What follows belongs to an exercise in optimizing a design on an open flow for a short achievable clock period and few clock cycles; a production flow would make more cautious choices.
At most, simulation tests tie the RTL to the original design; equivalence was not proved.
Some runs may be left out. An edit can pass the tests and still lose a function that they never use.
For runs 4, 5 and 11 to 13, only the layout was checked, not whether the RTL still works.
The clock cells of runs 8 to 13 come from the design's own scripts or RTL, not from TritonCTS.
No driver is modelled on the clock port, so clock power and skew are understated where the tree is cut down; a real chip needs a root buffer or a tree.

[run.sh]
#!/bin/bash
# synth_recipe.tcl (not shown) runs the flow's synth.tcl, then flattens the netlist and writes it again
# the make line also repeats each setting of config.mk as NAME=value (left out here)
make -C /OpenROAD-flow-scripts/flow DESIGN_CONFIG=/design/flow/config.mk WORK_HOME=/design/flow/orfs CLKGATE_MAP_FILE= SYNTH_SCRIPT=/design/flow/synth_recipe.tcl finish
[design.v]
`timescale 1ns / 1ps
module day4_top( clk, rst, rom_addr, rom_data, sum_overlap, sum_contain, done );
    input clk;
    input rst;
    output [13:0] rom_addr;
    input [7:0] rom_data;
    output [15:0] sum_contain;
    output [15:0] sum_overlap;
    output done;
    localparam S_NEW = 0,    
               S_RA  = 1,    
               S_RD1 = 2,    
               S_RB2 = 3,    
               S_RC2 = 4,    
               S_RC  = 5,    
               S_RB3 = 6,    
               S_RD3 = 7,    
               S_RD4 = 8,    
               S_RB4 = 9,    
               S_IDL = 10;   
    localparam NS = 11;
    reg [13:0] addr;
    reg [7:0]  data_q;
    reg [NS-1:0] f_st, b_st;
    reg [11:0]   f_line, b_line;
    reg [6:0]    f_a, f_b, f_c, f_d;
    reg [6:0]    b_a, b_b, b_c, b_d;
    reg [11:0] next_line;
    reg        term;
    reg        r_v;
    reg [6:0]  r_a, r_b, r_c, r_d;
    reg        inc_c, inc_o;
    reg [15:0] cnt_c, cnt_o;
    reg [2:0]  fc, fo;         
    reg        all_idle_q;
    reg        int_done;
    assign rom_addr = addr;
    assign sum_contain = cnt_c;
    assign sum_overlap = cnt_o;
    assign done = int_done;
    wire [6:0] v = data_q[6:0];
    wire zero = (data_q == 8'd0);
    wire lt_a = v < f_a;
    wire lt_c = v < f_c;
    wire kill     = f_st[S_RA] & (zero | term);
    wire fin_dis  = (f_st[S_RD1] & lt_a) | (f_st[S_RB3] & lt_c) | (f_st[S_RD4] & lt_a);
    wire fin_full = f_st[S_RC2] | f_st[S_RD3] | f_st[S_RB4];
    wire free     = fin_dis | fin_full | f_st[S_NEW];
    wire new_line = free & ~term;
    wire to_idle  = kill | (free & term) | f_st[S_IDL];
    reg [NS-1:0] n_st;
    always @(*) begin
        n_st = {NS{1'b0}};
        if (new_line)
            n_st[S_RA] = 1'b1;
        else if (to_idle)
            n_st[S_IDL] = 1'b1;
        else begin
            n_st[S_RD1] = f_st[S_RA] & v[6];
            n_st[S_RC]  = f_st[S_RA] & ~v[6];
            n_st[S_RB2] = f_st[S_RD1];
            n_st[S_RC2] = f_st[S_RB2];
            n_st[S_RB3] = f_st[S_RC] & ~lt_a;
            n_st[S_RD4] = f_st[S_RC] & lt_a;
            n_st[S_RD3] = f_st[S_RB3];
            n_st[S_RB4] = f_st[S_RD4];
        end
    end
    wire [1:0] n_off = (n_st[S_RD1] | n_st[S_RD3] | n_st[S_RD4]) ? 2'd3 :
                       (n_st[S_RC2] | n_st[S_RC]) ? 2'd2 :
                       (n_st[S_RB2] | n_st[S_RB3] | n_st[S_RB4]) ? 2'd1 : 2'd0;
    wire [6:0] n_a = f_st[S_RA] ? v : f_a;
    wire [6:0] n_b = (f_st[S_RB2] | f_st[S_RB3] | f_st[S_RB4]) ? v : f_b;
    wire [6:0] n_c = (f_st[S_RC2] | f_st[S_RC]) ? v : f_c;
    wire [6:0] n_d = (f_st[S_RD1] | f_st[S_RD3] | f_st[S_RD4]) ? v : f_d;
    wire [11:0] n_line = new_line ? next_line : f_line;
    wire f_idle = f_st[S_IDL];
    wire b_idle = b_st[S_IDL];
    always @(posedge clk) begin
        data_q <= rom_data;
        if (rst) begin
            addr <= 14'd0;
            f_st <= {{(NS-1){1'b0}}, 1'b1} << S_NEW;
            b_st <= {{(NS-1){1'b0}}, 1'b1} << S_RA;
            f_line <= 12'd0;
            b_line <= 12'd0;
            next_line <= 12'd1;
            term <= 1'b0;
            r_v <= 1'b0;
            inc_c <= 1'b0;
            inc_o <= 1'b0;
            cnt_c <= 16'd0;
            cnt_o <= 16'd0;
            fc <= 3'd0;
            fo <= 3'd0;
            all_idle_q <= 1'b0;
            int_done <= 1'b0;
        end else begin
            addr <= {n_line, n_off};
            f_st <= b_st;
            f_line <= b_line;
            b_st <= n_st;
            b_line <= n_line;
            if (new_line)
                next_line <= next_line + 12'd1;
            if (f_st[S_RA] & zero)
                term <= 1'b1;
            r_v <= fin_full;
            inc_c <= r_v & (((r_a <= r_c) & (r_d <= r_b)) | ((r_c <= r_a) & (r_b <= r_d)));
            inc_o <= r_v & (r_a <= r_d) & (r_c <= r_b);
            if (inc_c) begin
                cnt_c[3:0] <= cnt_c[3:0] + 4'd1;
                if (fc[0]) cnt_c[7:4] <= cnt_c[7:4] + 4'd1;
                if (fc[0] & fc[1]) cnt_c[11:8] <= cnt_c[11:8] + 4'd1;
                if (fc[0] & fc[1] & fc[2]) cnt_c[15:12] <= cnt_c[15:12] + 4'd1;
                fc[0] <= (cnt_c[3:0] == 4'd14);
                if (fc[0]) fc[1] <= (cnt_c[7:4] == 4'd14);
                if (fc[0] & fc[1]) fc[2] <= (cnt_c[11:8] == 4'd14);
            end
            if (inc_o) begin
                cnt_o[3:0] <= cnt_o[3:0] + 4'd1;
                if (fo[0]) cnt_o[7:4] <= cnt_o[7:4] + 4'd1;
                if (fo[0] & fo[1]) cnt_o[11:8] <= cnt_o[11:8] + 4'd1;
                if (fo[0] & fo[1] & fo[2]) cnt_o[15:12] <= cnt_o[15:12] + 4'd1;
                fo[0] <= (cnt_o[3:0] == 4'd14);
                if (fo[0]) fo[1] <= (cnt_o[7:4] == 4'd14);
                if (fo[0] & fo[1]) fo[2] <= (cnt_o[11:8] == 4'd14);
            end
            all_idle_q <= term & f_idle & b_idle;
            if (all_idle_q)
                int_done <= 1'b1;
        end
        f_a <= b_a; f_b <= b_b; f_c <= b_c; f_d <= b_d;
        b_a <= n_a; b_b <= n_b; b_c <= n_c; b_d <= n_d;
        r_a <= n_a; r_b <= n_b; r_c <= n_c; r_d <= n_d;
    end
endmodule
[config.mk]
export PLATFORM = sky130hd
export DESIGN_NAME = day4_top
export DESIGN_NICKNAME = day4_top
export VERILOG_FILES = /design/flow/design.v
export SDC_FILE = /design/flow/constraint.sdc
export NUM_CORES = 4
export LEC_CHECK = 0
export CAP_MARGIN = 20
export CORE_MARGIN = 2
export CORE_UTILIZATION = 40
export SLEW_MARGIN = 20
[constraint.sdc]
create_clock -name core_clock -period 4.0 [get_ports {clk}]
set_input_delay 0.8000 -clock core_clock [delete_from_list [all_inputs] [get_ports {clk}]]
set_output_delay 0.8000 -clock core_clock [all_outputs]
set_load 0.01 [all_outputs]
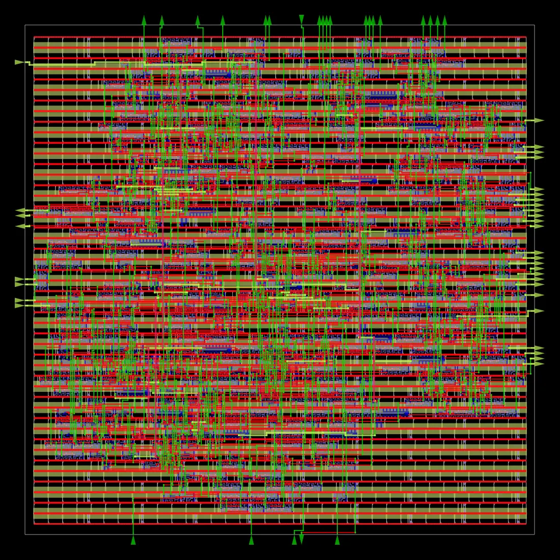
run_1/final_routing.png
DR vias: 4488
routed wl met3: 470 um

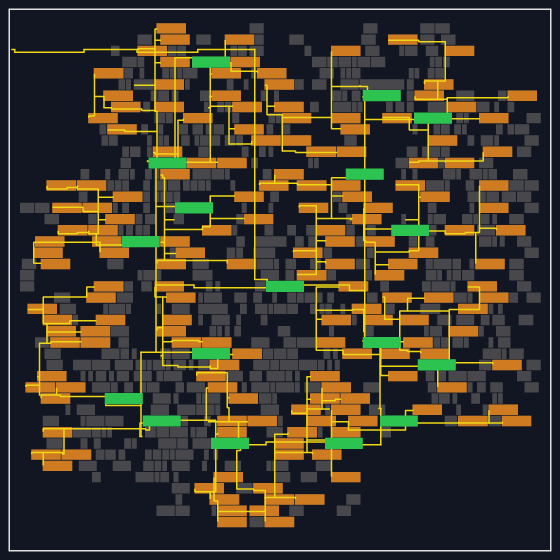
run_1/clock_map.png
[cells driving clock nets] green | count: 17
[flip-flops] orange | count: 167
[clock wires] yellow | length: 1880 um
routed clock nets: 18

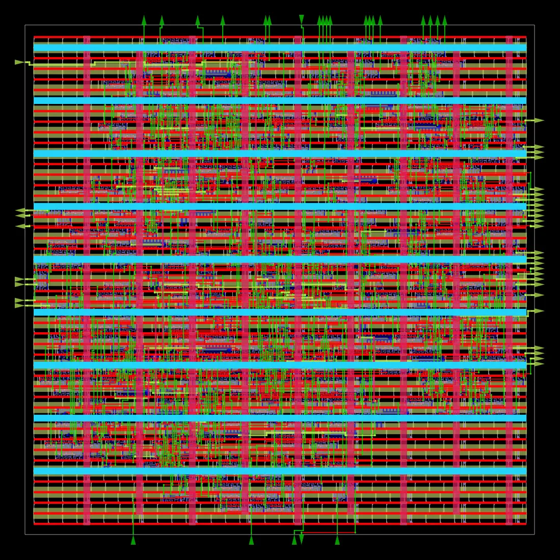
run_1/layout.png
Design Area, Final: 7740 sq um
final core occ: 48.9%
I/O pins: 57
non-filler cells, final: 920

==> notes.md, run 1 <==
FF+latch count, synth 167; Worst Reg-to-Reg Cells 7; Hold Crit Endpoint f_d[1]$_DFF_P_; worst setup path startpoint data_q[5]$_DFF_P_; Data buffer area share 7.37%; Highest Signal Layer met4; DRC Markers 0; area of the core 15800 sq um; Biggest Area Class flip-flops and latches; die height 131 um; mapped cell area 6450 sq um; Max Clock Skew 0.00651 ns; simple-gate share of the synthesized area 15.7%; XOR/XNOR Fraction of Synth Area 3.26%; global-route wire length before repair 20.9 mm; count leader, synth dfxtp_1; pre-CTS WS 1.45 ns; Seq area share 43.2%; CP Max Fanout 16; most frequent cells in the layout dfxtp_1 (167), ha_1 (55), clkdlybuf4s50_1 (55); ant diodes 0; area leader, netlist dfxtp_1; Starting Density 40.7%; synth cell count leaders dfxtp_1 (167), ha_1 (55), inv_1 (47), a21oi_1 (42), nor2_1 (42); DRT Pass-1 Iters 4; multi-input logic portion of the cell area 36.7%; invs w/o clock 47; worst r2r src data_q[5]$_DFF_P_; Max Cap Viol 0; routed wl met2 5.58 mm; cells after synthesis 637; DR iter-0 viols 171; run status complete, no violations; initial antenna violation count 0; area of the multi-input gates 2840 sq um; Worst R2R Setup Slack 1.43 ns; clock sink total 167; Final GP Congestion 0.802; post-synthesis mux area share 3.84%; number of multi-input logic gates 401
Testbench counts for the RTL of run 1, summed over its fixed seeds: cycles 23,939.
run_1/drive_strength.png
Scale bar: 50 um.
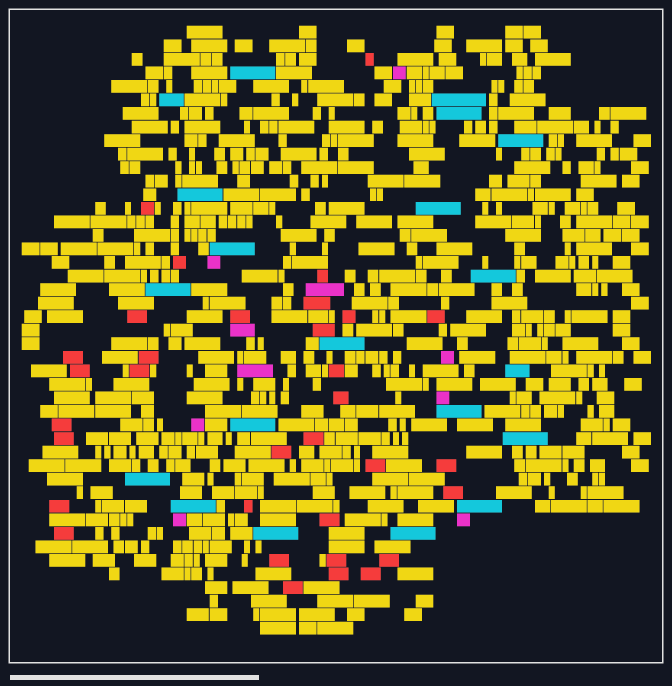

## Run 2: what changed since run 1
--- a/config.mk
+++ b/config.mk
@@ -5,7 +5,10 @@
 export SDC_FILE = /design/flow/constraint.sdc
 export NUM_CORES = 4
 export LEC_CHECK = 0
+export ABC_CLOCK_PERIOD_IN_PS = 1500
 export CAP_MARGIN = 20
 export CORE_MARGIN = 2
 export CORE_UTILIZATION = 40
+export SETUP_SLACK_MARGIN = 2.5
 export SLEW_MARGIN = 20
+export TNS_END_PERCENT = 100
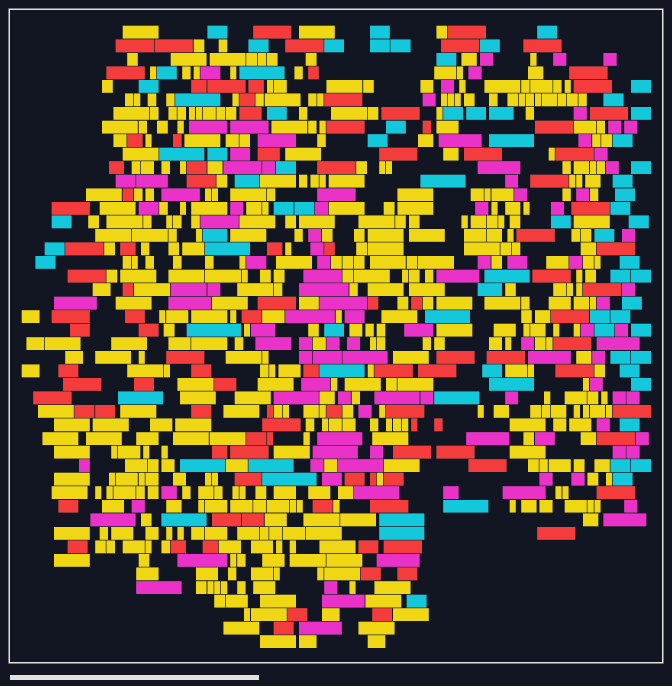
run_2/drive_strength.png
Scale bar: 50 um.
| size | color | cells | most used |
|---|---|---|---|
| drive 1 or less | yellow | 472 | dfxtp_1 |
| drive 2 | red | 108 | dfxtp_2 |
| drive 6 and up | cyan | 77 | buf_6 |
| drive 3 to 4 | magenta | 108 | buf_4 |

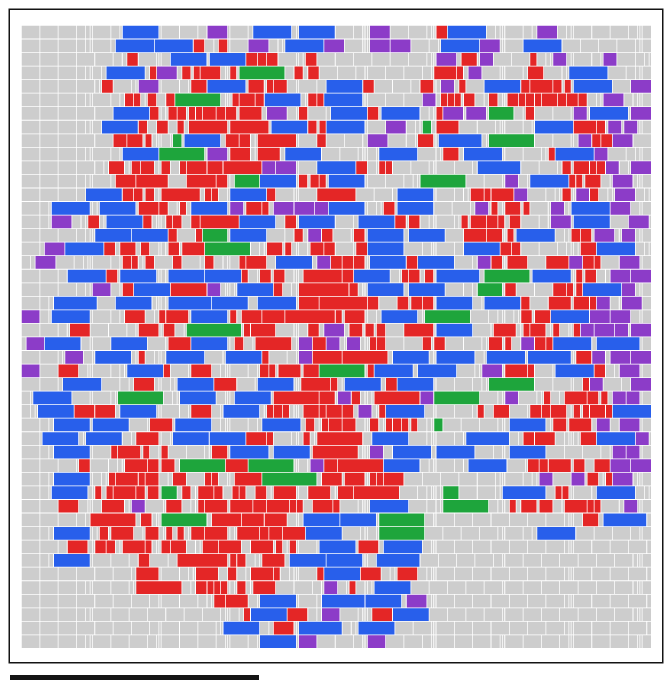
run_2/cell_classes.png
Scale bar: 50 um. Fill, decap, tap and diode cells in gray.
| class | color | cells | share of their area |
|---|---|---|---|
| clock drivers and dummy loads | green | 29 | 6.9% |
| flops | blue | 167 | 40% |
| other buffers and delay cells | purple | 115 | 12% |
| all other logic | red | 454 | 41% |

==> run 2 against run 1 <==
Still clean on timing, DRC and antenna. Core utilization increased by 7.5 points. Setup slack improved by 0.31 ns. Hold slack got worse by 0.0038 ns. Fmax increased by 14%. Die area unchanged. Wire length increased by 21%. Count of clock-buffer cells in the layout decreased by 2.
==> notes.md, run 2 <==
run status complete, no violations; Seq. cell area 3460 sq um; Post-synth EDFFs 0; post-synthesis mux area share 3.84% (unchanged); synth cell count leaders dfxtp_1 (167), ha_1 (55), inv_1 (47), a21oi_1 (42), nor2_1 (42); Worst Reg-to-Reg Cells 8 (+1); main combinational cell family by area after synthesis simple AND/OR/NAND/NOR gates; Skew-Pair Late Insertion Delay 0.42 ns; Post-Synth Adder-Cell Area 10.7%; CTS buffer count 17; RSZ-0062 raised after global routing true; Setup CP Type flop to flop; Synth Flop Type dfxtp_1; Final GP Congestion 0.772 (-3.7%); Starting Density 40.7% (unchanged); Net Count, Synth 702; routed wl met3 530 um (+13%); hpwl dp 8.98 mm; commonest non-fill, non-tap cell in the layout dfxtp_1; die height 131 um (unchanged); multi-input logic portion of the cell area 37.4% (+0.75 points); Final setup viols 0; CTS Hold Bufs 0; most frequent cells in the layout dfxtp_1 (101), buf_4 (54), dfxtp_2 (53), buf_6 (53), ha_1 (46); vias per std cell 5.07; largest net degree at the start of global routing 54; CP cell instances inv_2 -> ha_4 -> a211o_1 -> a21oi_2 -> o21ai_4 -> o311a_4 -> or4_4 -> a21oi_2; worst path required time 4.35 ns; clock sink total 167 (unchanged); worst r2r src f_a[4]$_DFF_P_; cells after synthesis 637 (unchanged); Crit path max-delay family compound AO/OA/AOI/OAI gates; Synth cell types 50; pre-CTS WS 1.49 ns (+0.0312 ns); Highest Signal Layer met4; area of the core 15800 sq um (unchanged); ant diodes 0 (unchanged); CTS Buffer Depth 2; Post-Route WL 15.2 mm; mapped cell area 6450 sq um (unchanged); Max Cap Viol 0 (unchanged); worst setup path startpoint f_a[4]$_DFF_P_; FFs & Latches 167; XOR/XNOR Fraction of Synth Area 3.26% (unchanged); Clock transition at path regs 0.06 ns; Max Clock Skew 0.00615 ns (-0.000360 ns); setup_tns 0 ns; area leader, netlist dfxtp_1; Post-synth ARST share 0%; DRC Markers 0 (unchanged); Least-Margin Pin Slew 0.724 ns; Final ANT Viol Nets 0; DR iter-0 viols 403 (+140%); Data buffer area share 12.1% (+4.7 points); Hold Crit Endpoint f_d[3]$_DFF_P_; count leader, synth dfxtp_1; non-filler cells, final 981 (+6.6%); Max Fclk 441 MHz; initial antenna violation count 0 (unchanged); Design Area, Final 8940 sq um (+15%); worst path bufs/invs 1; vias in the first global route 4962; H-tree lvl count 4; invs w/o clock 47 (unchanged); Worst EP arrival 2.62 ns; Critical Path Sink next_line[9]$_SDFFE_PP0P_; Worst slew margin 51.3%; Biggest Area Class flip-flops and latches; Synth Area in Compound Gates 10.5%; Final Cycle Share 56.7%; DRT Pass-1 Iters 6 (+2); Yosys warning count 1; DR vias 4975 (+11%); clk root buf clkbuf_16; Filler cells 1342; global-route wire length before repair 24.2 mm (+15%); number of multi-input logic gates 407 (+1.5%); clock buffers 22; CP Max Fanout 6 (-10); simple-gate share of the synthesized area 15.7% (unchanged); critical path depth 8; post-synthesis sequential area ratio 51.9%; largest registers cnt_c x16, cnt_o x16, addr x14; P&R area growth vs syn 38.6%; gr busiest metal met2; post-placement cell count 889; Worst R2R Setup Slack 1.73 ns (+0.31 ns); Post-CTS Setup Repair Bufs 48; area of the multi-input gates 3340 sq um (+18%); FF+latch count, synth 167 (unchanged); I/O pins 57 (unchanged); WHS Path Cells 0; routed wl met2 7.44 mm (+33%); Die ar. 17100 sq um; final core occ 56.5% (+7.5 points); Seq area share 38.7% (-4.5 points)
run_2/clock_map.png
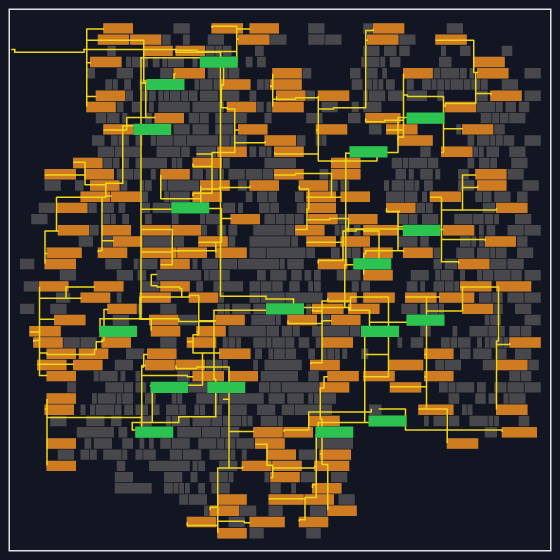

## Run 3: what changed since run 2
--- a/config.mk
+++ b/config.mk
@@ -8,7 +8,8 @@
 export ABC_CLOCK_PERIOD_IN_PS = 1500
 export CAP_MARGIN = 20
 export CORE_MARGIN = 2
-export CORE_UTILIZATION = 40
-export SETUP_SLACK_MARGIN = 2.5
+export CORE_UTILIZATION = 60
+export PLACE_DENSITY = 0.7
+export SETUP_SLACK_MARGIN = 2.2
 export SLEW_MARGIN = 20
 export TNS_END_PERCENT = 100
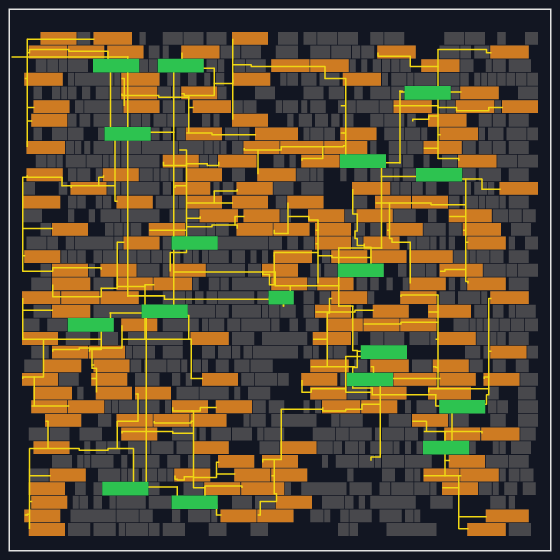
run_3/clock_map.png
[cells driving clock nets] green | count: 17
[flip-flops] orange | count: 167
[clock wires] yellow | length: 1710 um
routed clock nets: 18
flops lie: widely spread

==> run 3 against run 2 <==
Clock skew is 0.0012 ns higher. Core utilization rose by 27 points. Still clean. Fmax grew 0.98%. Setup slack improved by 0.022 ns.
==> notes.md, run 3 <==
run status complete, no violations; DR vias 4988 (+0.26%); Data buffer area share 12.3% (+0.22 points); Critical Path Sink next_line[3]$_SDFFE_PP0P_; Final Cycle Share 56.1% (-0.55 points); Worst slew margin 47.3% (-4.0 points); area of the multi-input gates 3200 sq um (-4.4%); final core occ 83.1% (+27 points); Yosys warning count 1 (unchanged); ant diodes 0 (unchanged); vias per std cell 5.55 (+9.5%); Worst R2R Setup Slack 1.76 ns (+0.02 ns); Synth Area in Compound Gates 10.5% (unchanged); post-placement cell count 810 (-8.9%); Least-Margin Pin Slew 0.783 ns (+0.0596 ns); Starting Density 62.2% (+21 points); invs w/o clock 47 (unchanged); DRT Pass-1 Iters 5 (-1); CTS buffer count 17 (unchanged); Final setup viols 0 (unchanged); Synth Flop Type dfxtp_1; hpwl dp 8.94 mm (-0.43%); Final ANT Viol Nets 0 (unchanged); I/O pins 57 (unchanged); Design Area, Final 8610 sq um (-3.6%); Max Cap Viol 0 (unchanged); DRC Markers 0 (unchanged); Worst Reg-to-Reg Cells 9 (+1); clock sink total 167 (unchanged); setup_tns 0 ns (unchanged); Worst EP arrival 2.70 ns (+0.08 ns); CP cell instances inv_1 -> ha_1 -> a211o_1 -> a21oi_4 -> o21ai_4 -> buf_6 -> o311a_4 -> or3_4 -> a21oi_1; Skew-Pair Late Insertion Delay 0.53 ns (+0.11 ns); XOR/XNOR Fraction of Synth Area 3.26% (unchanged); clock buffers 21 (-4.5%); Crit path max-delay family compound AO/OA/AOI/OAI gates; DR iter-0 viols 299 (-26%); Die ar. 11600 sq um (-32%); main combinational cell family by area after synthesis simple AND/OR/NAND/NOR gates; die height 108 um (-18%); Net Count, Synth 702 (unchanged); worst path bufs/invs 2 (+1); simple-gate share of the synthesized area 15.7% (unchanged); WHS Path Cells 0 (unchanged)
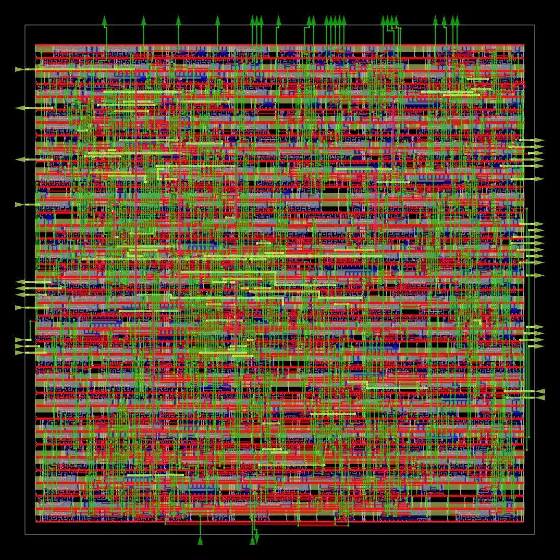
run_3/final_routing.png
Post-Route WL: 15.4 mm
routed wl met3: 648 um
routed wl met2: 7.73 mm

run_3/layout.png
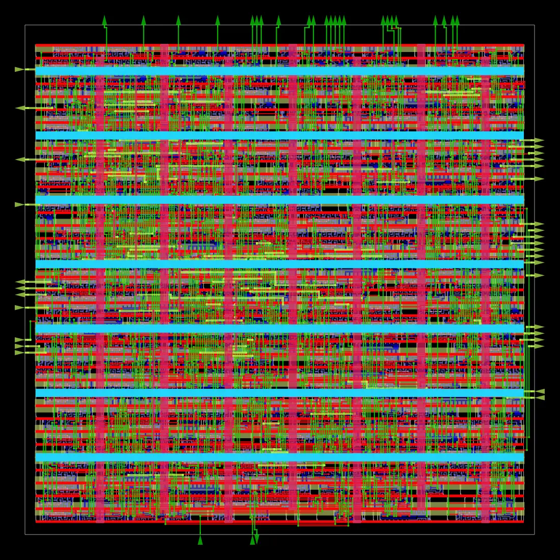

==> run 4: a larger rewrite; changed files in full <==
==> design.v <==
`timescale 1ns / 1ps
module day4_top( clk, rst, rom_addr, rom_data, sum_overlap, sum_contain, done );
    input clk;
    input rst;
    output [13:0] rom_addr;
    input [7:0] rom_data;
    output [15:0] sum_contain;
    output [15:0] sum_overlap;
    output done;
    localparam S_NEW = 0,    
               S_RA  = 1,    
               S_RD1 = 2,    
               S_RB2 = 3,    
               S_RC2 = 4,    
               S_RC  = 5,    
               S_RB3 = 6,    
               S_RD3 = 7,    
               S_RD4 = 8,    
               S_RB4 = 9,    
               S_IDL = 10;   
    localparam NS = 11;
    reg [13:0] addr;
    reg [7:0]  data_q;
    reg [NS-1:0] st0;
    reg [11:0]   line0;
    reg [6:0]    a0, b0, c0, d0;
    reg [NS-1:0] st1;
    reg [11:0]   line1;
    reg [6:0]    a1, b1, c1, d1;
    reg          free1;       
    reg          both1;       
    reg          full1;       
    reg          zero1;       
    reg [NS-1:0] cont1;       
    reg [1:0]    off1;        
    reg [NS-1:0] st2;
    reg [11:0]   line2;
    reg [6:0]    a2, b2, c2, d2;
    reg [11:0] next_line;
    reg        term;
    reg        inc_c, inc_o;
    reg [15:0] cnt_c, cnt_o;
    reg [2:0]  fc, fo;         
    reg        int_done;
    assign rom_addr = addr;
    assign sum_contain = cnt_c;
    assign sum_overlap = cnt_o;
    assign done = int_done;
    wire [6:0] v = data_q[6:0];
    wire zero = (data_q == 8'd0);
    wire lt_a = v < a0;
    wire lt_c = v < c0;
    wire eq_a = v == a0;
    wire eq_d = v == d0;
    wire is99 = v == 7'd99;
    wire fin_dis  = (st0[S_RD1] & lt_a) | (st0[S_RB3] & lt_c) | (st0[S_RD4] & lt_a);
    wire fin_both = (st0[S_RB2] & eq_d) | (st0[S_RC] & eq_a) |
                    (st0[S_RB3] & ~lt_c & is99) | (st0[S_RD4] & ~lt_a & is99);
    wire fin_full = st0[S_RC2] | st0[S_RD3] | st0[S_RB4];
    wire [NS-1:0] cont;
    assign cont[S_NEW] = 1'b0;
    assign cont[S_RA]  = 1'b0;
    assign cont[S_RD1] = st0[S_RA] & v[6];
    assign cont[S_RC]  = st0[S_RA] & ~v[6];
    assign cont[S_RB2] = st0[S_RD1];
    assign cont[S_RC2] = st0[S_RB2];
    assign cont[S_RB3] = st0[S_RC] & ~lt_a;
    assign cont[S_RD4] = st0[S_RC] & lt_a;
    assign cont[S_RD3] = st0[S_RB3];
    assign cont[S_RB4] = st0[S_RD4];
    assign cont[S_IDL] = st0[S_IDL];
    wire [1:0] cont_off = (cont[S_RD1] | cont[S_RD3] | cont[S_RD4]) ? 2'd3 :
                          (cont[S_RC2] | cont[S_RC]) ? 2'd2 :
                          (cont[S_RB2] | cont[S_RB3] | cont[S_RB4]) ? 2'd1 : 2'd0;
    wire new_line = free1 & ~term;
    wire to_idle  = (st1[S_RA] & (zero1 | term)) | (free1 & term) | st1[S_IDL];
    wire [NS-1:0] n_st = new_line ? ({{(NS-1){1'b0}}, 1'b1} << S_RA) :
                         to_idle  ? ({{(NS-1){1'b0}}, 1'b1} << S_IDL) : cont1;
    wire [11:0] n_line = new_line ? next_line : line1;
    wire [1:0]  n_off  = new_line ? 2'd0 : off1;
    always @(posedge clk) begin
        data_q <= rom_data;
        if (rst) begin
            addr <= 14'd0;
            st0 <= {{(NS-1){1'b0}}, 1'b1} << S_NEW;
            st1 <= {{(NS-1){1'b0}}, 1'b1} << S_NEW;
            st2 <= {{(NS-1){1'b0}}, 1'b1} << S_RA;
            free1 <= 1'b1;
            both1 <= 1'b0;
            full1 <= 1'b0;
            zero1 <= 1'b0;
            line2 <= 12'd0;
            next_line <= 12'd1;
            term <= 1'b0;
            inc_c <= 1'b0;
            inc_o <= 1'b0;
            cnt_c <= 16'd0;
            cnt_o <= 16'd0;
            fc <= 3'd0;
            fo <= 3'd0;
            int_done <= 1'b0;
        end else begin
            st1 <= st0;
            free1 <= fin_dis | fin_both | fin_full | st0[S_NEW];
            both1 <= fin_both;
            full1 <= fin_full;
            zero1 <= st0[S_RA] & zero;
            addr <= {n_line, n_off};
            st2 <= n_st;
            line2 <= n_line;
            if (new_line)
                next_line <= next_line + 12'd1;
            if (st1[S_RA] & zero1)
                term <= 1'b1;
            st0 <= st2;
            inc_c <= both1 | (full1 & (((a1 <= c1) & (d1 <= b1)) | ((c1 <= a1) & (b1 <= d1))));
            inc_o <= both1 | (full1 & (a1 <= d1) & (c1 <= b1));
            if (inc_c) begin
                cnt_c[3:0] <= cnt_c[3:0] + 4'd1;
                if (fc[0]) cnt_c[7:4] <= cnt_c[7:4] + 4'd1;
                if (fc[0] & fc[1]) cnt_c[11:8] <= cnt_c[11:8] + 4'd1;
                if (fc[0] & fc[1] & fc[2]) cnt_c[15:12] <= cnt_c[15:12] + 4'd1;
                fc[0] <= (cnt_c[3:0] == 4'd14);
                if (fc[0]) fc[1] <= (cnt_c[7:4] == 4'd14);
                if (fc[0] & fc[1]) fc[2] <= (cnt_c[11:8] == 4'd14);
            end
            if (inc_o) begin
                cnt_o[3:0] <= cnt_o[3:0] + 4'd1;
                if (fo[0]) cnt_o[7:4] <= cnt_o[7:4] + 4'd1;
                if (fo[0] & fo[1]) cnt_o[11:8] <= cnt_o[11:8] + 4'd1;
                if (fo[0] & fo[1] & fo[2]) cnt_o[15:12] <= cnt_o[15:12] + 4'd1;
                fo[0] <= (cnt_o[3:0] == 4'd14);
                if (fo[0]) fo[1] <= (cnt_o[7:4] == 4'd14);
                if (fo[0] & fo[1]) fo[2] <= (cnt_o[11:8] == 4'd14);
            end
            if (term & st0[S_IDL] & st1[S_IDL] & st2[S_IDL])
                int_done <= 1'b1;
        end
        cont1 <= cont;
        off1 <= cont_off;
        line1 <= line0;
        a1 <= st0[S_RA] ? v : a0;
        b1 <= (st0[S_RB2] | st0[S_RB3] | st0[S_RB4]) ? v : b0;
        c1 <= (st0[S_RC2] | st0[S_RC]) ? v : c0;
        d1 <= (st0[S_RD1] | st0[S_RD3] | st0[S_RD4]) ? v : d0;
        a2 <= a1; b2 <= b1; c2 <= c1; d2 <= d1;
        line0 <= line2;
        a0 <= a2; b0 <= b2; c0 <= c2; d0 <= d2;
    end
endmodule
==> config.mk <==
export PLATFORM = sky130hd
export DESIGN_NAME = day4_top
export DESIGN_NICKNAME = day4_top
export VERILOG_FILES = /design/flow/design.v
export SDC_FILE = /design/flow/constraint.sdc
export NUM_CORES = 4
export LEC_CHECK = 0
export ABC_CLOCK_PERIOD_IN_PS = 1500
export CAP_MARGIN = 20
export CORE_MARGIN = 2
export CORE_UTILIZATION = 60
export PLACE_DENSITY = 0.7
export SETUP_SLACK_MARGIN = 2.4
export SLEW_MARGIN = 20
export TNS_END_PERCENT = 100
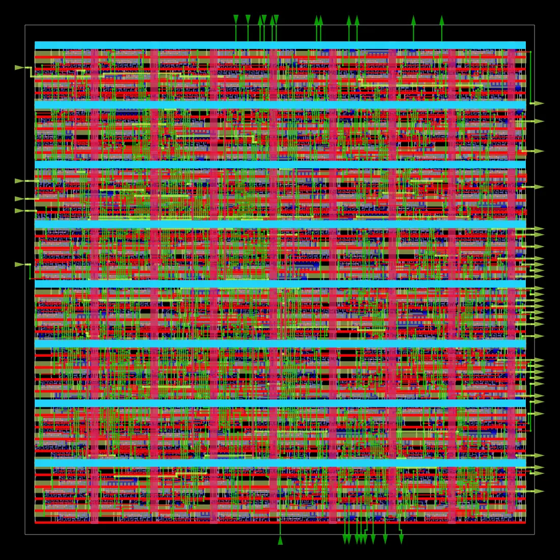
run_4/layout.png
Die ar.: 13500 sq um
final core occ: 81.3%
Row Count: 40
width of the die: 116 um
die height: 116 um

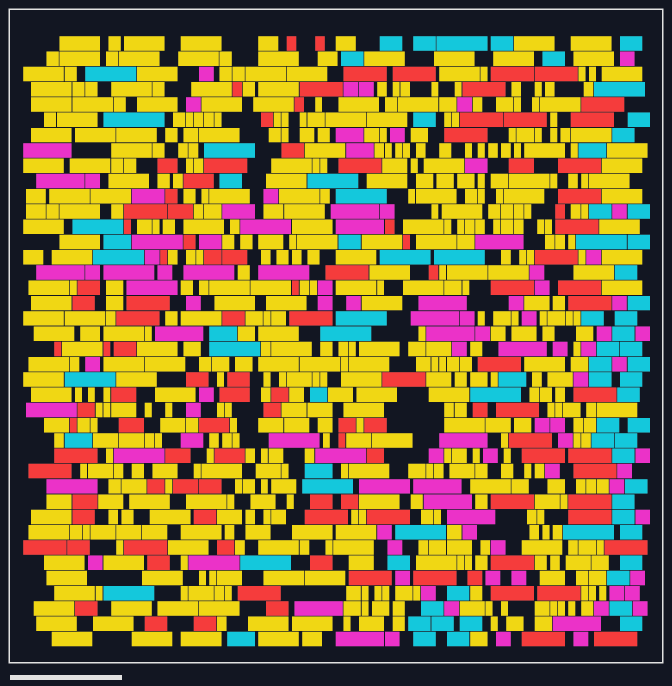
run_4/drive_strength.png
Scale bar: 20 um.
| size | color | cells | most used |
|---|---|---|---|
| drive 2 | red | 112 | dfxtp_2 |
| drive 6 and up | cyan | 77 | buf_6 |
| drive 1 or less | yellow | 551 | dfxtp_1 |
| drive 3 to 4 | magenta | 102 | buf_4 |

==> run 4 against run 3 <==
Core utilization shrank 1.8 points. Non-clock buffer count grew 11. Synthesized cell count grew 11%. Still clean. Highest routed layer unchanged. Fmax grew 20%.
==> notes.md, run 4 <==
worst path bufs/invs 1 (-1); Max Cap Viol 0 (unchanged); simple-gate share of the synthesized area 14.2% (-1.4 points); invs w/o clock 44 (-6.4%); Worst Reg-to-Reg Cells 6 (-3); routed wl met3 612 um (-5.6%); run status complete, no violations; vias per std cell 5.17 (-6.9%); main combinational cell family by area after synthesis simple AND/OR/NAND/NOR gates; Final Cycle Share 46.8% (-9.3 points); ant diodes 0 (unchanged); Post-DP Area 8280 sq um; setup_tns 0 ns (unchanged); Synth Area in Compound Gates 6.88% (-3.7 points); area of the multi-input gates 3140 sq um (-1.8%); I/O pins 57 (unchanged); Final setup viols 0 (unchanged); Yosys warning count 1 (unchanged); XOR/XNOR Fraction of Synth Area 4.30% (+1.0 points); Worst R2R Setup Slack 2.13 ns (+0.37 ns); Net Count, Synth 770 (+9.7%); Starting Density 62.0% (-0.14 points); post-placement cell count 909 (+12%); Worst slew margin 55.3% (+8.0 points); Worst EP arrival 2.26 ns (-0.44 ns); DR iter-0 viols 250 (-16%); Critical Path Sink inc_c$_SDFF_PP0_; CTS buffer count 21 (+4); Skew-Pair Late Insertion Delay 0.49 ns (-0.04 ns); routed wl met2 7.30 mm (-5.5%); Post-Route WL 15.1 mm (-2.3%); DRC Markers 0 (unchanged); CP cell instances inv_1 -> ha_1 -> o21ai_1 -> o22ai_2 -> or4_4 -> a311oi_2; Crit path max-delay family compound AO/OA/AOI/OAI gates; synth cell count leaders dfxtp_1 (222), nor2_1 (61), ha_1 (56), nand2_1 (55), inv_1 (44); clock sink total 222 (+33%); Design Area, Final 9880 sq um (+15%); Least-Margin Pin Slew 0.667 ns (-0.117 ns); hpwl dp 9.37 mm (+4.7%); Data buffer area share 11.2% (-1.2 points)
run_4/final_routing.png
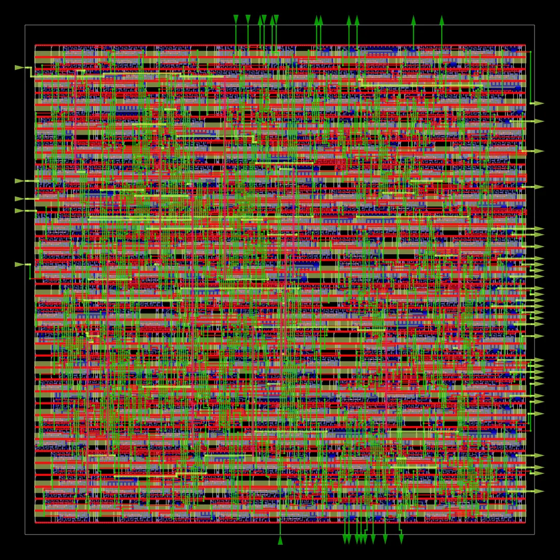

## Run 5: what changed since run 4
--- a/design.v
+++ b/design.v
@@ -19,6 +19,22 @@
                S_RB4 = 9,    
                S_IDL = 10;   
     localparam NS = 11;
+    function lt7(input [6:0] x, input [6:0] y);
+        reg [6:0] e;
+        begin
+            e = ~(x ^ y);
+            lt7 = (~x[6] & y[6]) |
+                  (e[6] & ~x[5] & y[5]) |
+                  (e[6] & e[5] & ~x[4] & y[4]) |
+                  (e[6] & e[5] & e[4] & ~x[3] & y[3]) |
+                  (e[6] & e[5] & e[4] & e[3] & ~x[2] & y[2]) |
+                  (e[6] & e[5] & e[4] & e[3] & e[2] & ~x[1] & y[1]) |
+                  (e[6] & e[5] & e[4] & e[3] & e[2] & e[1] & ~x[0] & y[0]);
+        end
+    endfunction
+    function eq7(input [6:0] x, input [6:0] y);
+        eq7 = (x == y);
+    endfunction
     reg [13:0] addr;
     reg [7:0]  data_q;
     reg [NS-1:0] st0;
@@ -27,6 +43,7 @@
     reg [NS-1:0] st1;
     reg [11:0]   line1;
     reg [6:0]    a1, b1, c1, d1;
+    reg          ac1, ca1, db1, bd1, ad1, cb1;   
     reg          free1;       
     reg          both1;       
     reg          full1;       
@@ -36,6 +53,8 @@
     reg [NS-1:0] st2;
     reg [11:0]   line2;
     reg [6:0]    a2, b2, c2, d2;
+    reg          ac2, ca2, db2, bd2, ad2, cb2;
+    reg          ac0, ca0, db0, bd0, ad0, cb0;
     reg [11:0] next_line;
     reg        term;
     reg        inc_c, inc_o;
@@ -48,11 +67,21 @@
     assign done = int_done;
     wire [6:0] v = data_q[6:0];
     wire zero = (data_q == 8'd0);
-    wire lt_a = v < a0;
-    wire lt_c = v < c0;
-    wire eq_a = v == a0;
-    wire eq_d = v == d0;
-    wire is99 = v == 7'd99;
+    wire lt_a = lt7(v, a0);
+    wire lt_b = lt7(v, b0);
+    wire lt_c = lt7(v, c0);
+    wire lt_d = lt7(v, d0);
+    wire eq_a = eq7(v, a0);
+    wire eq_b = eq7(v, b0);
+    wire eq_d = eq7(v, d0);
+    wire is99 = (v == 7'd99);
+    wire rd_b = st0[S_RB2] | st0[S_RB3] | st0[S_RB4];
+    wire rd_c = st0[S_RC2] | st0[S_RC];
+    wire rd_d = st0[S_RD1] | st0[S_RD3] | st0[S_RD4];
+    wire b_after_d = st0[S_RB2] | st0[S_RB4];
+    wire d_after_b = st0[S_RD3];
+    wire b_after_c = st0[S_RB3] | st0[S_RB4];
+    wire c_after_b = st0[S_RC2];
     wire fin_dis  = (st0[S_RD1] & lt_a) | (st0[S_RB3] & lt_c) | (st0[S_RD4] & lt_a);
     wire fin_both = (st0[S_RB2] & eq_d) | (st0[S_RC] & eq_a) |
                     (st0[S_RB3] & ~lt_c & is99) | (st0[S_RD4] & ~lt_a & is99);
@@ -113,8 +142,8 @@
             if (st1[S_RA] & zero1)
                 term <= 1'b1;
             st0 <= st2;
-            inc_c <= both1 | (full1 & (((a1 <= c1) & (d1 <= b1)) | ((c1 <= a1) & (b1 <= d1))));
-            inc_o <= both1 | (full1 & (a1 <= d1) & (c1 <= b1));
+            inc_c <= both1 | (full1 & ((ac1 & db1) | (ca1 & bd1)));
+            inc_o <= both1 | (full1 & ad1 & cb1);
             if (inc_c) begin
                 cnt_c[3:0] <= cnt_c[3:0] + 4'd1;
                 if (fc[0]) cnt_c[7:4] <= cnt_c[7:4] + 4'd1;
@@ -140,11 +169,19 @@
         off1 <= cont_off;
         line1 <= line0;
         a1 <= st0[S_RA] ? v : a0;
-        b1 <= (st0[S_RB2] | st0[S_RB3] | st0[S_RB4]) ? v : b0;
-        c1 <= (st0[S_RC2] | st0[S_RC]) ? v : c0;
-        d1 <= (st0[S_RD1] | st0[S_RD3] | st0[S_RD4]) ? v : d0;
+        b1 <= rd_b ? v : b0;
+        c1 <= rd_c ? v : c0;
+        d1 <= rd_d ? v : d0;
+        ac1 <= rd_c ? ~lt_a : ac0;
+        ca1 <= rd_c ? (lt_a | eq_a) : ca0;
+        ad1 <= rd_d ? ~lt_a : ad0;
+        db1 <= b_after_d ? ~lt_d : d_after_b ? (lt_b | eq_b) : db0;
+        bd1 <= b_after_d ? (lt_d | eq_d) : d_after_b ? ~lt_b : bd0;
+        cb1 <= b_after_c ? ~lt_c : c_after_b ? (lt_b | eq_b) : cb0;
         a2 <= a1; b2 <= b1; c2 <= c1; d2 <= d1;
+        ac2 <= ac1; ca2 <= ca1; db2 <= db1; bd2 <= bd1; ad2 <= ad1; cb2 <= cb1;
         line0 <= line2;
         a0 <= a2; b0 <= b2; c0 <= c2; d0 <= d2;
+        ac0 <= ac2; ca0 <= ca2; db0 <= db2; bd0 <= bd2; ad0 <= ad2; cb0 <= cb2;
     end
 endmodule
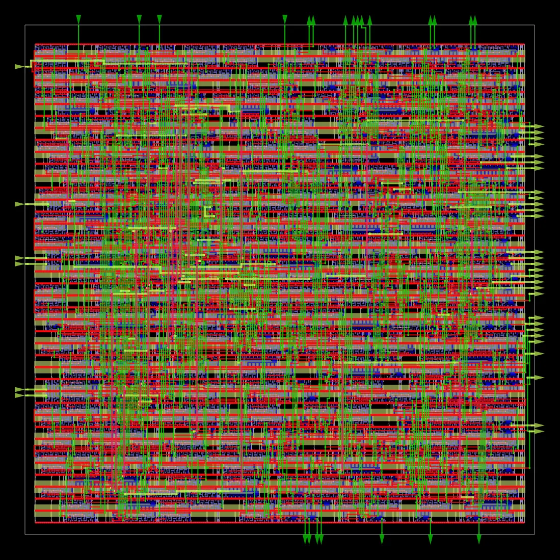
run_5/final_routing.png
Highest Signal Layer: met4
DR vias: 5207

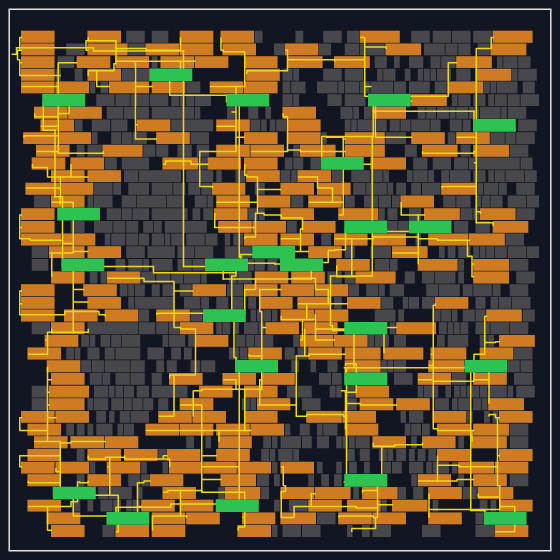
run_5/clock_map.png
[clock wires] yellow | length: 2280 um
[flip-flops] orange | count: 240
[cells driving clock nets] green | count: 23
routed clock nets: 24

==> run 5 against run 4 <==
Register-to-register slack lost 0.14 ns. Fmax down 7.2%. Setup slack worse by 0.14 ns. Cell area fell by 0.44%. Global-route usage grew 0.44 points. Area after synthesis shrank 0.41%. Die area shrank 0.40%. Via count decreased by 0.29%. Non-clock buffer count up 6. Hold slack better by 0.012 ns. Critical path type unchanged. Highest routed layer unchanged.
==> notes.md, run 5 <==
synth cell count leaders dfxtp_1 (240), nand2_1 (67), nor2_1 (56), a21oi_1 (33), o21ai_0 (32); Synth area leaders dfxtp_1 (64%), nand2_1 (3.3%), ha_1 (3.2%); Final ANT Viol Nets 0; Worst R2R Setup Slack 1.98 ns (-0.14 ns); worst setup path startpoint data_q[6]$_DFF_P_; critical path depth 7; Yosys warning count 1 (unchanged); Post-DP Area 8220 sq um (-0.67%); invs w/o clock 18 (-59%); main combinational cell family by area after synthesis simple AND/OR/NAND/NOR gates; Max Cap Viol 0 (unchanged); routed wl met2 7.86 mm (+7.6%); setup_tns 0 ns (unchanged); ant diodes 0 (unchanged); Worst Reg-to-Reg Cells 7 (+1); hpwl dp 9.08 mm (-3.0%); run status complete, no violations; multi-input logic portion of the cell area 27.9%; CP cell instances inv_6 -> ha_4 -> and3b_2 -> nor4_4 -> o311ai_2 -> and3_4 -> or4_1; Crit path max-delay family simple AND/OR/NAND/NOR gates; die height 116 um (-0.20%); Skew-Pair Late Insertion Delay 0.50 ns (about the same); simple-gate share of the synthesized area 15.9% (+1.7 points); worst path bufs/invs 1 (unchanged); Least-Margin Pin Slew 0.733 ns (+0.0666 ns); count leader, synth dfxtp_1; width of the die 116 um (-0.20%); Final Cycle Share 50.4% (+3.6 points); DR iter-0 viols 314 (+26%); Starting Density 62.0% (about the same); WL/cell 15.6 um; P&R area growth vs syn 31.0%; XOR/XNOR Fraction of Synth Area 4.90% (+0.60 points); vias per std cell 5.19 (+0.31%); Data buffer area share 11.9% (+0.67 points); Critical Path Sink off1[1]$_SDFF_PP1_; Net Count, Synth 724 (-6.0%); Seq area share 49.9%; Die ar. 13400 sq um (-0.40%); Synth Area in Compound Gates 7.58% (+0.69 points); Design Area, Final 9840 sq um (-0.44%); area of the multi-input gates 2750 sq um (-12%); I/O pins 57 (unchanged); clock sink total 240 (+8.1%); non-filler cells, final 1004; routed wl met3 545 um (-11%); final core occ 81.2% (about the same); DRC Markers 0 (unchanged); Post-synth EDFFs 0; Post-synth ARST share 0%; CTS buffer count 23 (+9.5%); post-placement cell count 896 (-1.4%); H-tree lvl count 1; Worst EP arrival 2.38 ns (+0.12 ns); Post-Route WL 15.7 mm (+4.0%); clk root buf clkbuf_16; Worst slew margin 50.7% (-4.6 points); Row Count 40 (unchanged); Slowest-stage cell, CP or4_1; Final setup viols 0 (unchanged)
run_5/layout.png
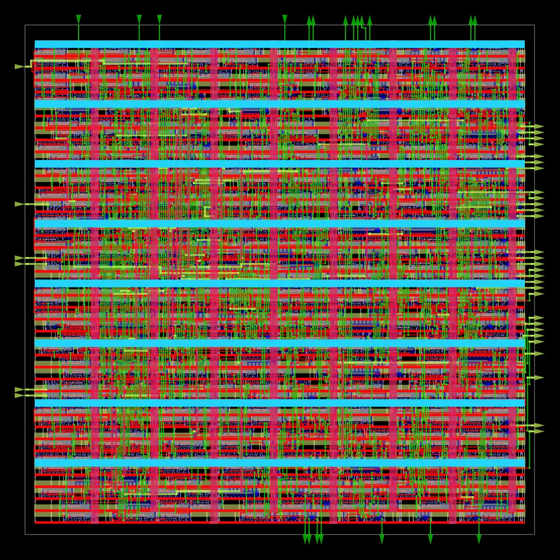

--- run 6 (changed files replaced; the others as in run 5) ---
==> design.v <==
`timescale 1ns / 1ps
module day4_top( clk, rst, rom_addr, rom_data, sum_overlap, sum_contain, done );
    input clk;
    input rst;
    output [13:0] rom_addr;
    input [7:0] rom_data;
    output [15:0] sum_contain;
    output [15:0] sum_overlap;
    output done;
    localparam S_NEW = 0,    
               S_RA  = 1,    
               S_RD1 = 2,    
               S_RB2 = 3,    
               S_RC2 = 4,    
               S_RC  = 5,    
               S_RB3 = 6,    
               S_RD3 = 7,    
               S_RD4 = 8,    
               S_RB4 = 9,    
               S_IDL = 10;   
    localparam NS = 11;
    function lt7(input [6:0] x, input [6:0] y);
        reg [6:0] e;
        begin
            e = ~(x ^ y);
            lt7 = (~x[6] & y[6]) |
                  (e[6] & ~x[5] & y[5]) |
                  (e[6] & e[5] & ~x[4] & y[4]) |
                  (e[6] & e[5] & e[4] & ~x[3] & y[3]) |
                  (e[6] & e[5] & e[4] & e[3] & ~x[2] & y[2]) |
                  (e[6] & e[5] & e[4] & e[3] & e[2] & ~x[1] & y[1]) |
                  (e[6] & e[5] & e[4] & e[3] & e[2] & e[1] & ~x[0] & y[0]);
        end
    endfunction
    reg [13:0] addr;
    reg [6:0]  data_q;
    reg q_lt_a, q_lt_b, q_lt_c, q_lt_d, q_eq_a, q_eq_b, q_eq_d, q_99, q_zero;
    reg [NS-1:0] st0;
    reg [11:0]   line0;
    reg [6:0]    a0, b0, c0, d0;
    reg          ac0, ca0, db0, bd0, ad0, cb0;   
    reg [NS-1:0] st1;
    reg [11:0]   line1;
    reg [6:0]    a1, b1, c1, d1;
    reg          ac1, ca1, db1, bd1, ad1, cb1;
    reg          free1;       
    reg          zero1;       
    reg [NS-1:0] cont1;       
    reg [1:0]    off1;        
    reg [NS-1:0] st2;
    reg [11:0]   line2;
    reg [6:0]    a2, b2, c2, d2;
    reg          ac2, ca2, db2, bd2, ad2, cb2;
    reg [11:0] next_line;
    reg        term;
    reg        inc_c, inc_o;
    reg [15:0] cnt_c, cnt_o;
    reg [2:0]  fc, fo;         
    reg        int_done;
    assign rom_addr = addr;
    assign sum_contain = cnt_c;
    assign sum_overlap = cnt_o;
    assign done = int_done;
    wire [6:0] r = rom_data[6:0];
    wire in_lt_a = lt7(r, a2);
    wire in_lt_b = lt7(r, b2);
    wire in_lt_c = lt7(r, c2);
    wire in_lt_d = lt7(r, d2);
    wire in_eq_a = (r == a2);
    wire in_eq_b = (r == b2);
    wire in_eq_d = (r == d2);
    wire in_99   = (r == 7'd99);
    wire in_zero = (rom_data == 8'd0);
    wire [6:0] v = data_q;
    wire zero = q_zero;
    wire lt_a = q_lt_a;
    wire lt_b = q_lt_b;
    wire lt_c = q_lt_c;
    wire lt_d = q_lt_d;
    wire eq_a = q_eq_a;
    wire eq_b = q_eq_b;
    wire eq_d = q_eq_d;
    wire is99 = q_99;
    wire rd_a = st0[S_RA];
    wire rd_b = st0[S_RB2] | st0[S_RB3] | st0[S_RB4];
    wire rd_c = st0[S_RC2] | st0[S_RC];
    wire rd_d = st0[S_RD1] | st0[S_RD3] | st0[S_RD4];
    wire b_after_d = st0[S_RB2] | st0[S_RB4];
    wire d_after_b = st0[S_RD3];
    wire b_after_c = st0[S_RB3] | st0[S_RB4];
    wire c_after_b = st0[S_RC2];
    wire n_ac = rd_c ? ~lt_a : ac0;
    wire n_ca = rd_c ? (lt_a | eq_a) : ca0;
    wire n_ad = rd_d ? ~lt_a : ad0;
    wire n_db = b_after_d ? ~lt_d : d_after_b ? (lt_b | eq_b) : db0;
    wire n_bd = b_after_d ? (lt_d | eq_d) : d_after_b ? ~lt_b : bd0;
    wire n_cb = b_after_c ? ~lt_c : c_after_b ? (lt_b | eq_b) : cb0;
    wire fin_dis  = (st0[S_RD1] & lt_a) | (st0[S_RB3] & lt_c) | (st0[S_RD4] & lt_a);
    wire fin_both = (st0[S_RB2] & eq_d) | (st0[S_RC] & eq_a) |
                    (st0[S_RB3] & ~lt_c & is99) | (st0[S_RD4] & ~lt_a & is99);
    wire fin_full = st0[S_RC2] | st0[S_RD3] | st0[S_RB4];
    wire [NS-1:0] cont;
    assign cont[S_NEW] = 1'b0;
    assign cont[S_RA]  = 1'b0;
    assign cont[S_RD1] = st0[S_RA] & v[6];
    assign cont[S_RC]  = st0[S_RA] & ~v[6];
    assign cont[S_RB2] = st0[S_RD1];
    assign cont[S_RC2] = st0[S_RB2];
    assign cont[S_RB3] = st0[S_RC] & ~lt_a;
    assign cont[S_RD4] = st0[S_RC] & lt_a;
    assign cont[S_RD3] = st0[S_RB3];
    assign cont[S_RB4] = st0[S_RD4];
    assign cont[S_IDL] = st0[S_IDL];
    wire [1:0] cont_off = (cont[S_RD1] | cont[S_RD3] | cont[S_RD4]) ? 2'd3 :
                          (cont[S_RC2] | cont[S_RC]) ? 2'd2 :
                          (cont[S_RB2] | cont[S_RB3] | cont[S_RB4]) ? 2'd1 : 2'd0;
    wire new_line = free1 & ~term;
    wire to_idle  = (st1[S_RA] & (zero1 | term)) | (free1 & term) | st1[S_IDL];
    wire [NS-1:0] n_st = new_line ? ({{(NS-1){1'b0}}, 1'b1} << S_RA) :
                         to_idle  ? ({{(NS-1){1'b0}}, 1'b1} << S_IDL) : cont1;
    wire [11:0] n_line = new_line ? next_line : line1;
    wire [1:0]  n_off  = new_line ? 2'd0 : off1;
    always @(posedge clk) begin
        data_q <= rom_data[6:0];
        q_lt_a <= in_lt_a;
        q_lt_b <= in_lt_b;
        q_lt_c <= in_lt_c;
        q_lt_d <= in_lt_d;
        q_eq_a <= in_eq_a;
        q_eq_b <= in_eq_b;
        q_eq_d <= in_eq_d;
        q_99 <= in_99;
        q_zero <= in_zero;
        if (rst) begin
            addr <= 14'd0;
            st0 <= {{(NS-1){1'b0}}, 1'b1} << S_NEW;
            st1 <= {{(NS-1){1'b0}}, 1'b1} << S_NEW;
            st2 <= {{(NS-1){1'b0}}, 1'b1} << S_RA;
            free1 <= 1'b1;
            zero1 <= 1'b0;
            line2 <= 12'd0;
            next_line <= 12'd1;
            term <= 1'b0;
            inc_c <= 1'b0;
            inc_o <= 1'b0;
            cnt_c <= 16'd0;
            cnt_o <= 16'd0;
            fc <= 3'd0;
            fo <= 3'd0;
            int_done <= 1'b0;
        end else begin
            st1 <= st0;
            free1 <= fin_dis | fin_both | fin_full | st0[S_NEW];
            zero1 <= st0[S_RA] & zero;
            addr <= {n_line, n_off};
            st2 <= n_st;
            line2 <= n_line;
            if (new_line)
                next_line <= next_line + 12'd1;
            if (st1[S_RA] & zero1)
                term <= 1'b1;
            st0 <= st2;
            inc_c <= fin_both | (fin_full & ((n_ac & n_db) | (n_ca & n_bd)));
            inc_o <= fin_both | (fin_full & n_ad & n_cb);
            if (inc_c) begin
                cnt_c[3:0] <= cnt_c[3:0] + 4'd1;
                if (fc[0]) cnt_c[7:4] <= cnt_c[7:4] + 4'd1;
                if (fc[0] & fc[1]) cnt_c[11:8] <= cnt_c[11:8] + 4'd1;
                if (fc[0] & fc[1] & fc[2]) cnt_c[15:12] <= cnt_c[15:12] + 4'd1;
                fc[0] <= (cnt_c[3:0] == 4'd14);
                if (fc[0]) fc[1] <= (cnt_c[7:4] == 4'd14);
                if (fc[0] & fc[1]) fc[2] <= (cnt_c[11:8] == 4'd14);
            end
            if (inc_o) begin
                cnt_o[3:0] <= cnt_o[3:0] + 4'd1;
                if (fo[0]) cnt_o[7:4] <= cnt_o[7:4] + 4'd1;
                if (fo[0] & fo[1]) cnt_o[11:8] <= cnt_o[11:8] + 4'd1;
                if (fo[0] & fo[1] & fo[2]) cnt_o[15:12] <= cnt_o[15:12] + 4'd1;
                fo[0] <= (cnt_o[3:0] == 4'd14);
                if (fo[0]) fo[1] <= (cnt_o[7:4] == 4'd14);
                if (fo[0] & fo[1]) fo[2] <= (cnt_o[11:8] == 4'd14);
            end
            if (term & st0[S_IDL] & st1[S_IDL] & st2[S_IDL])
                int_done <= 1'b1;
        end
        cont1 <= cont;
        off1 <= cont_off;
        line1 <= line0;
        a1 <= rd_a ? v : a0;
        b1 <= rd_b ? v : b0;
        c1 <= rd_c ? v : c0;
        d1 <= rd_d ? v : d0;
        ac1 <= n_ac; ca1 <= n_ca; db1 <= n_db; bd1 <= n_bd; ad1 <= n_ad; cb1 <= n_cb;
        a2 <= a1; b2 <= b1; c2 <= c1; d2 <= d1;
        ac2 <= ac1; ca2 <= ca1; db2 <= db1; bd2 <= bd1; ad2 <= ad1; cb2 <= cb1;
        line0 <= line2;
        a0 <= a2; b0 <= b2; c0 <= c2; d0 <= d2;
        ac0 <= ac2; ca0 <= ca2; db0 <= db2; bd0 <= bd2; ad0 <= ad2; cb0 <= cb2;
    end
endmodule
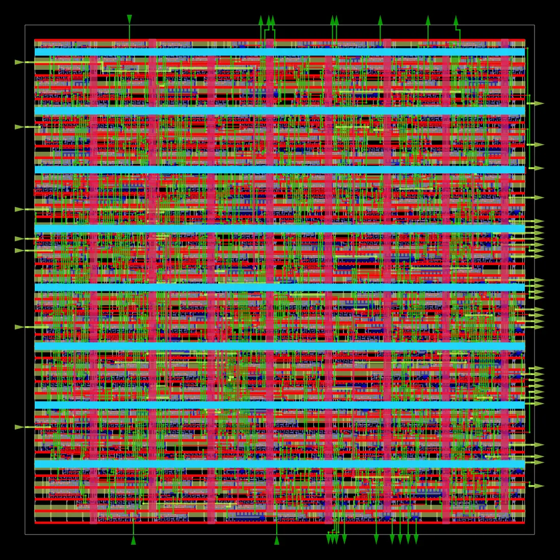
run_6/layout.png
width of the die: 118 um
Row Count: 41
die height: 118 um
non-filler cells, final: 972
Design Area, Final: 9810 sq um

==> run 6 against run 5 <==
Non-clock buffer count decreased by 26. Clock skew increased by 0.014 ns. Critical path depth decreased by 6. Via count decreased by 3.9%. Sequential share of layout area increased by 1.1 points. Register-to-register slack improved by 0.51 ns. Highest routed layer unchanged.
==> notes.md, run 6 <==
run status complete, no violations; Critical Path Sink sum_overlap[0]; Starting Density 61.5% (-0.50 points); simple-gate share of the synthesized area 14.8% (-1.1 points); Post-synth ARST share 0% (unchanged); final core occ 77.8% (-3.5 points); post-placement cell count 883 (-1.5%); main combinational cell family by area after synthesis simple AND/OR/NAND/NOR gates; Least-Margin Pin Slew 0.619 ns (-0.114 ns); CP cell instances buf_6; Net Count, Synth 709 (-2.1%); Yosys warning count 1 (unchanged); WL/cell 15.4 um (-1.6%); Final setup viols 0 (unchanged); Final ANT Viol Nets 0 (unchanged); synth cell count leaders dfxtp_1 (246), nor2_1 (50), nand2_1 (42), a21oi_1 (30), mux2_2 (27); Worst slew margin 58.7% (+8.0 points); Worst R2R Setup Slack 2.49 ns (+0.51 ns); setup_tns 0 ns (unchanged); DR vias 5004 (-3.9%); Highest Signal Layer met4; routed wl met3 483 um (-11%); Final Cycle Share 44.5% (-6.0 points); H-tree lvl count 1 (unchanged); Post-DP Area 8420 sq um (+2.4%); invs w/o clock 23 (+5); count leader, synth dfxtp_1; area of the multi-input gates 2690 sq um (-2.0%); Data buffer area share 9.52% (-2.3 points); Worst EP arrival 0.98 ns (-1.40 ns); vias per std cell 5.15 (-0.73%); worst setup path startpoint cnt_o[0]$_SDFFE_PP0P_; Worst Reg-to-Reg Cells 4 (-3); Max Cap Viol 0 (unchanged); critical path depth 1 (-6); DRC Markers 0 (unchanged)
Testbench counts for the RTL of run 6, summed over its fixed seeds: cycles 23,731.
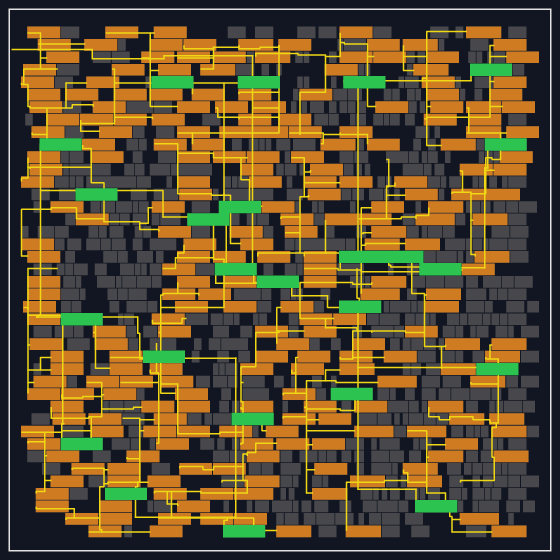
run_6/clock_map.png
[flip-flops] orange | count: 246
[clock wires] yellow | length: 2500 um
[cells driving clock nets] green | count: 24
routed clock nets: 25

## Run 7: what changed since run 6
==> flow/run.sh (new file) <==
#!/bin/bash
# The standard layout, with the clock tree that ORFS's CTS builds replaced
# by a two-level one (flow/clocktree.tcl, run as ORFS's POST_CTS_TCL hook).
set -euo pipefail
here=$(pwd)
echo "export POST_CTS_TCL = $here/flow/clocktree.tcl" >> config.mk
bash standard.sh finish > standard_make.log 2>&1
==> flow/clocktree.tcl (new file) <==
# Rebuild the clock tree with two levels of buffers: the clock port drives
# four clkbuf_16 buffers, one per quadrant of the registers' placement, and
# each of those drives LEAVES clkbuf_16 buffers, each driving the registers
# of one part of its quadrant (split at the median along the wider side).
# Run as POST_CTS_TCL, after ORFS's CTS.
set block [ord::get_db_block]
set db [ord::get_db]
set clk_net [$block findNet clk]
set bufm [$db findMaster sky130_fd_sc_hd__clkbuf_16]

# all clock sinks (register clock pins) reached from the clock port
set sinks {}
set cts_bufs {}
proc walk {net} {
  global sinks cts_bufs
  foreach it [$net getITerms] {
    set inst [$it getInst]
    if {[$it getIoType] != "INPUT"} { continue }
    set m [[$inst getMaster] getName]
    if {[string match "sky130_fd_sc_hd__clkbuf_*" $m] || [string match "sky130_fd_sc_hd__clkinv*" $m] || [string match "sky130_fd_sc_hd__buf_*" $m]} {
      lappend cts_bufs $inst
      foreach o [$inst getITerms] {
        if {[$o getIoType] == "OUTPUT" && [$o getNet] != "NULL"} { walk [$o getNet] }
      }
    } else {
      lappend sinks $it
    }
  }
}
walk $clk_net
puts "clocktree: [llength $sinks] sinks, [llength $cts_bufs] old buffers"


if {![info exists ::env(CT_LEAVES)]} { set ::env(CT_LEAVES) 3 }
set leaves_per_root $::env(CT_LEAVES)

# sink positions
set pos [dict create]
foreach it $sinks {
  set b [[$it getInst] getBBox]
  dict set pos $it [list [expr {([$b xMin] + [$b xMax]) / 2}] [expr {([$b yMin] + [$b yMax]) / 2}]]
}
proc ctr {items} {
  global pos
  set sx 0; set sy 0
  foreach it $items { lassign [dict get $pos $it] x y; incr sx $x; incr sy $y }
  set n [llength $items]
  return [list [expr {$sx / $n}] [expr {$sy / $n}]]
}
# split items into n parts of near-equal size, cutting across the wider side
proc bisect {items n} {
  global pos
  if {$n <= 1 || [llength $items] < 2} { return [list $items] }
  set xs {}; set ys {}
  foreach it $items { lassign [dict get $pos $it] x y; lappend xs $x; lappend ys $y }
  set xs [lsort -integer $xs]; set ys [lsort -integer $ys]
  set wx [expr {[lindex $xs end] - [lindex $xs 0]}]
  set wy [expr {[lindex $ys end] - [lindex $ys 0]}]
  set k [expr {$wx >= $wy ? 0 : 1}]
  set sorted [lsort -integer -index 1 [lmap it $items {list $it [lindex [dict get $pos $it] $k]}]]
  set n1 [expr {$n / 2}]
  set cut [expr {[llength $items] * $n1 / $n}]
  set a [lmap p [lrange $sorted 0 [expr {$cut - 1}]] {lindex $p 0}]
  set b [lmap p [lrange $sorted $cut end] {lindex $p 0}]
  return [concat [bisect $a $n1] [bisect $b [expr {$n - $n1}]]]
}
proc place_buf {name master x y} {
  global block
  set inst [odb::dbInst_create $block $master $name]
  $inst setLocation [expr {$x - [$master getWidth] / 2}] [expr {$y - [$master getHeight] / 2}]
  $inst setPlacementStatus PLACED
  return $inst
}
# drop the old tree
set old_nets {}
foreach inst $cts_bufs {
  foreach o [$inst getITerms] {
    if {[$o getIoType] == "OUTPUT" && [$o getNet] != "NULL"} { lappend old_nets [$o getNet] }
  }
}
foreach it $sinks { $it disconnect }
foreach inst $cts_bufs { odb::dbInst_destroy $inst }
foreach n [lsort -unique $old_nets] {
  if {[llength [$n getITerms]] == 0 && [llength [$n getBTerms]] == 0} { odb::dbNet_destroy $n }
}


set roots [bisect $sinks 4]
set r 0
foreach rg $roots {
  set rnet [odb::dbNet_create $block "clknet_r$r"]
  $rnet setSigType CLOCK
  set l 0
  set lcs {}
  foreach lg [bisect $rg $leaves_per_root] {
    set lnet [odb::dbNet_create $block "clknet_r${r}_l$l"]
    $lnet setSigType CLOCK
    lassign [ctr $lg] cx cy
    lappend lcs [list $cx $cy]
    set inst [place_buf "clkbuf_r${r}_l$l" $bufm $cx $cy]
    [$inst findITerm A] connect $rnet
    [$inst findITerm X] connect $lnet
    foreach it $lg { $it connect $lnet }
    puts "clocktree: root $r leaf $l: [llength $lg] sinks at [expr {$cx / 1000.0}] [expr {$cy / 1000.0}]"
    incr l
  }
  set sx 0; set sy 0
  foreach c $lcs { incr sx [lindex $c 0]; incr sy [lindex $c 1] }
  set inst [place_buf "clkbuf_r$r" $bufm [expr {$sx / [llength $lcs]}] [expr {$sy / [llength $lcs]}]]
  [$inst findITerm A] connect $clk_net
  [$inst findITerm X] connect $rnet
  incr r
}

detailed_placement
estimate_parasitics -placement
repair_timing_helper
detailed_placement
check_placement -verbose
==> standard.sh (new file) <==
#!/bin/bash
# synth_recipe.tcl (not shown) runs the flow's synth.tcl, then flattens the netlist and writes it again
# the make line also repeats each setting of config.mk as NAME=value (left out here)
make -C /OpenROAD-flow-scripts/flow DESIGN_CONFIG=/design/flow/config.mk WORK_HOME=/design/flow/orfs CLKGATE_MAP_FILE= SYNTH_SCRIPT=/design/flow/synth_recipe.tcl "${@:-finish}"
--- a/config.mk
+++ b/config.mk
@@ -13,3 +13,4 @@
 export SETUP_SLACK_MARGIN = 2.4
 export SLEW_MARGIN = 20
 export TNS_END_PERCENT = 100
+export POST_CTS_TCL = /design/flow/flow/clocktree.tcl
removed: run.sh
==> run 7 against run 6 <==
Area after synthesis unchanged. Synthesized cell count unchanged. The flow now stops in clock tree synthesis (4_1_cts).
==> notes.md, run 7 <==
run status did not finish; Last stage clock tree synthesis (4_1_cts); Stop Error Error: cts.tcl, 90 divide by zero; die height 118 um (unchanged); Post-synth ARST share 0% (unchanged); FF+latch count, synth 246; Synth cell types 57; mapped cell area 7760 sq um; simple-gate share of the synthesized area 14.8% (unchanged); clock sink total 246; Synth Area per Inst 11.4 sq um; hpwl dp 9.19 mm; cells after synthesis 680; Synth area leaders dfxtp_1 (63%), mux2_2 (3.9%), ha_1 (3.1%); Yosys warning count 1 (unchanged); width of the die 118 um (unchanged); Post-DP Area 8420 sq um (unchanged); count leader, synth dfxtp_1; I/O pins 57; Row Count 41 (unchanged); main combinational cell family by area after synthesis simple AND/OR/NAND/NOR gates; Synth Area in Compound Gates 6.17%; Final GP Congestion 0.831; Starting Density 61.5% (unchanged); XOR/XNOR Fraction of Synth Area 4.85%; pre-CTS WS 1.45 ns; synth cell count leaders dfxtp_1 (246), nor2_1 (50), nand2_1 (42), a21oi_1 (30), mux2_2 (27); Post-synth EDFFs 0; post-placement cell count 883 (unchanged); top-area cell type share of the netlist area 63.4%; post-synthesis sequential area ratio 63.4%; Synth Flop Type dfxtp_1; area leader, netlist dfxtp_1; port buffer count 56; Net Count, Synth 709 (unchanged); Post-Synth Adder-Cell Area 3.58%; post-synthesis mux area share 4.17%
## Run 8: what changed since run 7
==> flow/clocktree.tcl (replaced) <==
# Rebuild the clock tree with two levels of buffers: the clock port drives
# four clkbuf_16 buffers, one per quadrant of the registers' placement, and
# each of those drives LEAVES clkbuf_16 buffers, each driving the registers
# of one part of its quadrant (split at the median along the wider side).
# Run as POST_CTS_TCL, after ORFS's CTS.
set ::block [ord::get_db_block]
set db [ord::get_db]
set clk_net [$::block findNet clk]
set bufm [$db findMaster sky130_fd_sc_hd__clkbuf_16]

# all clock sinks (register clock pins) reached from the clock port
set ::sinks {}
set ::cts_bufs {}
proc walk {net} {
  foreach it [$net getITerms] {
    set inst [$it getInst]
    if {[$it getIoType] != "INPUT"} { continue }
    set m [[$inst getMaster] getName]
    if {[string match "sky130_fd_sc_hd__clkbuf_*" $m] || [string match "sky130_fd_sc_hd__clkinv*" $m] || [string match "sky130_fd_sc_hd__buf_*" $m]} {
      lappend ::cts_bufs $inst
      foreach o [$inst getITerms] {
        if {[$o getIoType] == "OUTPUT" && [$o getNet] != "NULL"} { walk [$o getNet] }
      }
    } else {
      lappend ::sinks $it
    }
  }
}
walk $clk_net
puts "clocktree: [llength $::sinks] sinks, [llength $::cts_bufs] old buffers"


if {![info exists ::env(CT_LEAVES)]} { set ::env(CT_LEAVES) 3 }
set leaves_per_root $::env(CT_LEAVES)

# sink positions
set ::pos [dict create]
foreach it $::sinks {
  set b [[$it getInst] getBBox]
  dict set ::pos $it [list [expr {([$b xMin] + [$b xMax]) / 2}] [expr {([$b yMin] + [$b yMax]) / 2}]]
}
proc ctr {items} {
  set sx 0; set sy 0
  foreach it $items { lassign [dict get $::pos $it] x y; incr sx $x; incr sy $y }
  set n [llength $items]
  return [list [expr {$sx / $n}] [expr {$sy / $n}]]
}
# split items into n parts of near-equal size, cutting across the wider side
proc bisect {items n} {
  if {$n <= 1 || [llength $items] < 2} { return [list $items] }
  set xs {}; set ys {}
  foreach it $items { lassign [dict get $::pos $it] x y; lappend xs $x; lappend ys $y }
  set xs [lsort -integer $xs]; set ys [lsort -integer $ys]
  set wx [expr {[lindex $xs end] - [lindex $xs 0]}]
  set wy [expr {[lindex $ys end] - [lindex $ys 0]}]
  set k [expr {$wx >= $wy ? 0 : 1}]
  set sorted [lsort -integer -index 1 [lmap it $items {list $it [lindex [dict get $::pos $it] $k]}]]
  set n1 [expr {$n / 2}]
  set cut [expr {[llength $items] * $n1 / $n}]
  set a [lmap p [lrange $sorted 0 [expr {$cut - 1}]] {lindex $p 0}]
  set b [lmap p [lrange $sorted $cut end] {lindex $p 0}]
  return [concat [bisect $a $n1] [bisect $b [expr {$n - $n1}]]]
}
proc place_buf {name master x y} {
  set inst [odb::dbInst_create $::block $master $name]
  $inst setLocation [expr {$x - [$master getWidth] / 2}] [expr {$y - [$master getHeight] / 2}]
  $inst setPlacementStatus PLACED
  return $inst
}
# drop the old tree
set old_nets {}
foreach inst $::cts_bufs {
  foreach o [$inst getITerms] {
    if {[$o getIoType] == "OUTPUT" && [$o getNet] != "NULL"} { lappend old_nets [$o getNet] }
  }
}
foreach it $::sinks { $it disconnect }
foreach inst $::cts_bufs { odb::dbInst_destroy $inst }
foreach n [lsort -unique $old_nets] {
  if {[llength [$n getITerms]] == 0 && [llength [$n getBTerms]] == 0} { odb::dbNet_destroy $n }
}


set roots [bisect $::sinks 4]
set r 0
foreach rg $roots {
  set rnet [odb::dbNet_create $::block "clknet_r$r"]
  $rnet setSigType CLOCK
  set l 0
  set lcs {}
  foreach lg [bisect $rg $leaves_per_root] {
    set lnet [odb::dbNet_create $::block "clknet_r${r}_l$l"]
    $lnet setSigType CLOCK
    lassign [ctr $lg] cx cy
    lappend lcs [list $cx $cy]
    set inst [place_buf "clkbuf_r${r}_l$l" $bufm $cx $cy]
    [$inst findITerm A] connect $rnet
    [$inst findITerm X] connect $lnet
    foreach it $lg { $it connect $lnet }
    puts "clocktree: root $r leaf $l: [llength $lg] sinks at [expr {$cx / 1000.0}] [expr {$cy / 1000.0}]"
    incr l
  }
  set sx 0; set sy 0
  foreach c $lcs { incr sx [lindex $c 0]; incr sy [lindex $c 1] }
  set inst [place_buf "clkbuf_r$r" $bufm [expr {$sx / [llength $lcs]}] [expr {$sy / [llength $lcs]}]]
  [$inst findITerm A] connect $clk_net
  [$inst findITerm X] connect $rnet
  incr r
}

detailed_placement
estimate_parasitics -placement
repair_timing_helper
detailed_placement
check_placement -verbose
--- a/config.mk
+++ b/config.mk
@@ -10,7 +10,7 @@
 export CORE_MARGIN = 2
 export CORE_UTILIZATION = 60
 export PLACE_DENSITY = 0.7
-export SETUP_SLACK_MARGIN = 2.4
+export SETUP_SLACK_MARGIN = 2.9
 export SLEW_MARGIN = 20
 export TNS_END_PERCENT = 100
 export POST_CTS_TCL = /design/flow/flow/clocktree.tcl
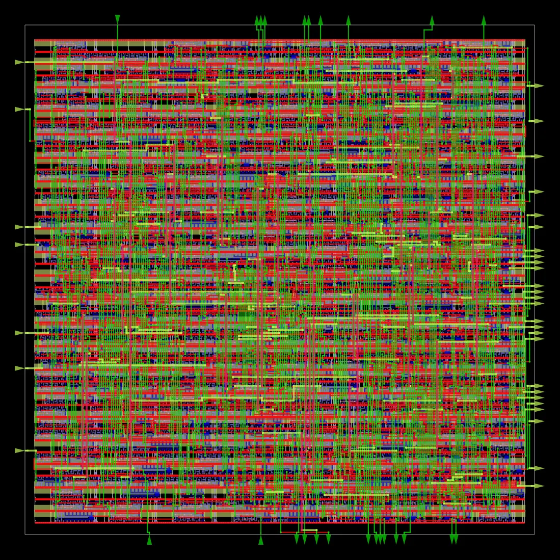
run_8/final_routing.png
wire length on met1: 8.84 mm
routed wl met2: 11.6 mm

==> run 8 against run 7 <==
Now clean on timing, DRC and antenna. Synthesized cell count unchanged. Area after synthesis unchanged.
==> notes.md, run 8 <==
most frequent cells in the layout dfxtp_1 (170), buf_6 (84), buf_4 (73); cells after synthesis 680 (unchanged); hpwl dp 9.07 mm (-1.3%); FF+latch count, synth 246 (unchanged); I/O pins 57 (unchanged); top-area cell type share of the netlist area 63.4% (unchanged); Starting Density 61.5% (unchanged); Synth Flop Type dfxtp_1; Max Cap Viol 0; Max Fclk 615 MHz; Worst EP arrival 0.83 ns; main combinational cell family by area after synthesis simple AND/OR/NAND/NOR gates; Highest Signal Layer met4; die height 118 um (unchanged); synth cell count leaders dfxtp_1 (246), nor2_1 (50), nand2_1 (42), a21oi_1 (30), mux2_2 (27); mapped cell area 7760 sq um (unchanged); critical path depth 1; Hold Crit Endpoint a2[0]$_DFF_P_; GRT Util Overall 27.0%; gr busiest metal met2; Final Max Slew Viols 0; Net Count, Synth 709 (unchanged); tapcell count 172; Worst R2R Setup Slack 2.59 ns; Synth area leaders dfxtp_1 (63%), mux2_2 (3.9%), ha_1 (3.1%); Max Clock Skew 0.0192 ns; count leader, synth dfxtp_1; post-placement cell count 884 (+0.11%); area leader, netlist dfxtp_1; pre-CTS WS 1.44 ns (-0.0157 ns); post-synthesis mux area share 4.17% (unchanged); run status complete, no violations; Row Count 41 (unchanged); Synth Area in Compound Gates 6.17% (unchanged); XOR/XNOR Fraction of Synth Area 4.85% (unchanged); Filler cells 455; Critical Path Sink sum_overlap[13]; Worst slew margin 75.5%; initial antenna violation count 0; port buffer count 56 (unchanged); Final Cycle Share 40.6%; width of the die 118 um (unchanged); vias in the first global route 5724; crit path time final 1.63 ns; Post-Synth Adder-Cell Area 3.58% (unchanged); worst r2r src next_line[9]$_SDFFE_PP0P_; Seq area share 45.1%; Post-synth EDFFs 0 (unchanged); Hold Crit Class flop to flop; Design Area, Final 11300 sq um; Fin. Hold Viols 0; clock sink total 246 (unchanged); Synth cell types 57 (unchanged); simple-gate share of the synthesized area 14.8% (unchanged); Post-DP Area 8750 sq um (+4.0%); post-synthesis sequential area ratio 63.4% (unchanged); Synth Area per Inst 11.4 sq um (unchanged); Yosys warning count 1 (unchanged); Post-synth ARST share 0% (unchanged); Final GP Congestion 0.804 (-3.3%); Setup CP Type flop to primary output
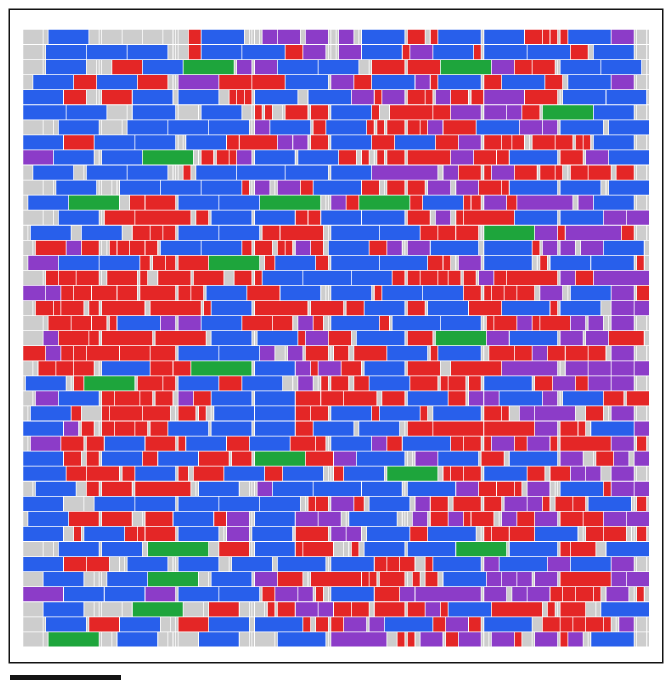
run_8/cell_classes.png
Scale bar: 20 um. Fill, decap, tap and diode cells in gray.
| class | color | cells | share of their area |
|---|---|---|---|
| clock drivers and dummy loads | green | 19 | 4.4% |
| other buffers and delay cells | purple | 173 | 17% |
| all other logic | red | 408 | 33% |
| flops | blue | 246 | 46% |

run_8/layout.png
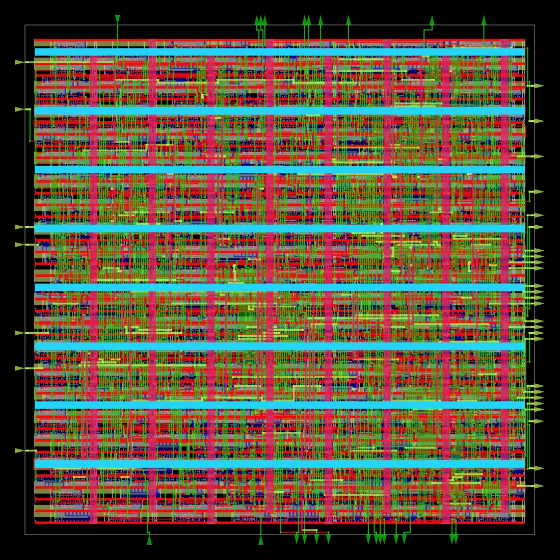

## Run 9: what changed since run 8
--- a/config.mk
+++ b/config.mk
@@ -10,7 +10,7 @@
 export CORE_MARGIN = 2
 export CORE_UTILIZATION = 60
 export PLACE_DENSITY = 0.7
-export SETUP_SLACK_MARGIN = 2.9
+export SETUP_SLACK_MARGIN = 2.4
 export SLEW_MARGIN = 20
 export TNS_END_PERCENT = 100
 export POST_CTS_TCL = /design/flow/flow/clocktree.tcl
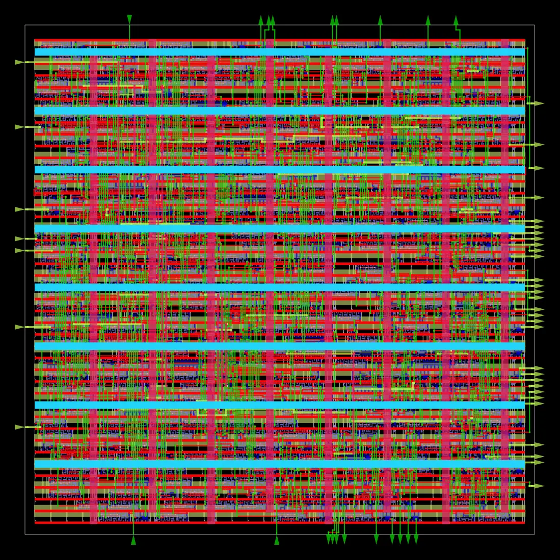
run_9/layout.png
non-filler cells, final: 939
Post-Route WL: 14.6 mm
Die ar.: 13900 sq um
final core occ: 74.9%

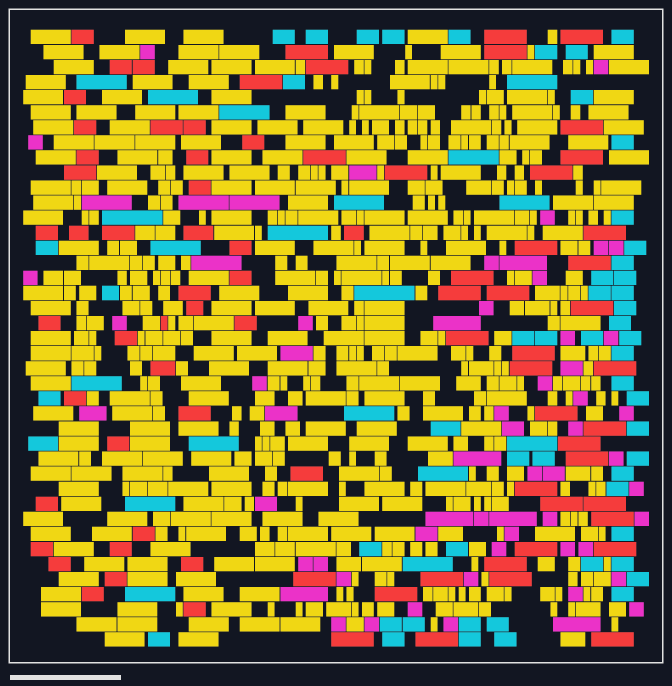
run_9/drive_strength.png
Scale bar: 20 um.
| size | color | cells | most used |
|---|---|---|---|
| drive 1 or less | yellow | 555 | dfxtp_1 |
| drive 3 to 4 | magenta | 61 | buf_4 |
| drive 2 | red | 79 | dfxtp_2 |
| drive 6 and up | cyan | 72 | buf_6 |

==> run 9 against run 8 <==
Die area unchanged. First-iteration DRC count down 33%. Register-to-register slack worse by 0.09 ns. Sequential cell count unchanged. Critical path depth up 5. Cell count down 7.8%. Global-route usage down 5.7 points. Wire length down 35%. Via count down 14%. Area after synthesis unchanged. Hold slack worse by 0.0032 ns. Critical path type is now primary input to flop. Highest routed layer unchanged.
==> notes.md, run 9 <==
run status complete, no violations; final layout net count 795; Synth Area in Compound Gates 6.17% (unchanged); Worst EP arrival 1.77 ns (+0.94 ns); DR iter-0 viols 259; initial antenna violation count 0 (unchanged); Worst slew margin 57.9% (-18 points); Critical Path Sink q_eq_a$_DFF_P_; Final Cycle Share 39.1% (-1.5 points); Least-Margin Pin Slew 0.631 ns; Post-synth ARST share 0% (unchanged); tapcell count 172 (unchanged); XOR/XNOR Fraction of Synth Area 4.85% (unchanged); Slowest-stage cell, CP ha_4; count leader, synth dfxtp_1; commonest non-fill, non-tap cell in the layout dfxtp_1; post-synthesis sequential area ratio 63.4% (unchanged); wire length on met1 6.39 mm (-28%); Biggest Area Class flip-flops and latches; clock sink total 246 (unchanged); vias in the first global route 4958 (-13%); Final GP Congestion 0.831 (+3.4%); Design Area, Final 9450 sq um (-17%); worst setup path startpoint rom_data[6]; Max Cap Viol 0 (unchanged); RSZ-0062 raised after global routing true; Hold Crit Class flop to flop; Filler cells 876 (+93%); simple-gate share of the synthesized area 14.8% (unchanged); Synth Flop Type dfxtp_1; Hold Crit Endpoint ac0$_DFF_P_; Max Clock Skew 0.0108 ns (-0.00837 ns); GRT Util Overall 21.3% (-5.7 points); Final Max Slew Viols 0 (unchanged); crit path time final 1.57 ns (-0.0598 ns); main combinational cell family by area after synthesis simple AND/OR/NAND/NOR gates; Post-synth EDFFs 0 (unchanged); Worst R2R Setup Slack 2.50 ns (-0.09 ns); setup_tns 0 ns; cells after synthesis 680 (unchanged); Post-Synth Adder-Cell Area 3.58% (unchanged); I/O pins 57 (unchanged); critical path depth 6 (+5); number of multi-input logic gates 385; Row Count 41 (unchanged); Seq area share 52.9% (+7.8 points); Fin. Hold Viols 0 (unchanged); Post-DP Area 8420 sq um (-3.8%); Fin Hold WS 0.323 ns; Crit path max-delay family simple AND/OR/NAND/NOR gates; width of the die 118 um (unchanged); Synth Area per Inst 11.4 sq um (unchanged); worst r2r src term$_SDFFE_PP0P_; Setup crit end kind flop; Net Count, Synth 709 (unchanged); gr busiest metal met2; P&R area growth vs syn 21.7%; mapped cell area 7760 sq um (unchanged); Max Fclk 639 MHz (+3.8%); routed wl met2 7.27 mm (-37%); Highest Signal Layer met4; share of layout cells above drive strength 1 27.6%; pre-CTS WS 1.45 ns (+0.0157 ns); port buffer count 56 (unchanged); top-area cell type share of the netlist area 63.4% (unchanged); synth cell count leaders dfxtp_1 (246), nor2_1 (50), nand2_1 (42), a21oi_1 (30), mux2_2 (27); Yosys warning count 1 (unchanged); Synth cell types 57 (unchanged); ant diodes 0; post-synthesis mux area share 4.17% (unchanged); most frequent cells in the layout dfxtp_1 (199), nor2_1 (50), buf_6 (50); Synth area leaders dfxtp_1 (63%), mux2_2 (3.9%), ha_1 (3.1%); post-placement cell count 883 (-0.11%); Setup CP Type primary input to flop; die height 118 um (unchanged); worst path required time 4.21 ns; Starting Density 61.5% (unchanged); FF+latch count, synth 246 (unchanged); area leader, netlist dfxtp_1; hpwl dp 9.19 mm (+1.3%)
run_9/cell_classes.png
Scale bar: 20 um. Fill, decap, tap and diode cells in gray.
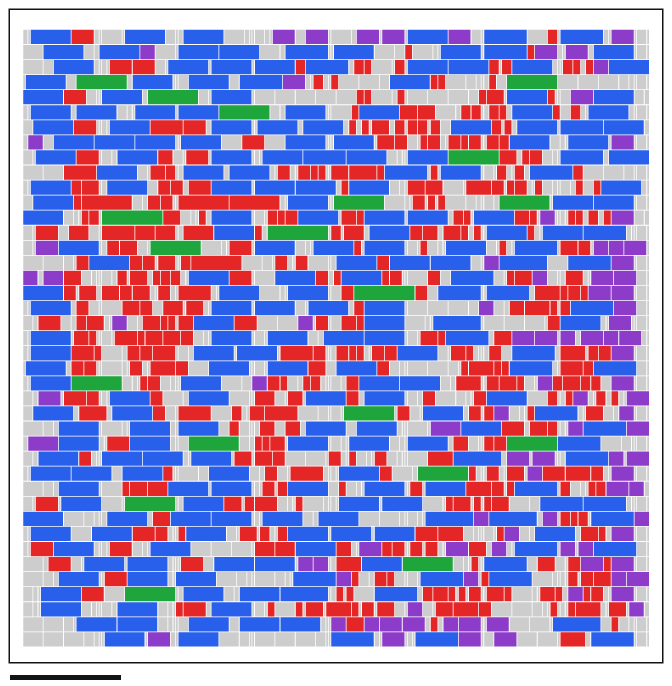

## Run 10: what changed since run 9
--- a/flow/clocktree.tcl
+++ b/flow/clocktree.tcl
@@ -1,12 +1,15 @@
-# Rebuild the clock tree with two levels of buffers: the clock port drives
-# four clkbuf_16 buffers, one per quadrant of the registers' placement, and
-# each of those drives LEAVES clkbuf_16 buffers, each driving the registers
-# of one part of its quadrant (split at the median along the wider side).
-# Run as POST_CTS_TCL, after ORFS's CTS.
+# Rebuild the clock tree with two levels of inverters: the clock port drives
+# four clkinv_16, one per quadrant of the registers' placement, and each of
+# those drives CT_LEAVES clkinv_8, each driving the registers of one part of
+# its quadrant (split at the median along the wider side), so the registers
+# see the clock twice inverted. Run as POST_CTS_TCL, after ORFS's CTS.
 set ::block [ord::get_db_block]
 set db [ord::get_db]
 set clk_net [$::block findNet clk]
-set bufm [$db findMaster sky130_fd_sc_hd__clkbuf_16]
+if {![info exists ::env(CT_ROOT)]} { set ::env(CT_ROOT) sky130_fd_sc_hd__clkinv_16 }
+if {![info exists ::env(CT_LEAF)]} { set ::env(CT_LEAF) sky130_fd_sc_hd__clkinv_8 }
+set rootm [$db findMaster $::env(CT_ROOT)]
+set leafm [$db findMaster $::env(CT_LEAF)]
 
 # all clock sinks (register clock pins) reached from the clock port
 set ::sinks {}
@@ -16,7 +19,7 @@
     set inst [$it getInst]
     if {[$it getIoType] != "INPUT"} { continue }
     set m [[$inst getMaster] getName]
-    if {[string match "sky130_fd_sc_hd__clkbuf_*" $m] || [string match "sky130_fd_sc_hd__clkinv*" $m] || [string match "sky130_fd_sc_hd__buf_*" $m]} {
+    if {[string match "sky130_fd_sc_hd__clkbuf_*" $m] || [string match "sky130_fd_sc_hd__clkinv*" $m] || [string match "sky130_fd_sc_hd__buf_*" $m] || [string match "sky130_fd_sc_hd__inv_*" $m]} {
       lappend ::cts_bufs $inst
       foreach o [$inst getITerms] {
         if {[$o getIoType] == "OUTPUT" && [$o getNet] != "NULL"} { walk [$o getNet] }
@@ -30,7 +33,7 @@
 puts "clocktree: [llength $::sinks] sinks, [llength $::cts_bufs] old buffers"
 
 
-if {![info exists ::env(CT_LEAVES)]} { set ::env(CT_LEAVES) 3 }
+if {![info exists ::env(CT_LEAVES)]} { set ::env(CT_LEAVES) 4 }
 set leaves_per_root $::env(CT_LEAVES)
 
 # sink positions
@@ -60,6 +63,11 @@
   set a [lmap p [lrange $sorted 0 [expr {$cut - 1}]] {lindex $p 0}]
   set b [lmap p [lrange $sorted $cut end] {lindex $p 0}]
   return [concat [bisect $a $n1] [bisect $b [expr {$n - $n1}]]]
+}
+proc outpin {master} {
+  foreach mt [$master getMTerms] {
+    if {[$mt getIoType] == "OUTPUT"} { return [$mt getName] }
+  }
 }
 proc place_buf {name master x y} {
   set inst [odb::dbInst_create $::block $master $name]
@@ -93,18 +101,18 @@
     $lnet setSigType CLOCK
     lassign [ctr $lg] cx cy
     lappend lcs [list $cx $cy]
-    set inst [place_buf "clkbuf_r${r}_l$l" $bufm $cx $cy]
+    set inst [place_buf "clkbuf_r${r}_l$l" $leafm $cx $cy]
     [$inst findITerm A] connect $rnet
-    [$inst findITerm X] connect $lnet
+    [$inst findITerm [outpin $leafm]] connect $lnet
     foreach it $lg { $it connect $lnet }
     puts "clocktree: root $r leaf $l: [llength $lg] sinks at [expr {$cx / 1000.0}] [expr {$cy / 1000.0}]"
     incr l
   }
   set sx 0; set sy 0
   foreach c $lcs { incr sx [lindex $c 0]; incr sy [lindex $c 1] }
-  set inst [place_buf "clkbuf_r$r" $bufm [expr {$sx / [llength $lcs]}] [expr {$sy / [llength $lcs]}]]
+  set inst [place_buf "clkbuf_r$r" $rootm [expr {$sx / [llength $lcs]}] [expr {$sy / [llength $lcs]}]]
   [$inst findITerm A] connect $clk_net
-  [$inst findITerm X] connect $rnet
+  [$inst findITerm [outpin $rootm]] connect $rnet
   incr r
 }
 
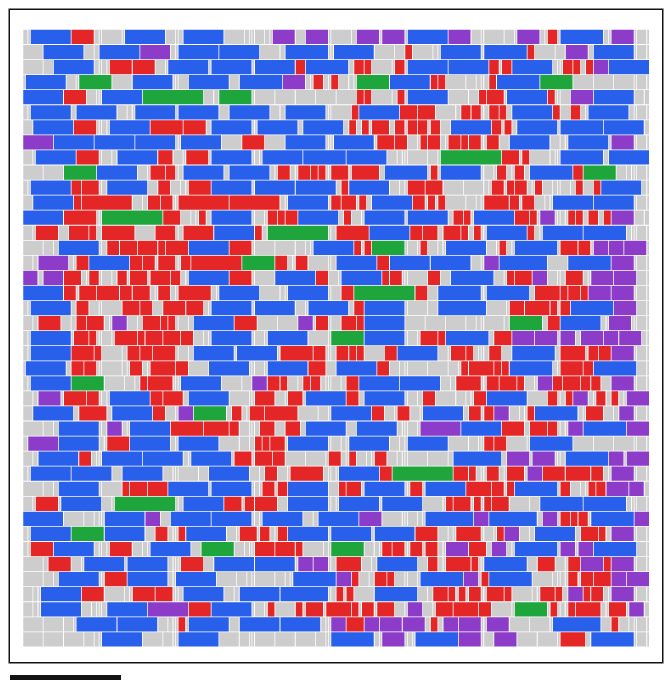
run_10/cell_classes.png
Scale bar: 20 um. Fill, decap, tap and diode cells in gray.
| class | color | cells | share of their area |
|---|---|---|---|
| flops | blue | 246 | 54% |
| other buffers and delay cells | purple | 96 | 10% |
| all other logic | red | 408 | 31% |
| clock drivers and dummy loads | green | 23 | 5.1% |

==> run 10 against run 9 <==
Still clean on timing, DRC and antenna. Core utilization increased by 0.51 points. Wire length increased by 0.31%. Area after synthesis unchanged. Synthesized cell count unchanged. Via count increased by 1.0%. First-iteration DRC count decreased by 25%. Clock skew increased by 0.0024 ns. Fmax decreased by 9.2%. Register-to-register slack about the same. Sequential cell count unchanged. Cell count increased by 0.64%. Largest cell class unchanged. Highest routed layer unchanged.
==> notes.md, run 10 <==
run status complete, no violations; post-synthesis mux area share 4.17% (unchanged); share of layout cells above drive strength 1 29.0% (+1.3 points); Final Cycle Share 43.1% (+4.0 points); Post-Synth Adder-Cell Area 3.58% (unchanged); Worst slew margin 59.1% (+1.3 points); Highest Signal Layer met4; I/O pins 57 (unchanged); most frequent cells in the layout dfxtp_1 (199), nor2_1 (50), buf_6 (47); RSZ-0062 raised after global routing true; Hold Crit Endpoint ac0$_DFF_P_; non-filler cells, final 945 (+0.64%); Final GP Congestion 0.831 (unchanged); critical path depth 6 (unchanged); Starting Density 61.5% (unchanged); clock sink total 246 (unchanged); P&R area growth vs syn 22.6%; Worst R2R Setup Slack 2.51 ns (about the same); FF+latch count, synth 246 (unchanged); Synth Area per Inst 11.4 sq um (unchanged); gr busiest metal met2; number of multi-input logic gates 385 (unchanged); crit path time final 1.72 ns (+0.159 ns); Synth cell types 57 (unchanged); die height 118 um (unchanged); Design Area, Final 9520 sq um (+0.68%); routed wl met2 7.26 mm (-0.11%); Post-synth ARST share 0% (unchanged); final core occ 75.4% (+0.51 points); hpwl dp 9.19 mm (unchanged); worst path required time 4.06 ns (-0.15 ns); vias in the first global route 4968 (+0.20%); simple-gate share of the synthesized area 14.8% (unchanged); post-placement cell count 883 (unchanged); Synth area leaders dfxtp_1 (63%), mux2_2 (3.9%), ha_1 (3.1%); Slowest-stage cell, CP a2111o_1; Yosys warning count 1 (unchanged); final layout net count 801 (+0.75%); Final Max Slew Viols 0 (unchanged); count leader, synth dfxtp_1; Die ar. 13900 sq um (unchanged); Net Count, Synth 709 (unchanged); Setup CP Type primary input to flop; port buffer count 56 (unchanged); tapcell count 172 (unchanged); Max Fclk 580 MHz (-9.2%); DR iter-0 viols 194 (-25%); GRT Util Overall 21.5% (+0.17 points); Fin Hold WS 0.323 ns (-0.000431 ns); worst setup path startpoint rom_data[6]; Setup crit end kind flop; Biggest Area Class flip-flops and latches
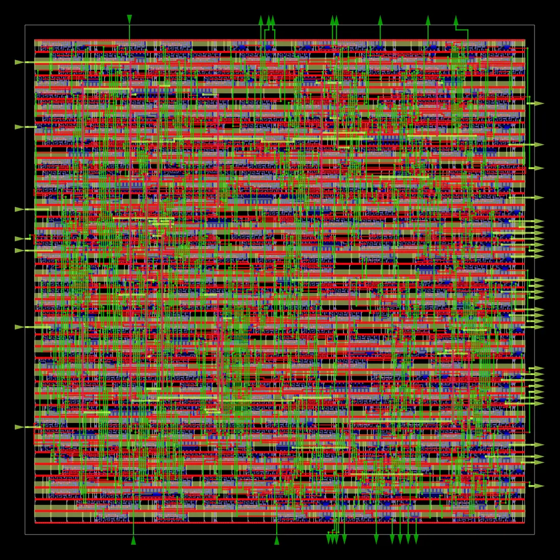
run_10/final_routing.png
DR vias: 4970
wire length on met1: 6.49 mm
WL/cell: 15.5 um
routed wl met3: 488 um

run_10/layout.png
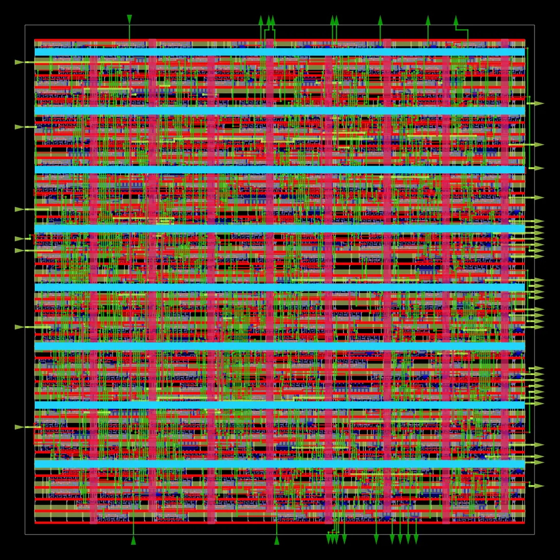

## Run 11: what changed since run 10
--- a/design.v
+++ b/design.v
@@ -19,22 +19,30 @@
                S_RB4 = 9,    
                S_IDL = 10;   
     localparam NS = 11;
-    function lt7(input [6:0] x, input [6:0] y);
+    function lt_hi(input [6:0] x, input [6:0] y);
         reg [6:0] e;
         begin
             e = ~(x ^ y);
-            lt7 = (~x[6] & y[6]) |
-                  (e[6] & ~x[5] & y[5]) |
-                  (e[6] & e[5] & ~x[4] & y[4]) |
-                  (e[6] & e[5] & e[4] & ~x[3] & y[3]) |
-                  (e[6] & e[5] & e[4] & e[3] & ~x[2] & y[2]) |
-                  (e[6] & e[5] & e[4] & e[3] & e[2] & ~x[1] & y[1]) |
-                  (e[6] & e[5] & e[4] & e[3] & e[2] & e[1] & ~x[0] & y[0]);
+            lt_hi = (~x[6] & y[6]) |
+                    (e[6] & ~x[5] & y[5]) |
+                    (e[6] & e[5] & ~x[4] & y[4]) |
+                    (e[6] & e[5] & e[4] & ~x[3] & y[3]);
+        end
+    endfunction
+    function lt_lo(input [6:0] x, input [6:0] y);
+        reg [6:0] e;
+        begin
+            e = ~(x ^ y);
+            lt_lo = (~x[2] & y[2]) |
+                    (e[2] & ~x[1] & y[1]) |
+                    (e[2] & e[1] & ~x[0] & y[0]);
         end
     endfunction
     reg [13:0] addr;
     reg [6:0]  data_q;
-    reg q_lt_a, q_lt_b, q_lt_c, q_lt_d, q_eq_a, q_eq_b, q_eq_d, q_99, q_zero;
+    reg [3:0] q_a, q_b, q_d;
+    reg [2:0] q_c;
+    reg q_99, q_zero;
     reg [NS-1:0] st0;
     reg [11:0]   line0;
     reg [6:0]    a0, b0, c0, d0;
@@ -62,24 +70,21 @@
     assign sum_overlap = cnt_o;
     assign done = int_done;
     wire [6:0] r = rom_data[6:0];
-    wire in_lt_a = lt7(r, a2);
-    wire in_lt_b = lt7(r, b2);
-    wire in_lt_c = lt7(r, c2);
-    wire in_lt_d = lt7(r, d2);
-    wire in_eq_a = (r == a2);
-    wire in_eq_b = (r == b2);
-    wire in_eq_d = (r == d2);
+    wire [3:0] in_a = {r[2:0] == a2[2:0], lt_lo(r, a2), r[6:3] == a2[6:3], lt_hi(r, a2)};
+    wire [3:0] in_b = {r[2:0] == b2[2:0], lt_lo(r, b2), r[6:3] == b2[6:3], lt_hi(r, b2)};
+    wire [2:0] in_c = {lt_lo(r, c2), r[6:3] == c2[6:3], lt_hi(r, c2)};
+    wire [3:0] in_d = {r[2:0] == d2[2:0], lt_lo(r, d2), r[6:3] == d2[6:3], lt_hi(r, d2)};
     wire in_99   = (r == 7'd99);
     wire in_zero = (rom_data == 8'd0);
     wire [6:0] v = data_q;
     wire zero = q_zero;
-    wire lt_a = q_lt_a;
-    wire lt_b = q_lt_b;
-    wire lt_c = q_lt_c;
-    wire lt_d = q_lt_d;
-    wire eq_a = q_eq_a;
-    wire eq_b = q_eq_b;
-    wire eq_d = q_eq_d;
+    wire lt_a = q_a[0] | (q_a[1] & q_a[2]);
+    wire lt_b = q_b[0] | (q_b[1] & q_b[2]);
+    wire lt_c = q_c[0] | (q_c[1] & q_c[2]);
+    wire lt_d = q_d[0] | (q_d[1] & q_d[2]);
+    wire eq_a = q_a[1] & q_a[3];
+    wire eq_b = q_b[1] & q_b[3];
+    wire eq_d = q_d[1] & q_d[3];
     wire is99 = q_99;
     wire rd_a = st0[S_RA];
     wire rd_b = st0[S_RB2] | st0[S_RB3] | st0[S_RB4];
@@ -122,13 +127,10 @@
     wire [1:0]  n_off  = new_line ? 2'd0 : off1;
     always @(posedge clk) begin
         data_q <= rom_data[6:0];
-        q_lt_a <= in_lt_a;
-        q_lt_b <= in_lt_b;
-        q_lt_c <= in_lt_c;
-        q_lt_d <= in_lt_d;
-        q_eq_a <= in_eq_a;
-        q_eq_b <= in_eq_b;
-        q_eq_d <= in_eq_d;
+        q_a <= in_a;
+        q_b <= in_b;
+        q_c <= in_c;
+        q_d <= in_d;
         q_99 <= in_99;
         q_zero <= in_zero;
         if (rst) begin
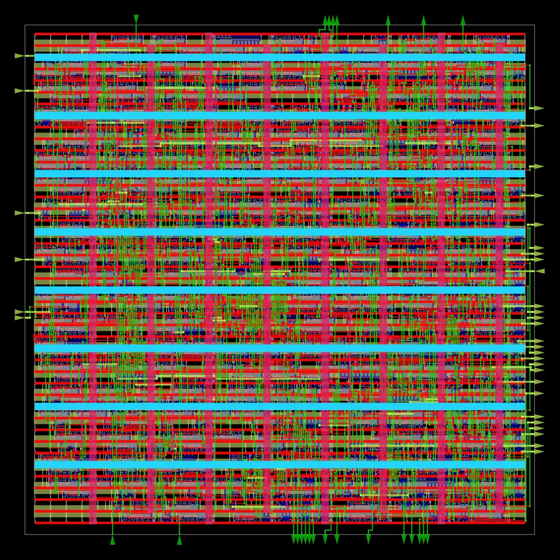
run_11/layout.png
width of the die: 119 um
final core occ: 74.4%
Design Area, Final: 9740 sq um

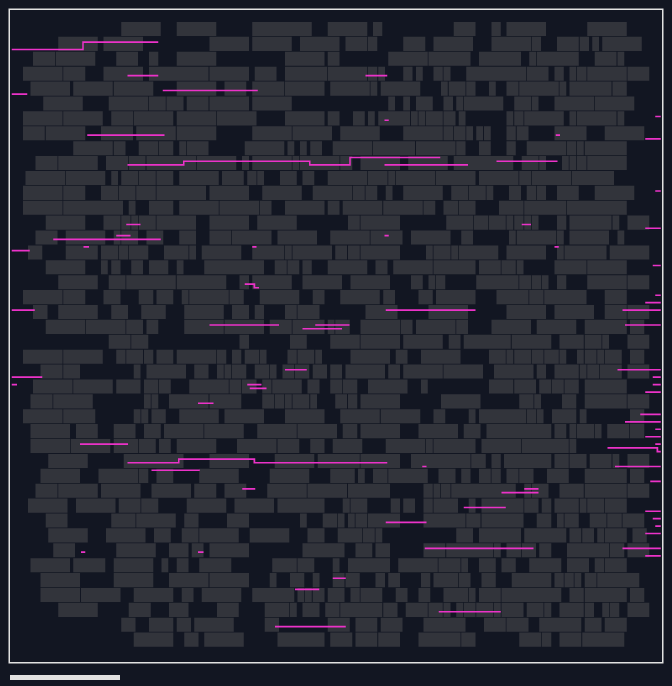
run_11/met3.png
Scale bar: 20 um.
longest straight run: 24.2 um
wire length on this layer: 477 um

==> run 11 against run 10 <==
Still clean. Critical path depth did not move. Cell count rose by 1.7%. Core utilization fell by 0.97 points.
==> notes.md, run 11 <==
hpwl dp 9.12 mm (-0.74%); worst path required time 4.10 ns (+0.04 ns); non-filler cells, final 961 (+1.7%); final layout net count 814 (+1.6%); run status complete, no violations; post-placement cell count 898 (+1.7%); P&R area growth vs syn 22.6% (about the same); share of layout cells above drive strength 1 28.3% (-0.70 points); WL/cell 15.5 um (+0.14%); Synth cell types 50 (-12%); number of multi-input logic gates 389 (+1.0%); I/O pins 57 (unchanged); Worst slew margin 57.8% (-1.3 points); Final Cycle Share 39.3% (-3.8 points); FF+latch count, synth 254 (+3.3%); Biggest Area Class flip-flops and latches; Max Fclk 636 MHz (+9.7%); Highest Signal Layer met4; GRT Util Overall 21.5% (+0.044 points); Worst R2R Setup Slack 2.45 ns (-0.06 ns); Fin Hold WS 0.325 ns (+0.00209 ns); clock sink total 254 (+3.3%); post-synthesis mux area share 4.16% (-0.017 points); wire length on met1 6.63 mm (+2.1%); Starting Density 60.7% (-0.80 points); tapcell count 176 (+2.3%); Post-Synth Adder-Cell Area 4.00% (+0.42 points); crit path time final 1.57 ns (-0.152 ns); critical path depth 6 (unchanged); DR vias 4977 (+0.14%); Yosys warning count 1 (unchanged); worst setup path startpoint rom_data[6]; count leader, synth dfxtp_1; RSZ-0062 raised after global routing true; vias in the first global route 5055 (+1.8%); routed wl met3 477 um (-2.3%); Die ar. 14200 sq um (+2.3%); most frequent cells in the layout dfxtp_1 (209), nor2_1 (54), buf_6 (45); Final GP Congestion 0.835 (+0.54%)
run_11/clock_map.png
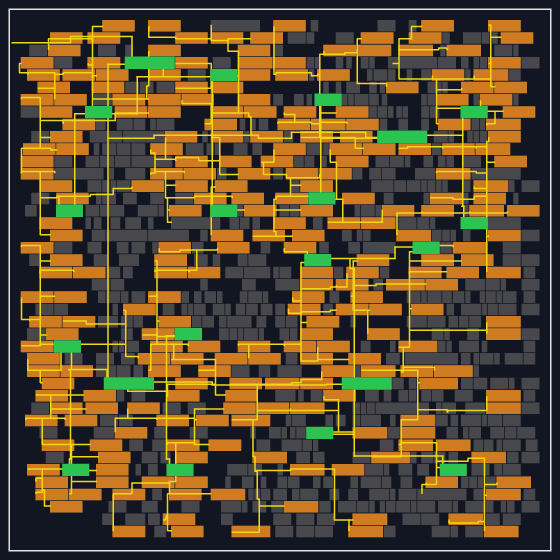

## Run 12: what changed since run 11
--- a/config.mk
+++ b/config.mk
@@ -10,7 +10,7 @@
 export CORE_MARGIN = 2
 export CORE_UTILIZATION = 60
 export PLACE_DENSITY = 0.7
-export SETUP_SLACK_MARGIN = 2.4
+export SETUP_SLACK_MARGIN = 2.6
 export SLEW_MARGIN = 20
 export TNS_END_PERCENT = 100
 export POST_CTS_TCL = /design/flow/flow/clocktree.tcl
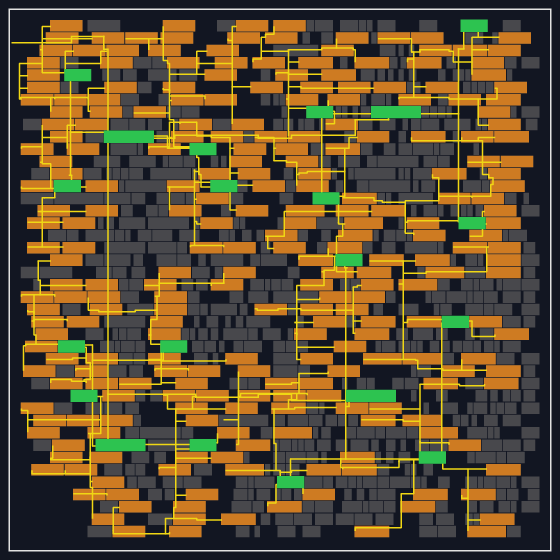
run_12/clock_map.png
[flip-flops] orange | count: 254
[cells driving clock nets] green | count: 20
[clock wires] yellow | length: 2250 um
flops lie: widely spread
routed clock nets: 21

==> run 12 against run 11 <==
Highest routed layer unchanged. Critical path type unchanged. Register-to-register slack better by 0.14 ns. Global-route usage is 0.30 points higher. Still clean on timing, DRC and antenna. Critical path depth is 1 lower. Cell area is 4.3% higher. Sequential cell count stayed put.
==> notes.md, run 12 <==
vias per std cell 5.26; worst setup path startpoint rom_data[4]; routed wl met3 503 um (+5.5%); share of layout cells above drive strength 1 35.9% (+7.6 points); GRT Util Overall 21.8% (+0.30 points); Max Fclk 590 MHz (-7.3%); I/O pins 57 (unchanged); clock sink total 254 (unchanged); post-synthesis mux area share 4.16% (unchanged); WL/cell 16.1 um (+3.5%); final core occ 77.6% (+3.2 points); DR vias 5163 (+3.7%); Worst R2R Setup Slack 2.59 ns (+0.14 ns); Synth cell types 50 (unchanged); Crit path max-delay family simple AND/OR/NAND/NOR gates; tapcell count 176 (unchanged); Final GP Congestion 0.827 (-0.99%); Die ar. 14200 sq um (unchanged); FF+latch count, synth 254 (unchanged); non-filler cells, final 981 (+2.1%); Post-Synth Adder-Cell Area 4.00% (unchanged); Worst slew margin 57.2% (-0.62 points); Starting Density 60.7% (unchanged); most frequent cells in the layout dfxtp_1 (195), buf_4 (57), nor2_1 (50); P&R area growth vs syn 27.8%; Yosys warning count 1 (unchanged); die height 119 um; R2R Path End next_line[6]$_SDFFE_PP0P_; worst path required time 4.09 ns (about the same); post-placement cell count 899 (+0.11%); count leader, synth dfxtp_1; hpwl dp 9.06 mm (-0.64%); Design Area, Final 10200 sq um (+4.3%); run status complete, no violations; wire length on met1 6.82 mm (+3.0%); crit path time final 1.70 ns (+0.124 ns); RSZ-0062 raised after global routing true; number of multi-input logic gates 389 (unchanged); vias in the first global route 5237 (+3.6%); critical path depth 5 (-1); Biggest Area Class flip-flops and latches; final layout net count 838 (+2.9%)
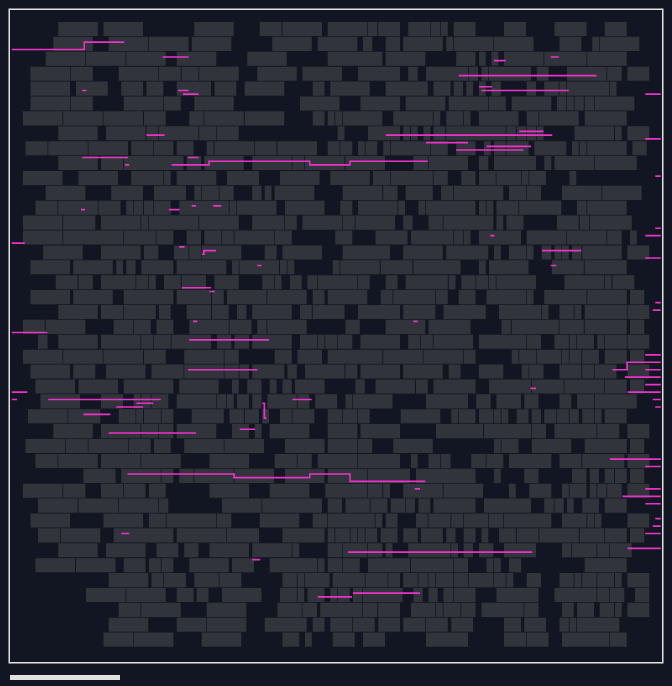
run_12/met3.png
Scale bar: 20 um.
wire length on this layer: 504 um
main direction: horizontal
nets with wire on the layer: 57

run_12/final_routing.png
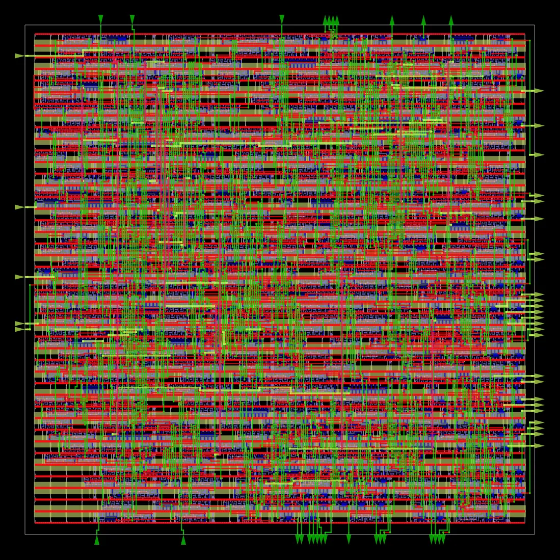

## Run 13: what changed since run 12
--- a/config.mk
+++ b/config.mk
@@ -10,7 +10,7 @@
 export CORE_MARGIN = 2
 export CORE_UTILIZATION = 60
 export PLACE_DENSITY = 0.7
-export SETUP_SLACK_MARGIN = 2.6
+export SETUP_SLACK_MARGIN = 2.8
 export SLEW_MARGIN = 20
 export TNS_END_PERCENT = 100
 export POST_CTS_TCL = /design/flow/flow/clocktree.tcl
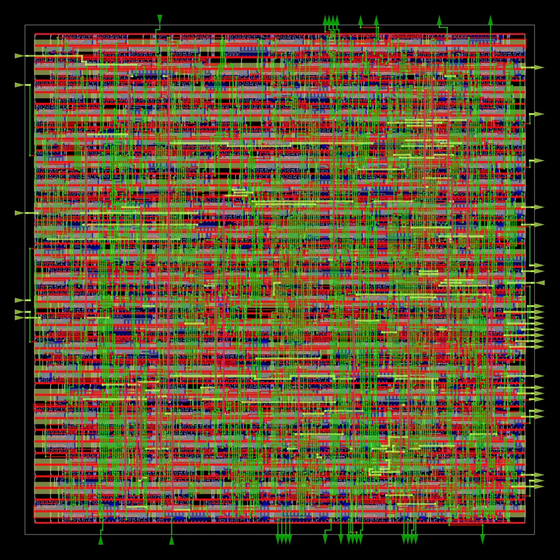
run_13/final_routing.png
DR vias: 5714
wire length on met1: 8.49 mm
Post-Route WL: 21.4 mm

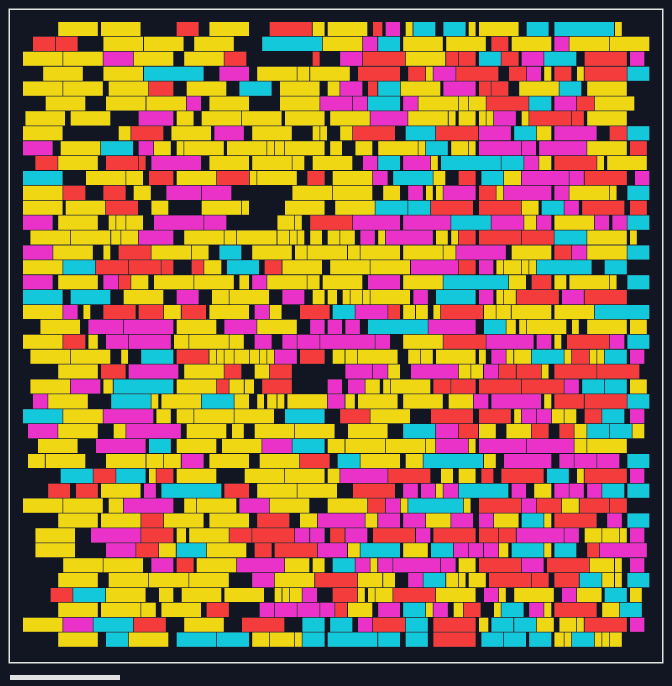
run_13/drive_strength.png
Scale bar: 20 um.
| size | color | cells | most used |
|---|---|---|---|
| drive 1 or less | yellow | 419 | dfxtp_1 |
| drive 3 to 4 | magenta | 179 | buf_4 |
| drive 6 and up | cyan | 110 | buf_6 |
| drive 2 | red | 150 | dfxtp_2 |

==> run 13 against run 12 <==
Register-to-register slack better by 0.04 ns. Critical path type unchanged. Critical endpoint unchanged.
==> notes.md, run 13 <==
Synth Area per Inst 11.5 sq um; Synth cell types 50 (unchanged); clock sink total 254 (unchanged); Max Fclk 665 MHz (+13%); worst path required time 4.03 ns (-0.06 ns); top-area cell type share of the netlist area 64.0%; routed wl met3 800 um (+59%); hpwl dp 9.14 mm (+0.87%); setup_tns 0 ns; mapped cell area 7950 sq um; cells after synthesis 689; Biggest Area Class flip-flops and latches; P&R area growth vs syn 44.0%; WL/cell 20.7 um (+28%); share of layout cells above drive strength 1 51.2% (+15 points); Final GP Congestion 0.851 (+2.9%); final layout net count 889 (+6.1%); FFs & Latches 254; number of multi-input logic gates 389 (unchanged); Final ANT Viol Nets 0; count leader, synth dfxtp_1; CP Max Fanout 4; Hold Crit Start b1[0]$_DFF_P_; routed wl met2 11.3 mm; GRT Util Overall 26.4% (+4.6 points); vias in the first global route 5780 (+10%); Starting Density 60.7% (unchanged); Hold Crit Class flop to flop; die height 119 um (unchanged); main combinational cell family by area after synthesis simple AND/OR/NAND/NOR gates; initial antenna violation count 0; post-synthesis sequential area ratio 64.0%; R2R Path End inc_c$_SDFF_PP0_; Worst R2R Setup Slack 2.63 ns (+0.04 ns); I/O pins 57 (unchanged); area of the core 13100 sq um; global-route wire length before repair 29.7 mm; Max Cap Viol 0; port buffer count 56; DRC Markers 0; worst r2r src q_c[2]$_DFF_P_; Startpoint Class primary input; Synth Flop Type dfxtp_1; Final Max Slew Viols 0; Setup CP Type primary input to flop; crit path time final 1.50 ns (-0.193 ns); Final setup viols 0; Worst Reg-to-Reg Cells 4; vias per std cell 5.53 (+5.0%); RSZ-0062 raised after global routing true; commonest non-fill, non-tap cell in the layout dfxtp_1; Die ar. 14200 sq um (unchanged); Yosys warning count 1 (unchanged); area leader, netlist dfxtp_1; critical path depth 6 (+1); run status complete, no violations; Post-synth ARST share 0%; final core occ 87.4% (+9.8 points); CP cell instances buf_12 -> inv_12 -> ha_4 -> nand3_4 -> nor3b_2 -> a211o_1; Seq. cell area 5220 sq um; tapcell count 176 (unchanged); Post-DP Area 8960 sq um; width of the die 119 um; Worst slew margin 74.7% (+18 points); most frequent cells in the layout dfxtp_1 (187), buf_4 (83), buf_6 (64); synth cell count leaders dfxtp_1 (254), nor2_1 (54), nand2_1 (42), a21oi_1 (29), mux2_2 (28); Row Count 42; worst setup path startpoint rom_data[6]; largest net degree at the start of global routing 33; met2 Usage GRT 48.0%; largest registers cnt_c x16, cnt_o x16; area of the multi-input gates 3610 sq um; Design Area, Final 11400 sq um (+13%); GRT overflow 0; GR Util met3 4.21%; XOR/XNOR Fraction of Synth Area 5.29%; Slowest-stage cell, CP a211o_1; non-filler cells, final 1034 (+5.4%); Max Clock Skew 0.0106 ns; Filler cells 551; FF+latch count, synth 254 (unchanged); Post-Synth Adder-Cell Area 4.00% (unchanged); Worst EP arrival 1.54 ns; DR iter-0 viols 372; Skew-Pair Late Insertion Delay 0.16 ns; post-synthesis mux area share 4.16% (unchanged); post-placement cell count 899 (unchanged); worst path bufs/invs 2; Crit path max-delay family compound AO/OA/AOI/OAI gates; WHS Path Cells 0

==> screenshots <==
Wires after detailed routing.
image #1
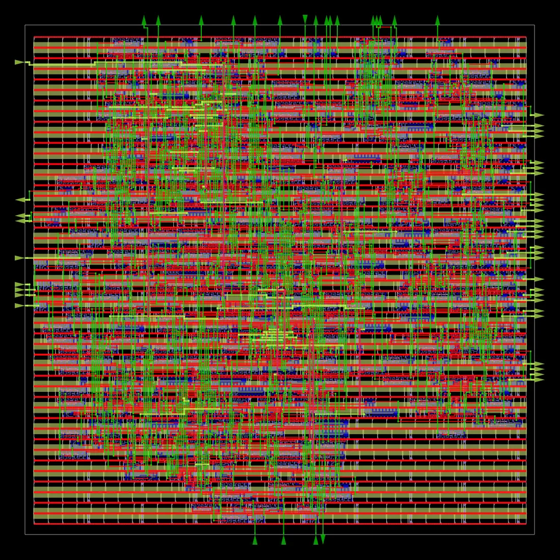
image #2
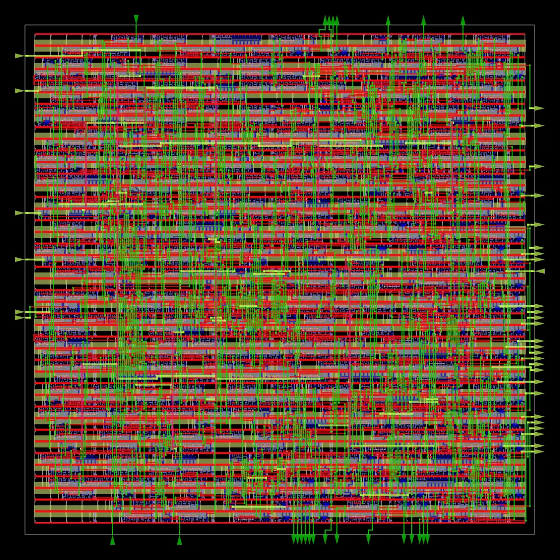
image #3
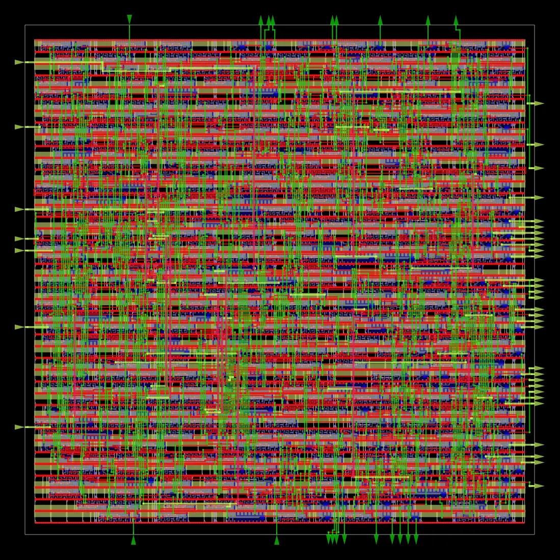
image #3: run 6
image #1: run 2
image #2: run 11
- lowest track usage: image #1

[separate check: timing with driven ports]
In the flow no input, the clock included, has a driving cell. The finished layouts below were timed again as built, in two steps.
Step 1: set_driving_cell puts a clkbuf_16 on clk and a buf_2 on each other input, an assumption about the parent block.
Step 2, shift: input delay + t, output delay - t, t = (earliest + latest rising clock arrival at the registers) / 2. This alone moves slack from input paths to output paths.
Slacks: ideal ports / drivers / drivers and shift; pairs: ideal ports / drivers.
| run | t (ns) | slack for setup (ns) | slew at the worst register clock pin (ns) |
|---|---|---|---|
| run 1 | 0.461 | 1.427 / 1.427 / 1.427 | 0.06 / 0.06 |
| run 2 | 0.468 | 1.734 / 1.734 / 1.734 | 0.06 / 0.06 |
| run 3 | 0.568 | 1.756 / 1.756 / 1.756 | 0.07 / 0.07 |
| run 4 | 0.526 | 2.127 / 2.127 / 2.077 | 0.07 / 0.07 |
| run 5 | 0.531 | 1.983 / 1.983 / 1.983 | 0.06 / 0.06 |
| run 6 | 0.545 | 2.221 / 2.182 / 1.926 | 0.06 / 0.06 |
| run 8 | 0.382 | 2.375 / 2.283 / 2.116 | 0.09 / 0.09 |
| run 9 | 0.375 | 2.435 / 2.355 / 2.112 | 0.09 / 0.09 |
| run 10 | 0.358 | 2.276 / 2.227 / 2.079 | 0.06 / 0.07 |
| run 11 | 0.364 | 2.428 / 2.327 / 2.249 | 0.07 / 0.07 |
| run 12 | 0.364 | 2.304 / 2.361 / 2.096 | 0.07 / 0.07 |
| run 13 | 0.363 | 2.497 / 2.368 / 2.287 | 0.07 / 0.07 |
After both steps setup and hold are still met in every run listed. For run 9, which loses most, drivers alone change the setup slack by -0.080 ns; drivers and shift together by -0.323 ns.
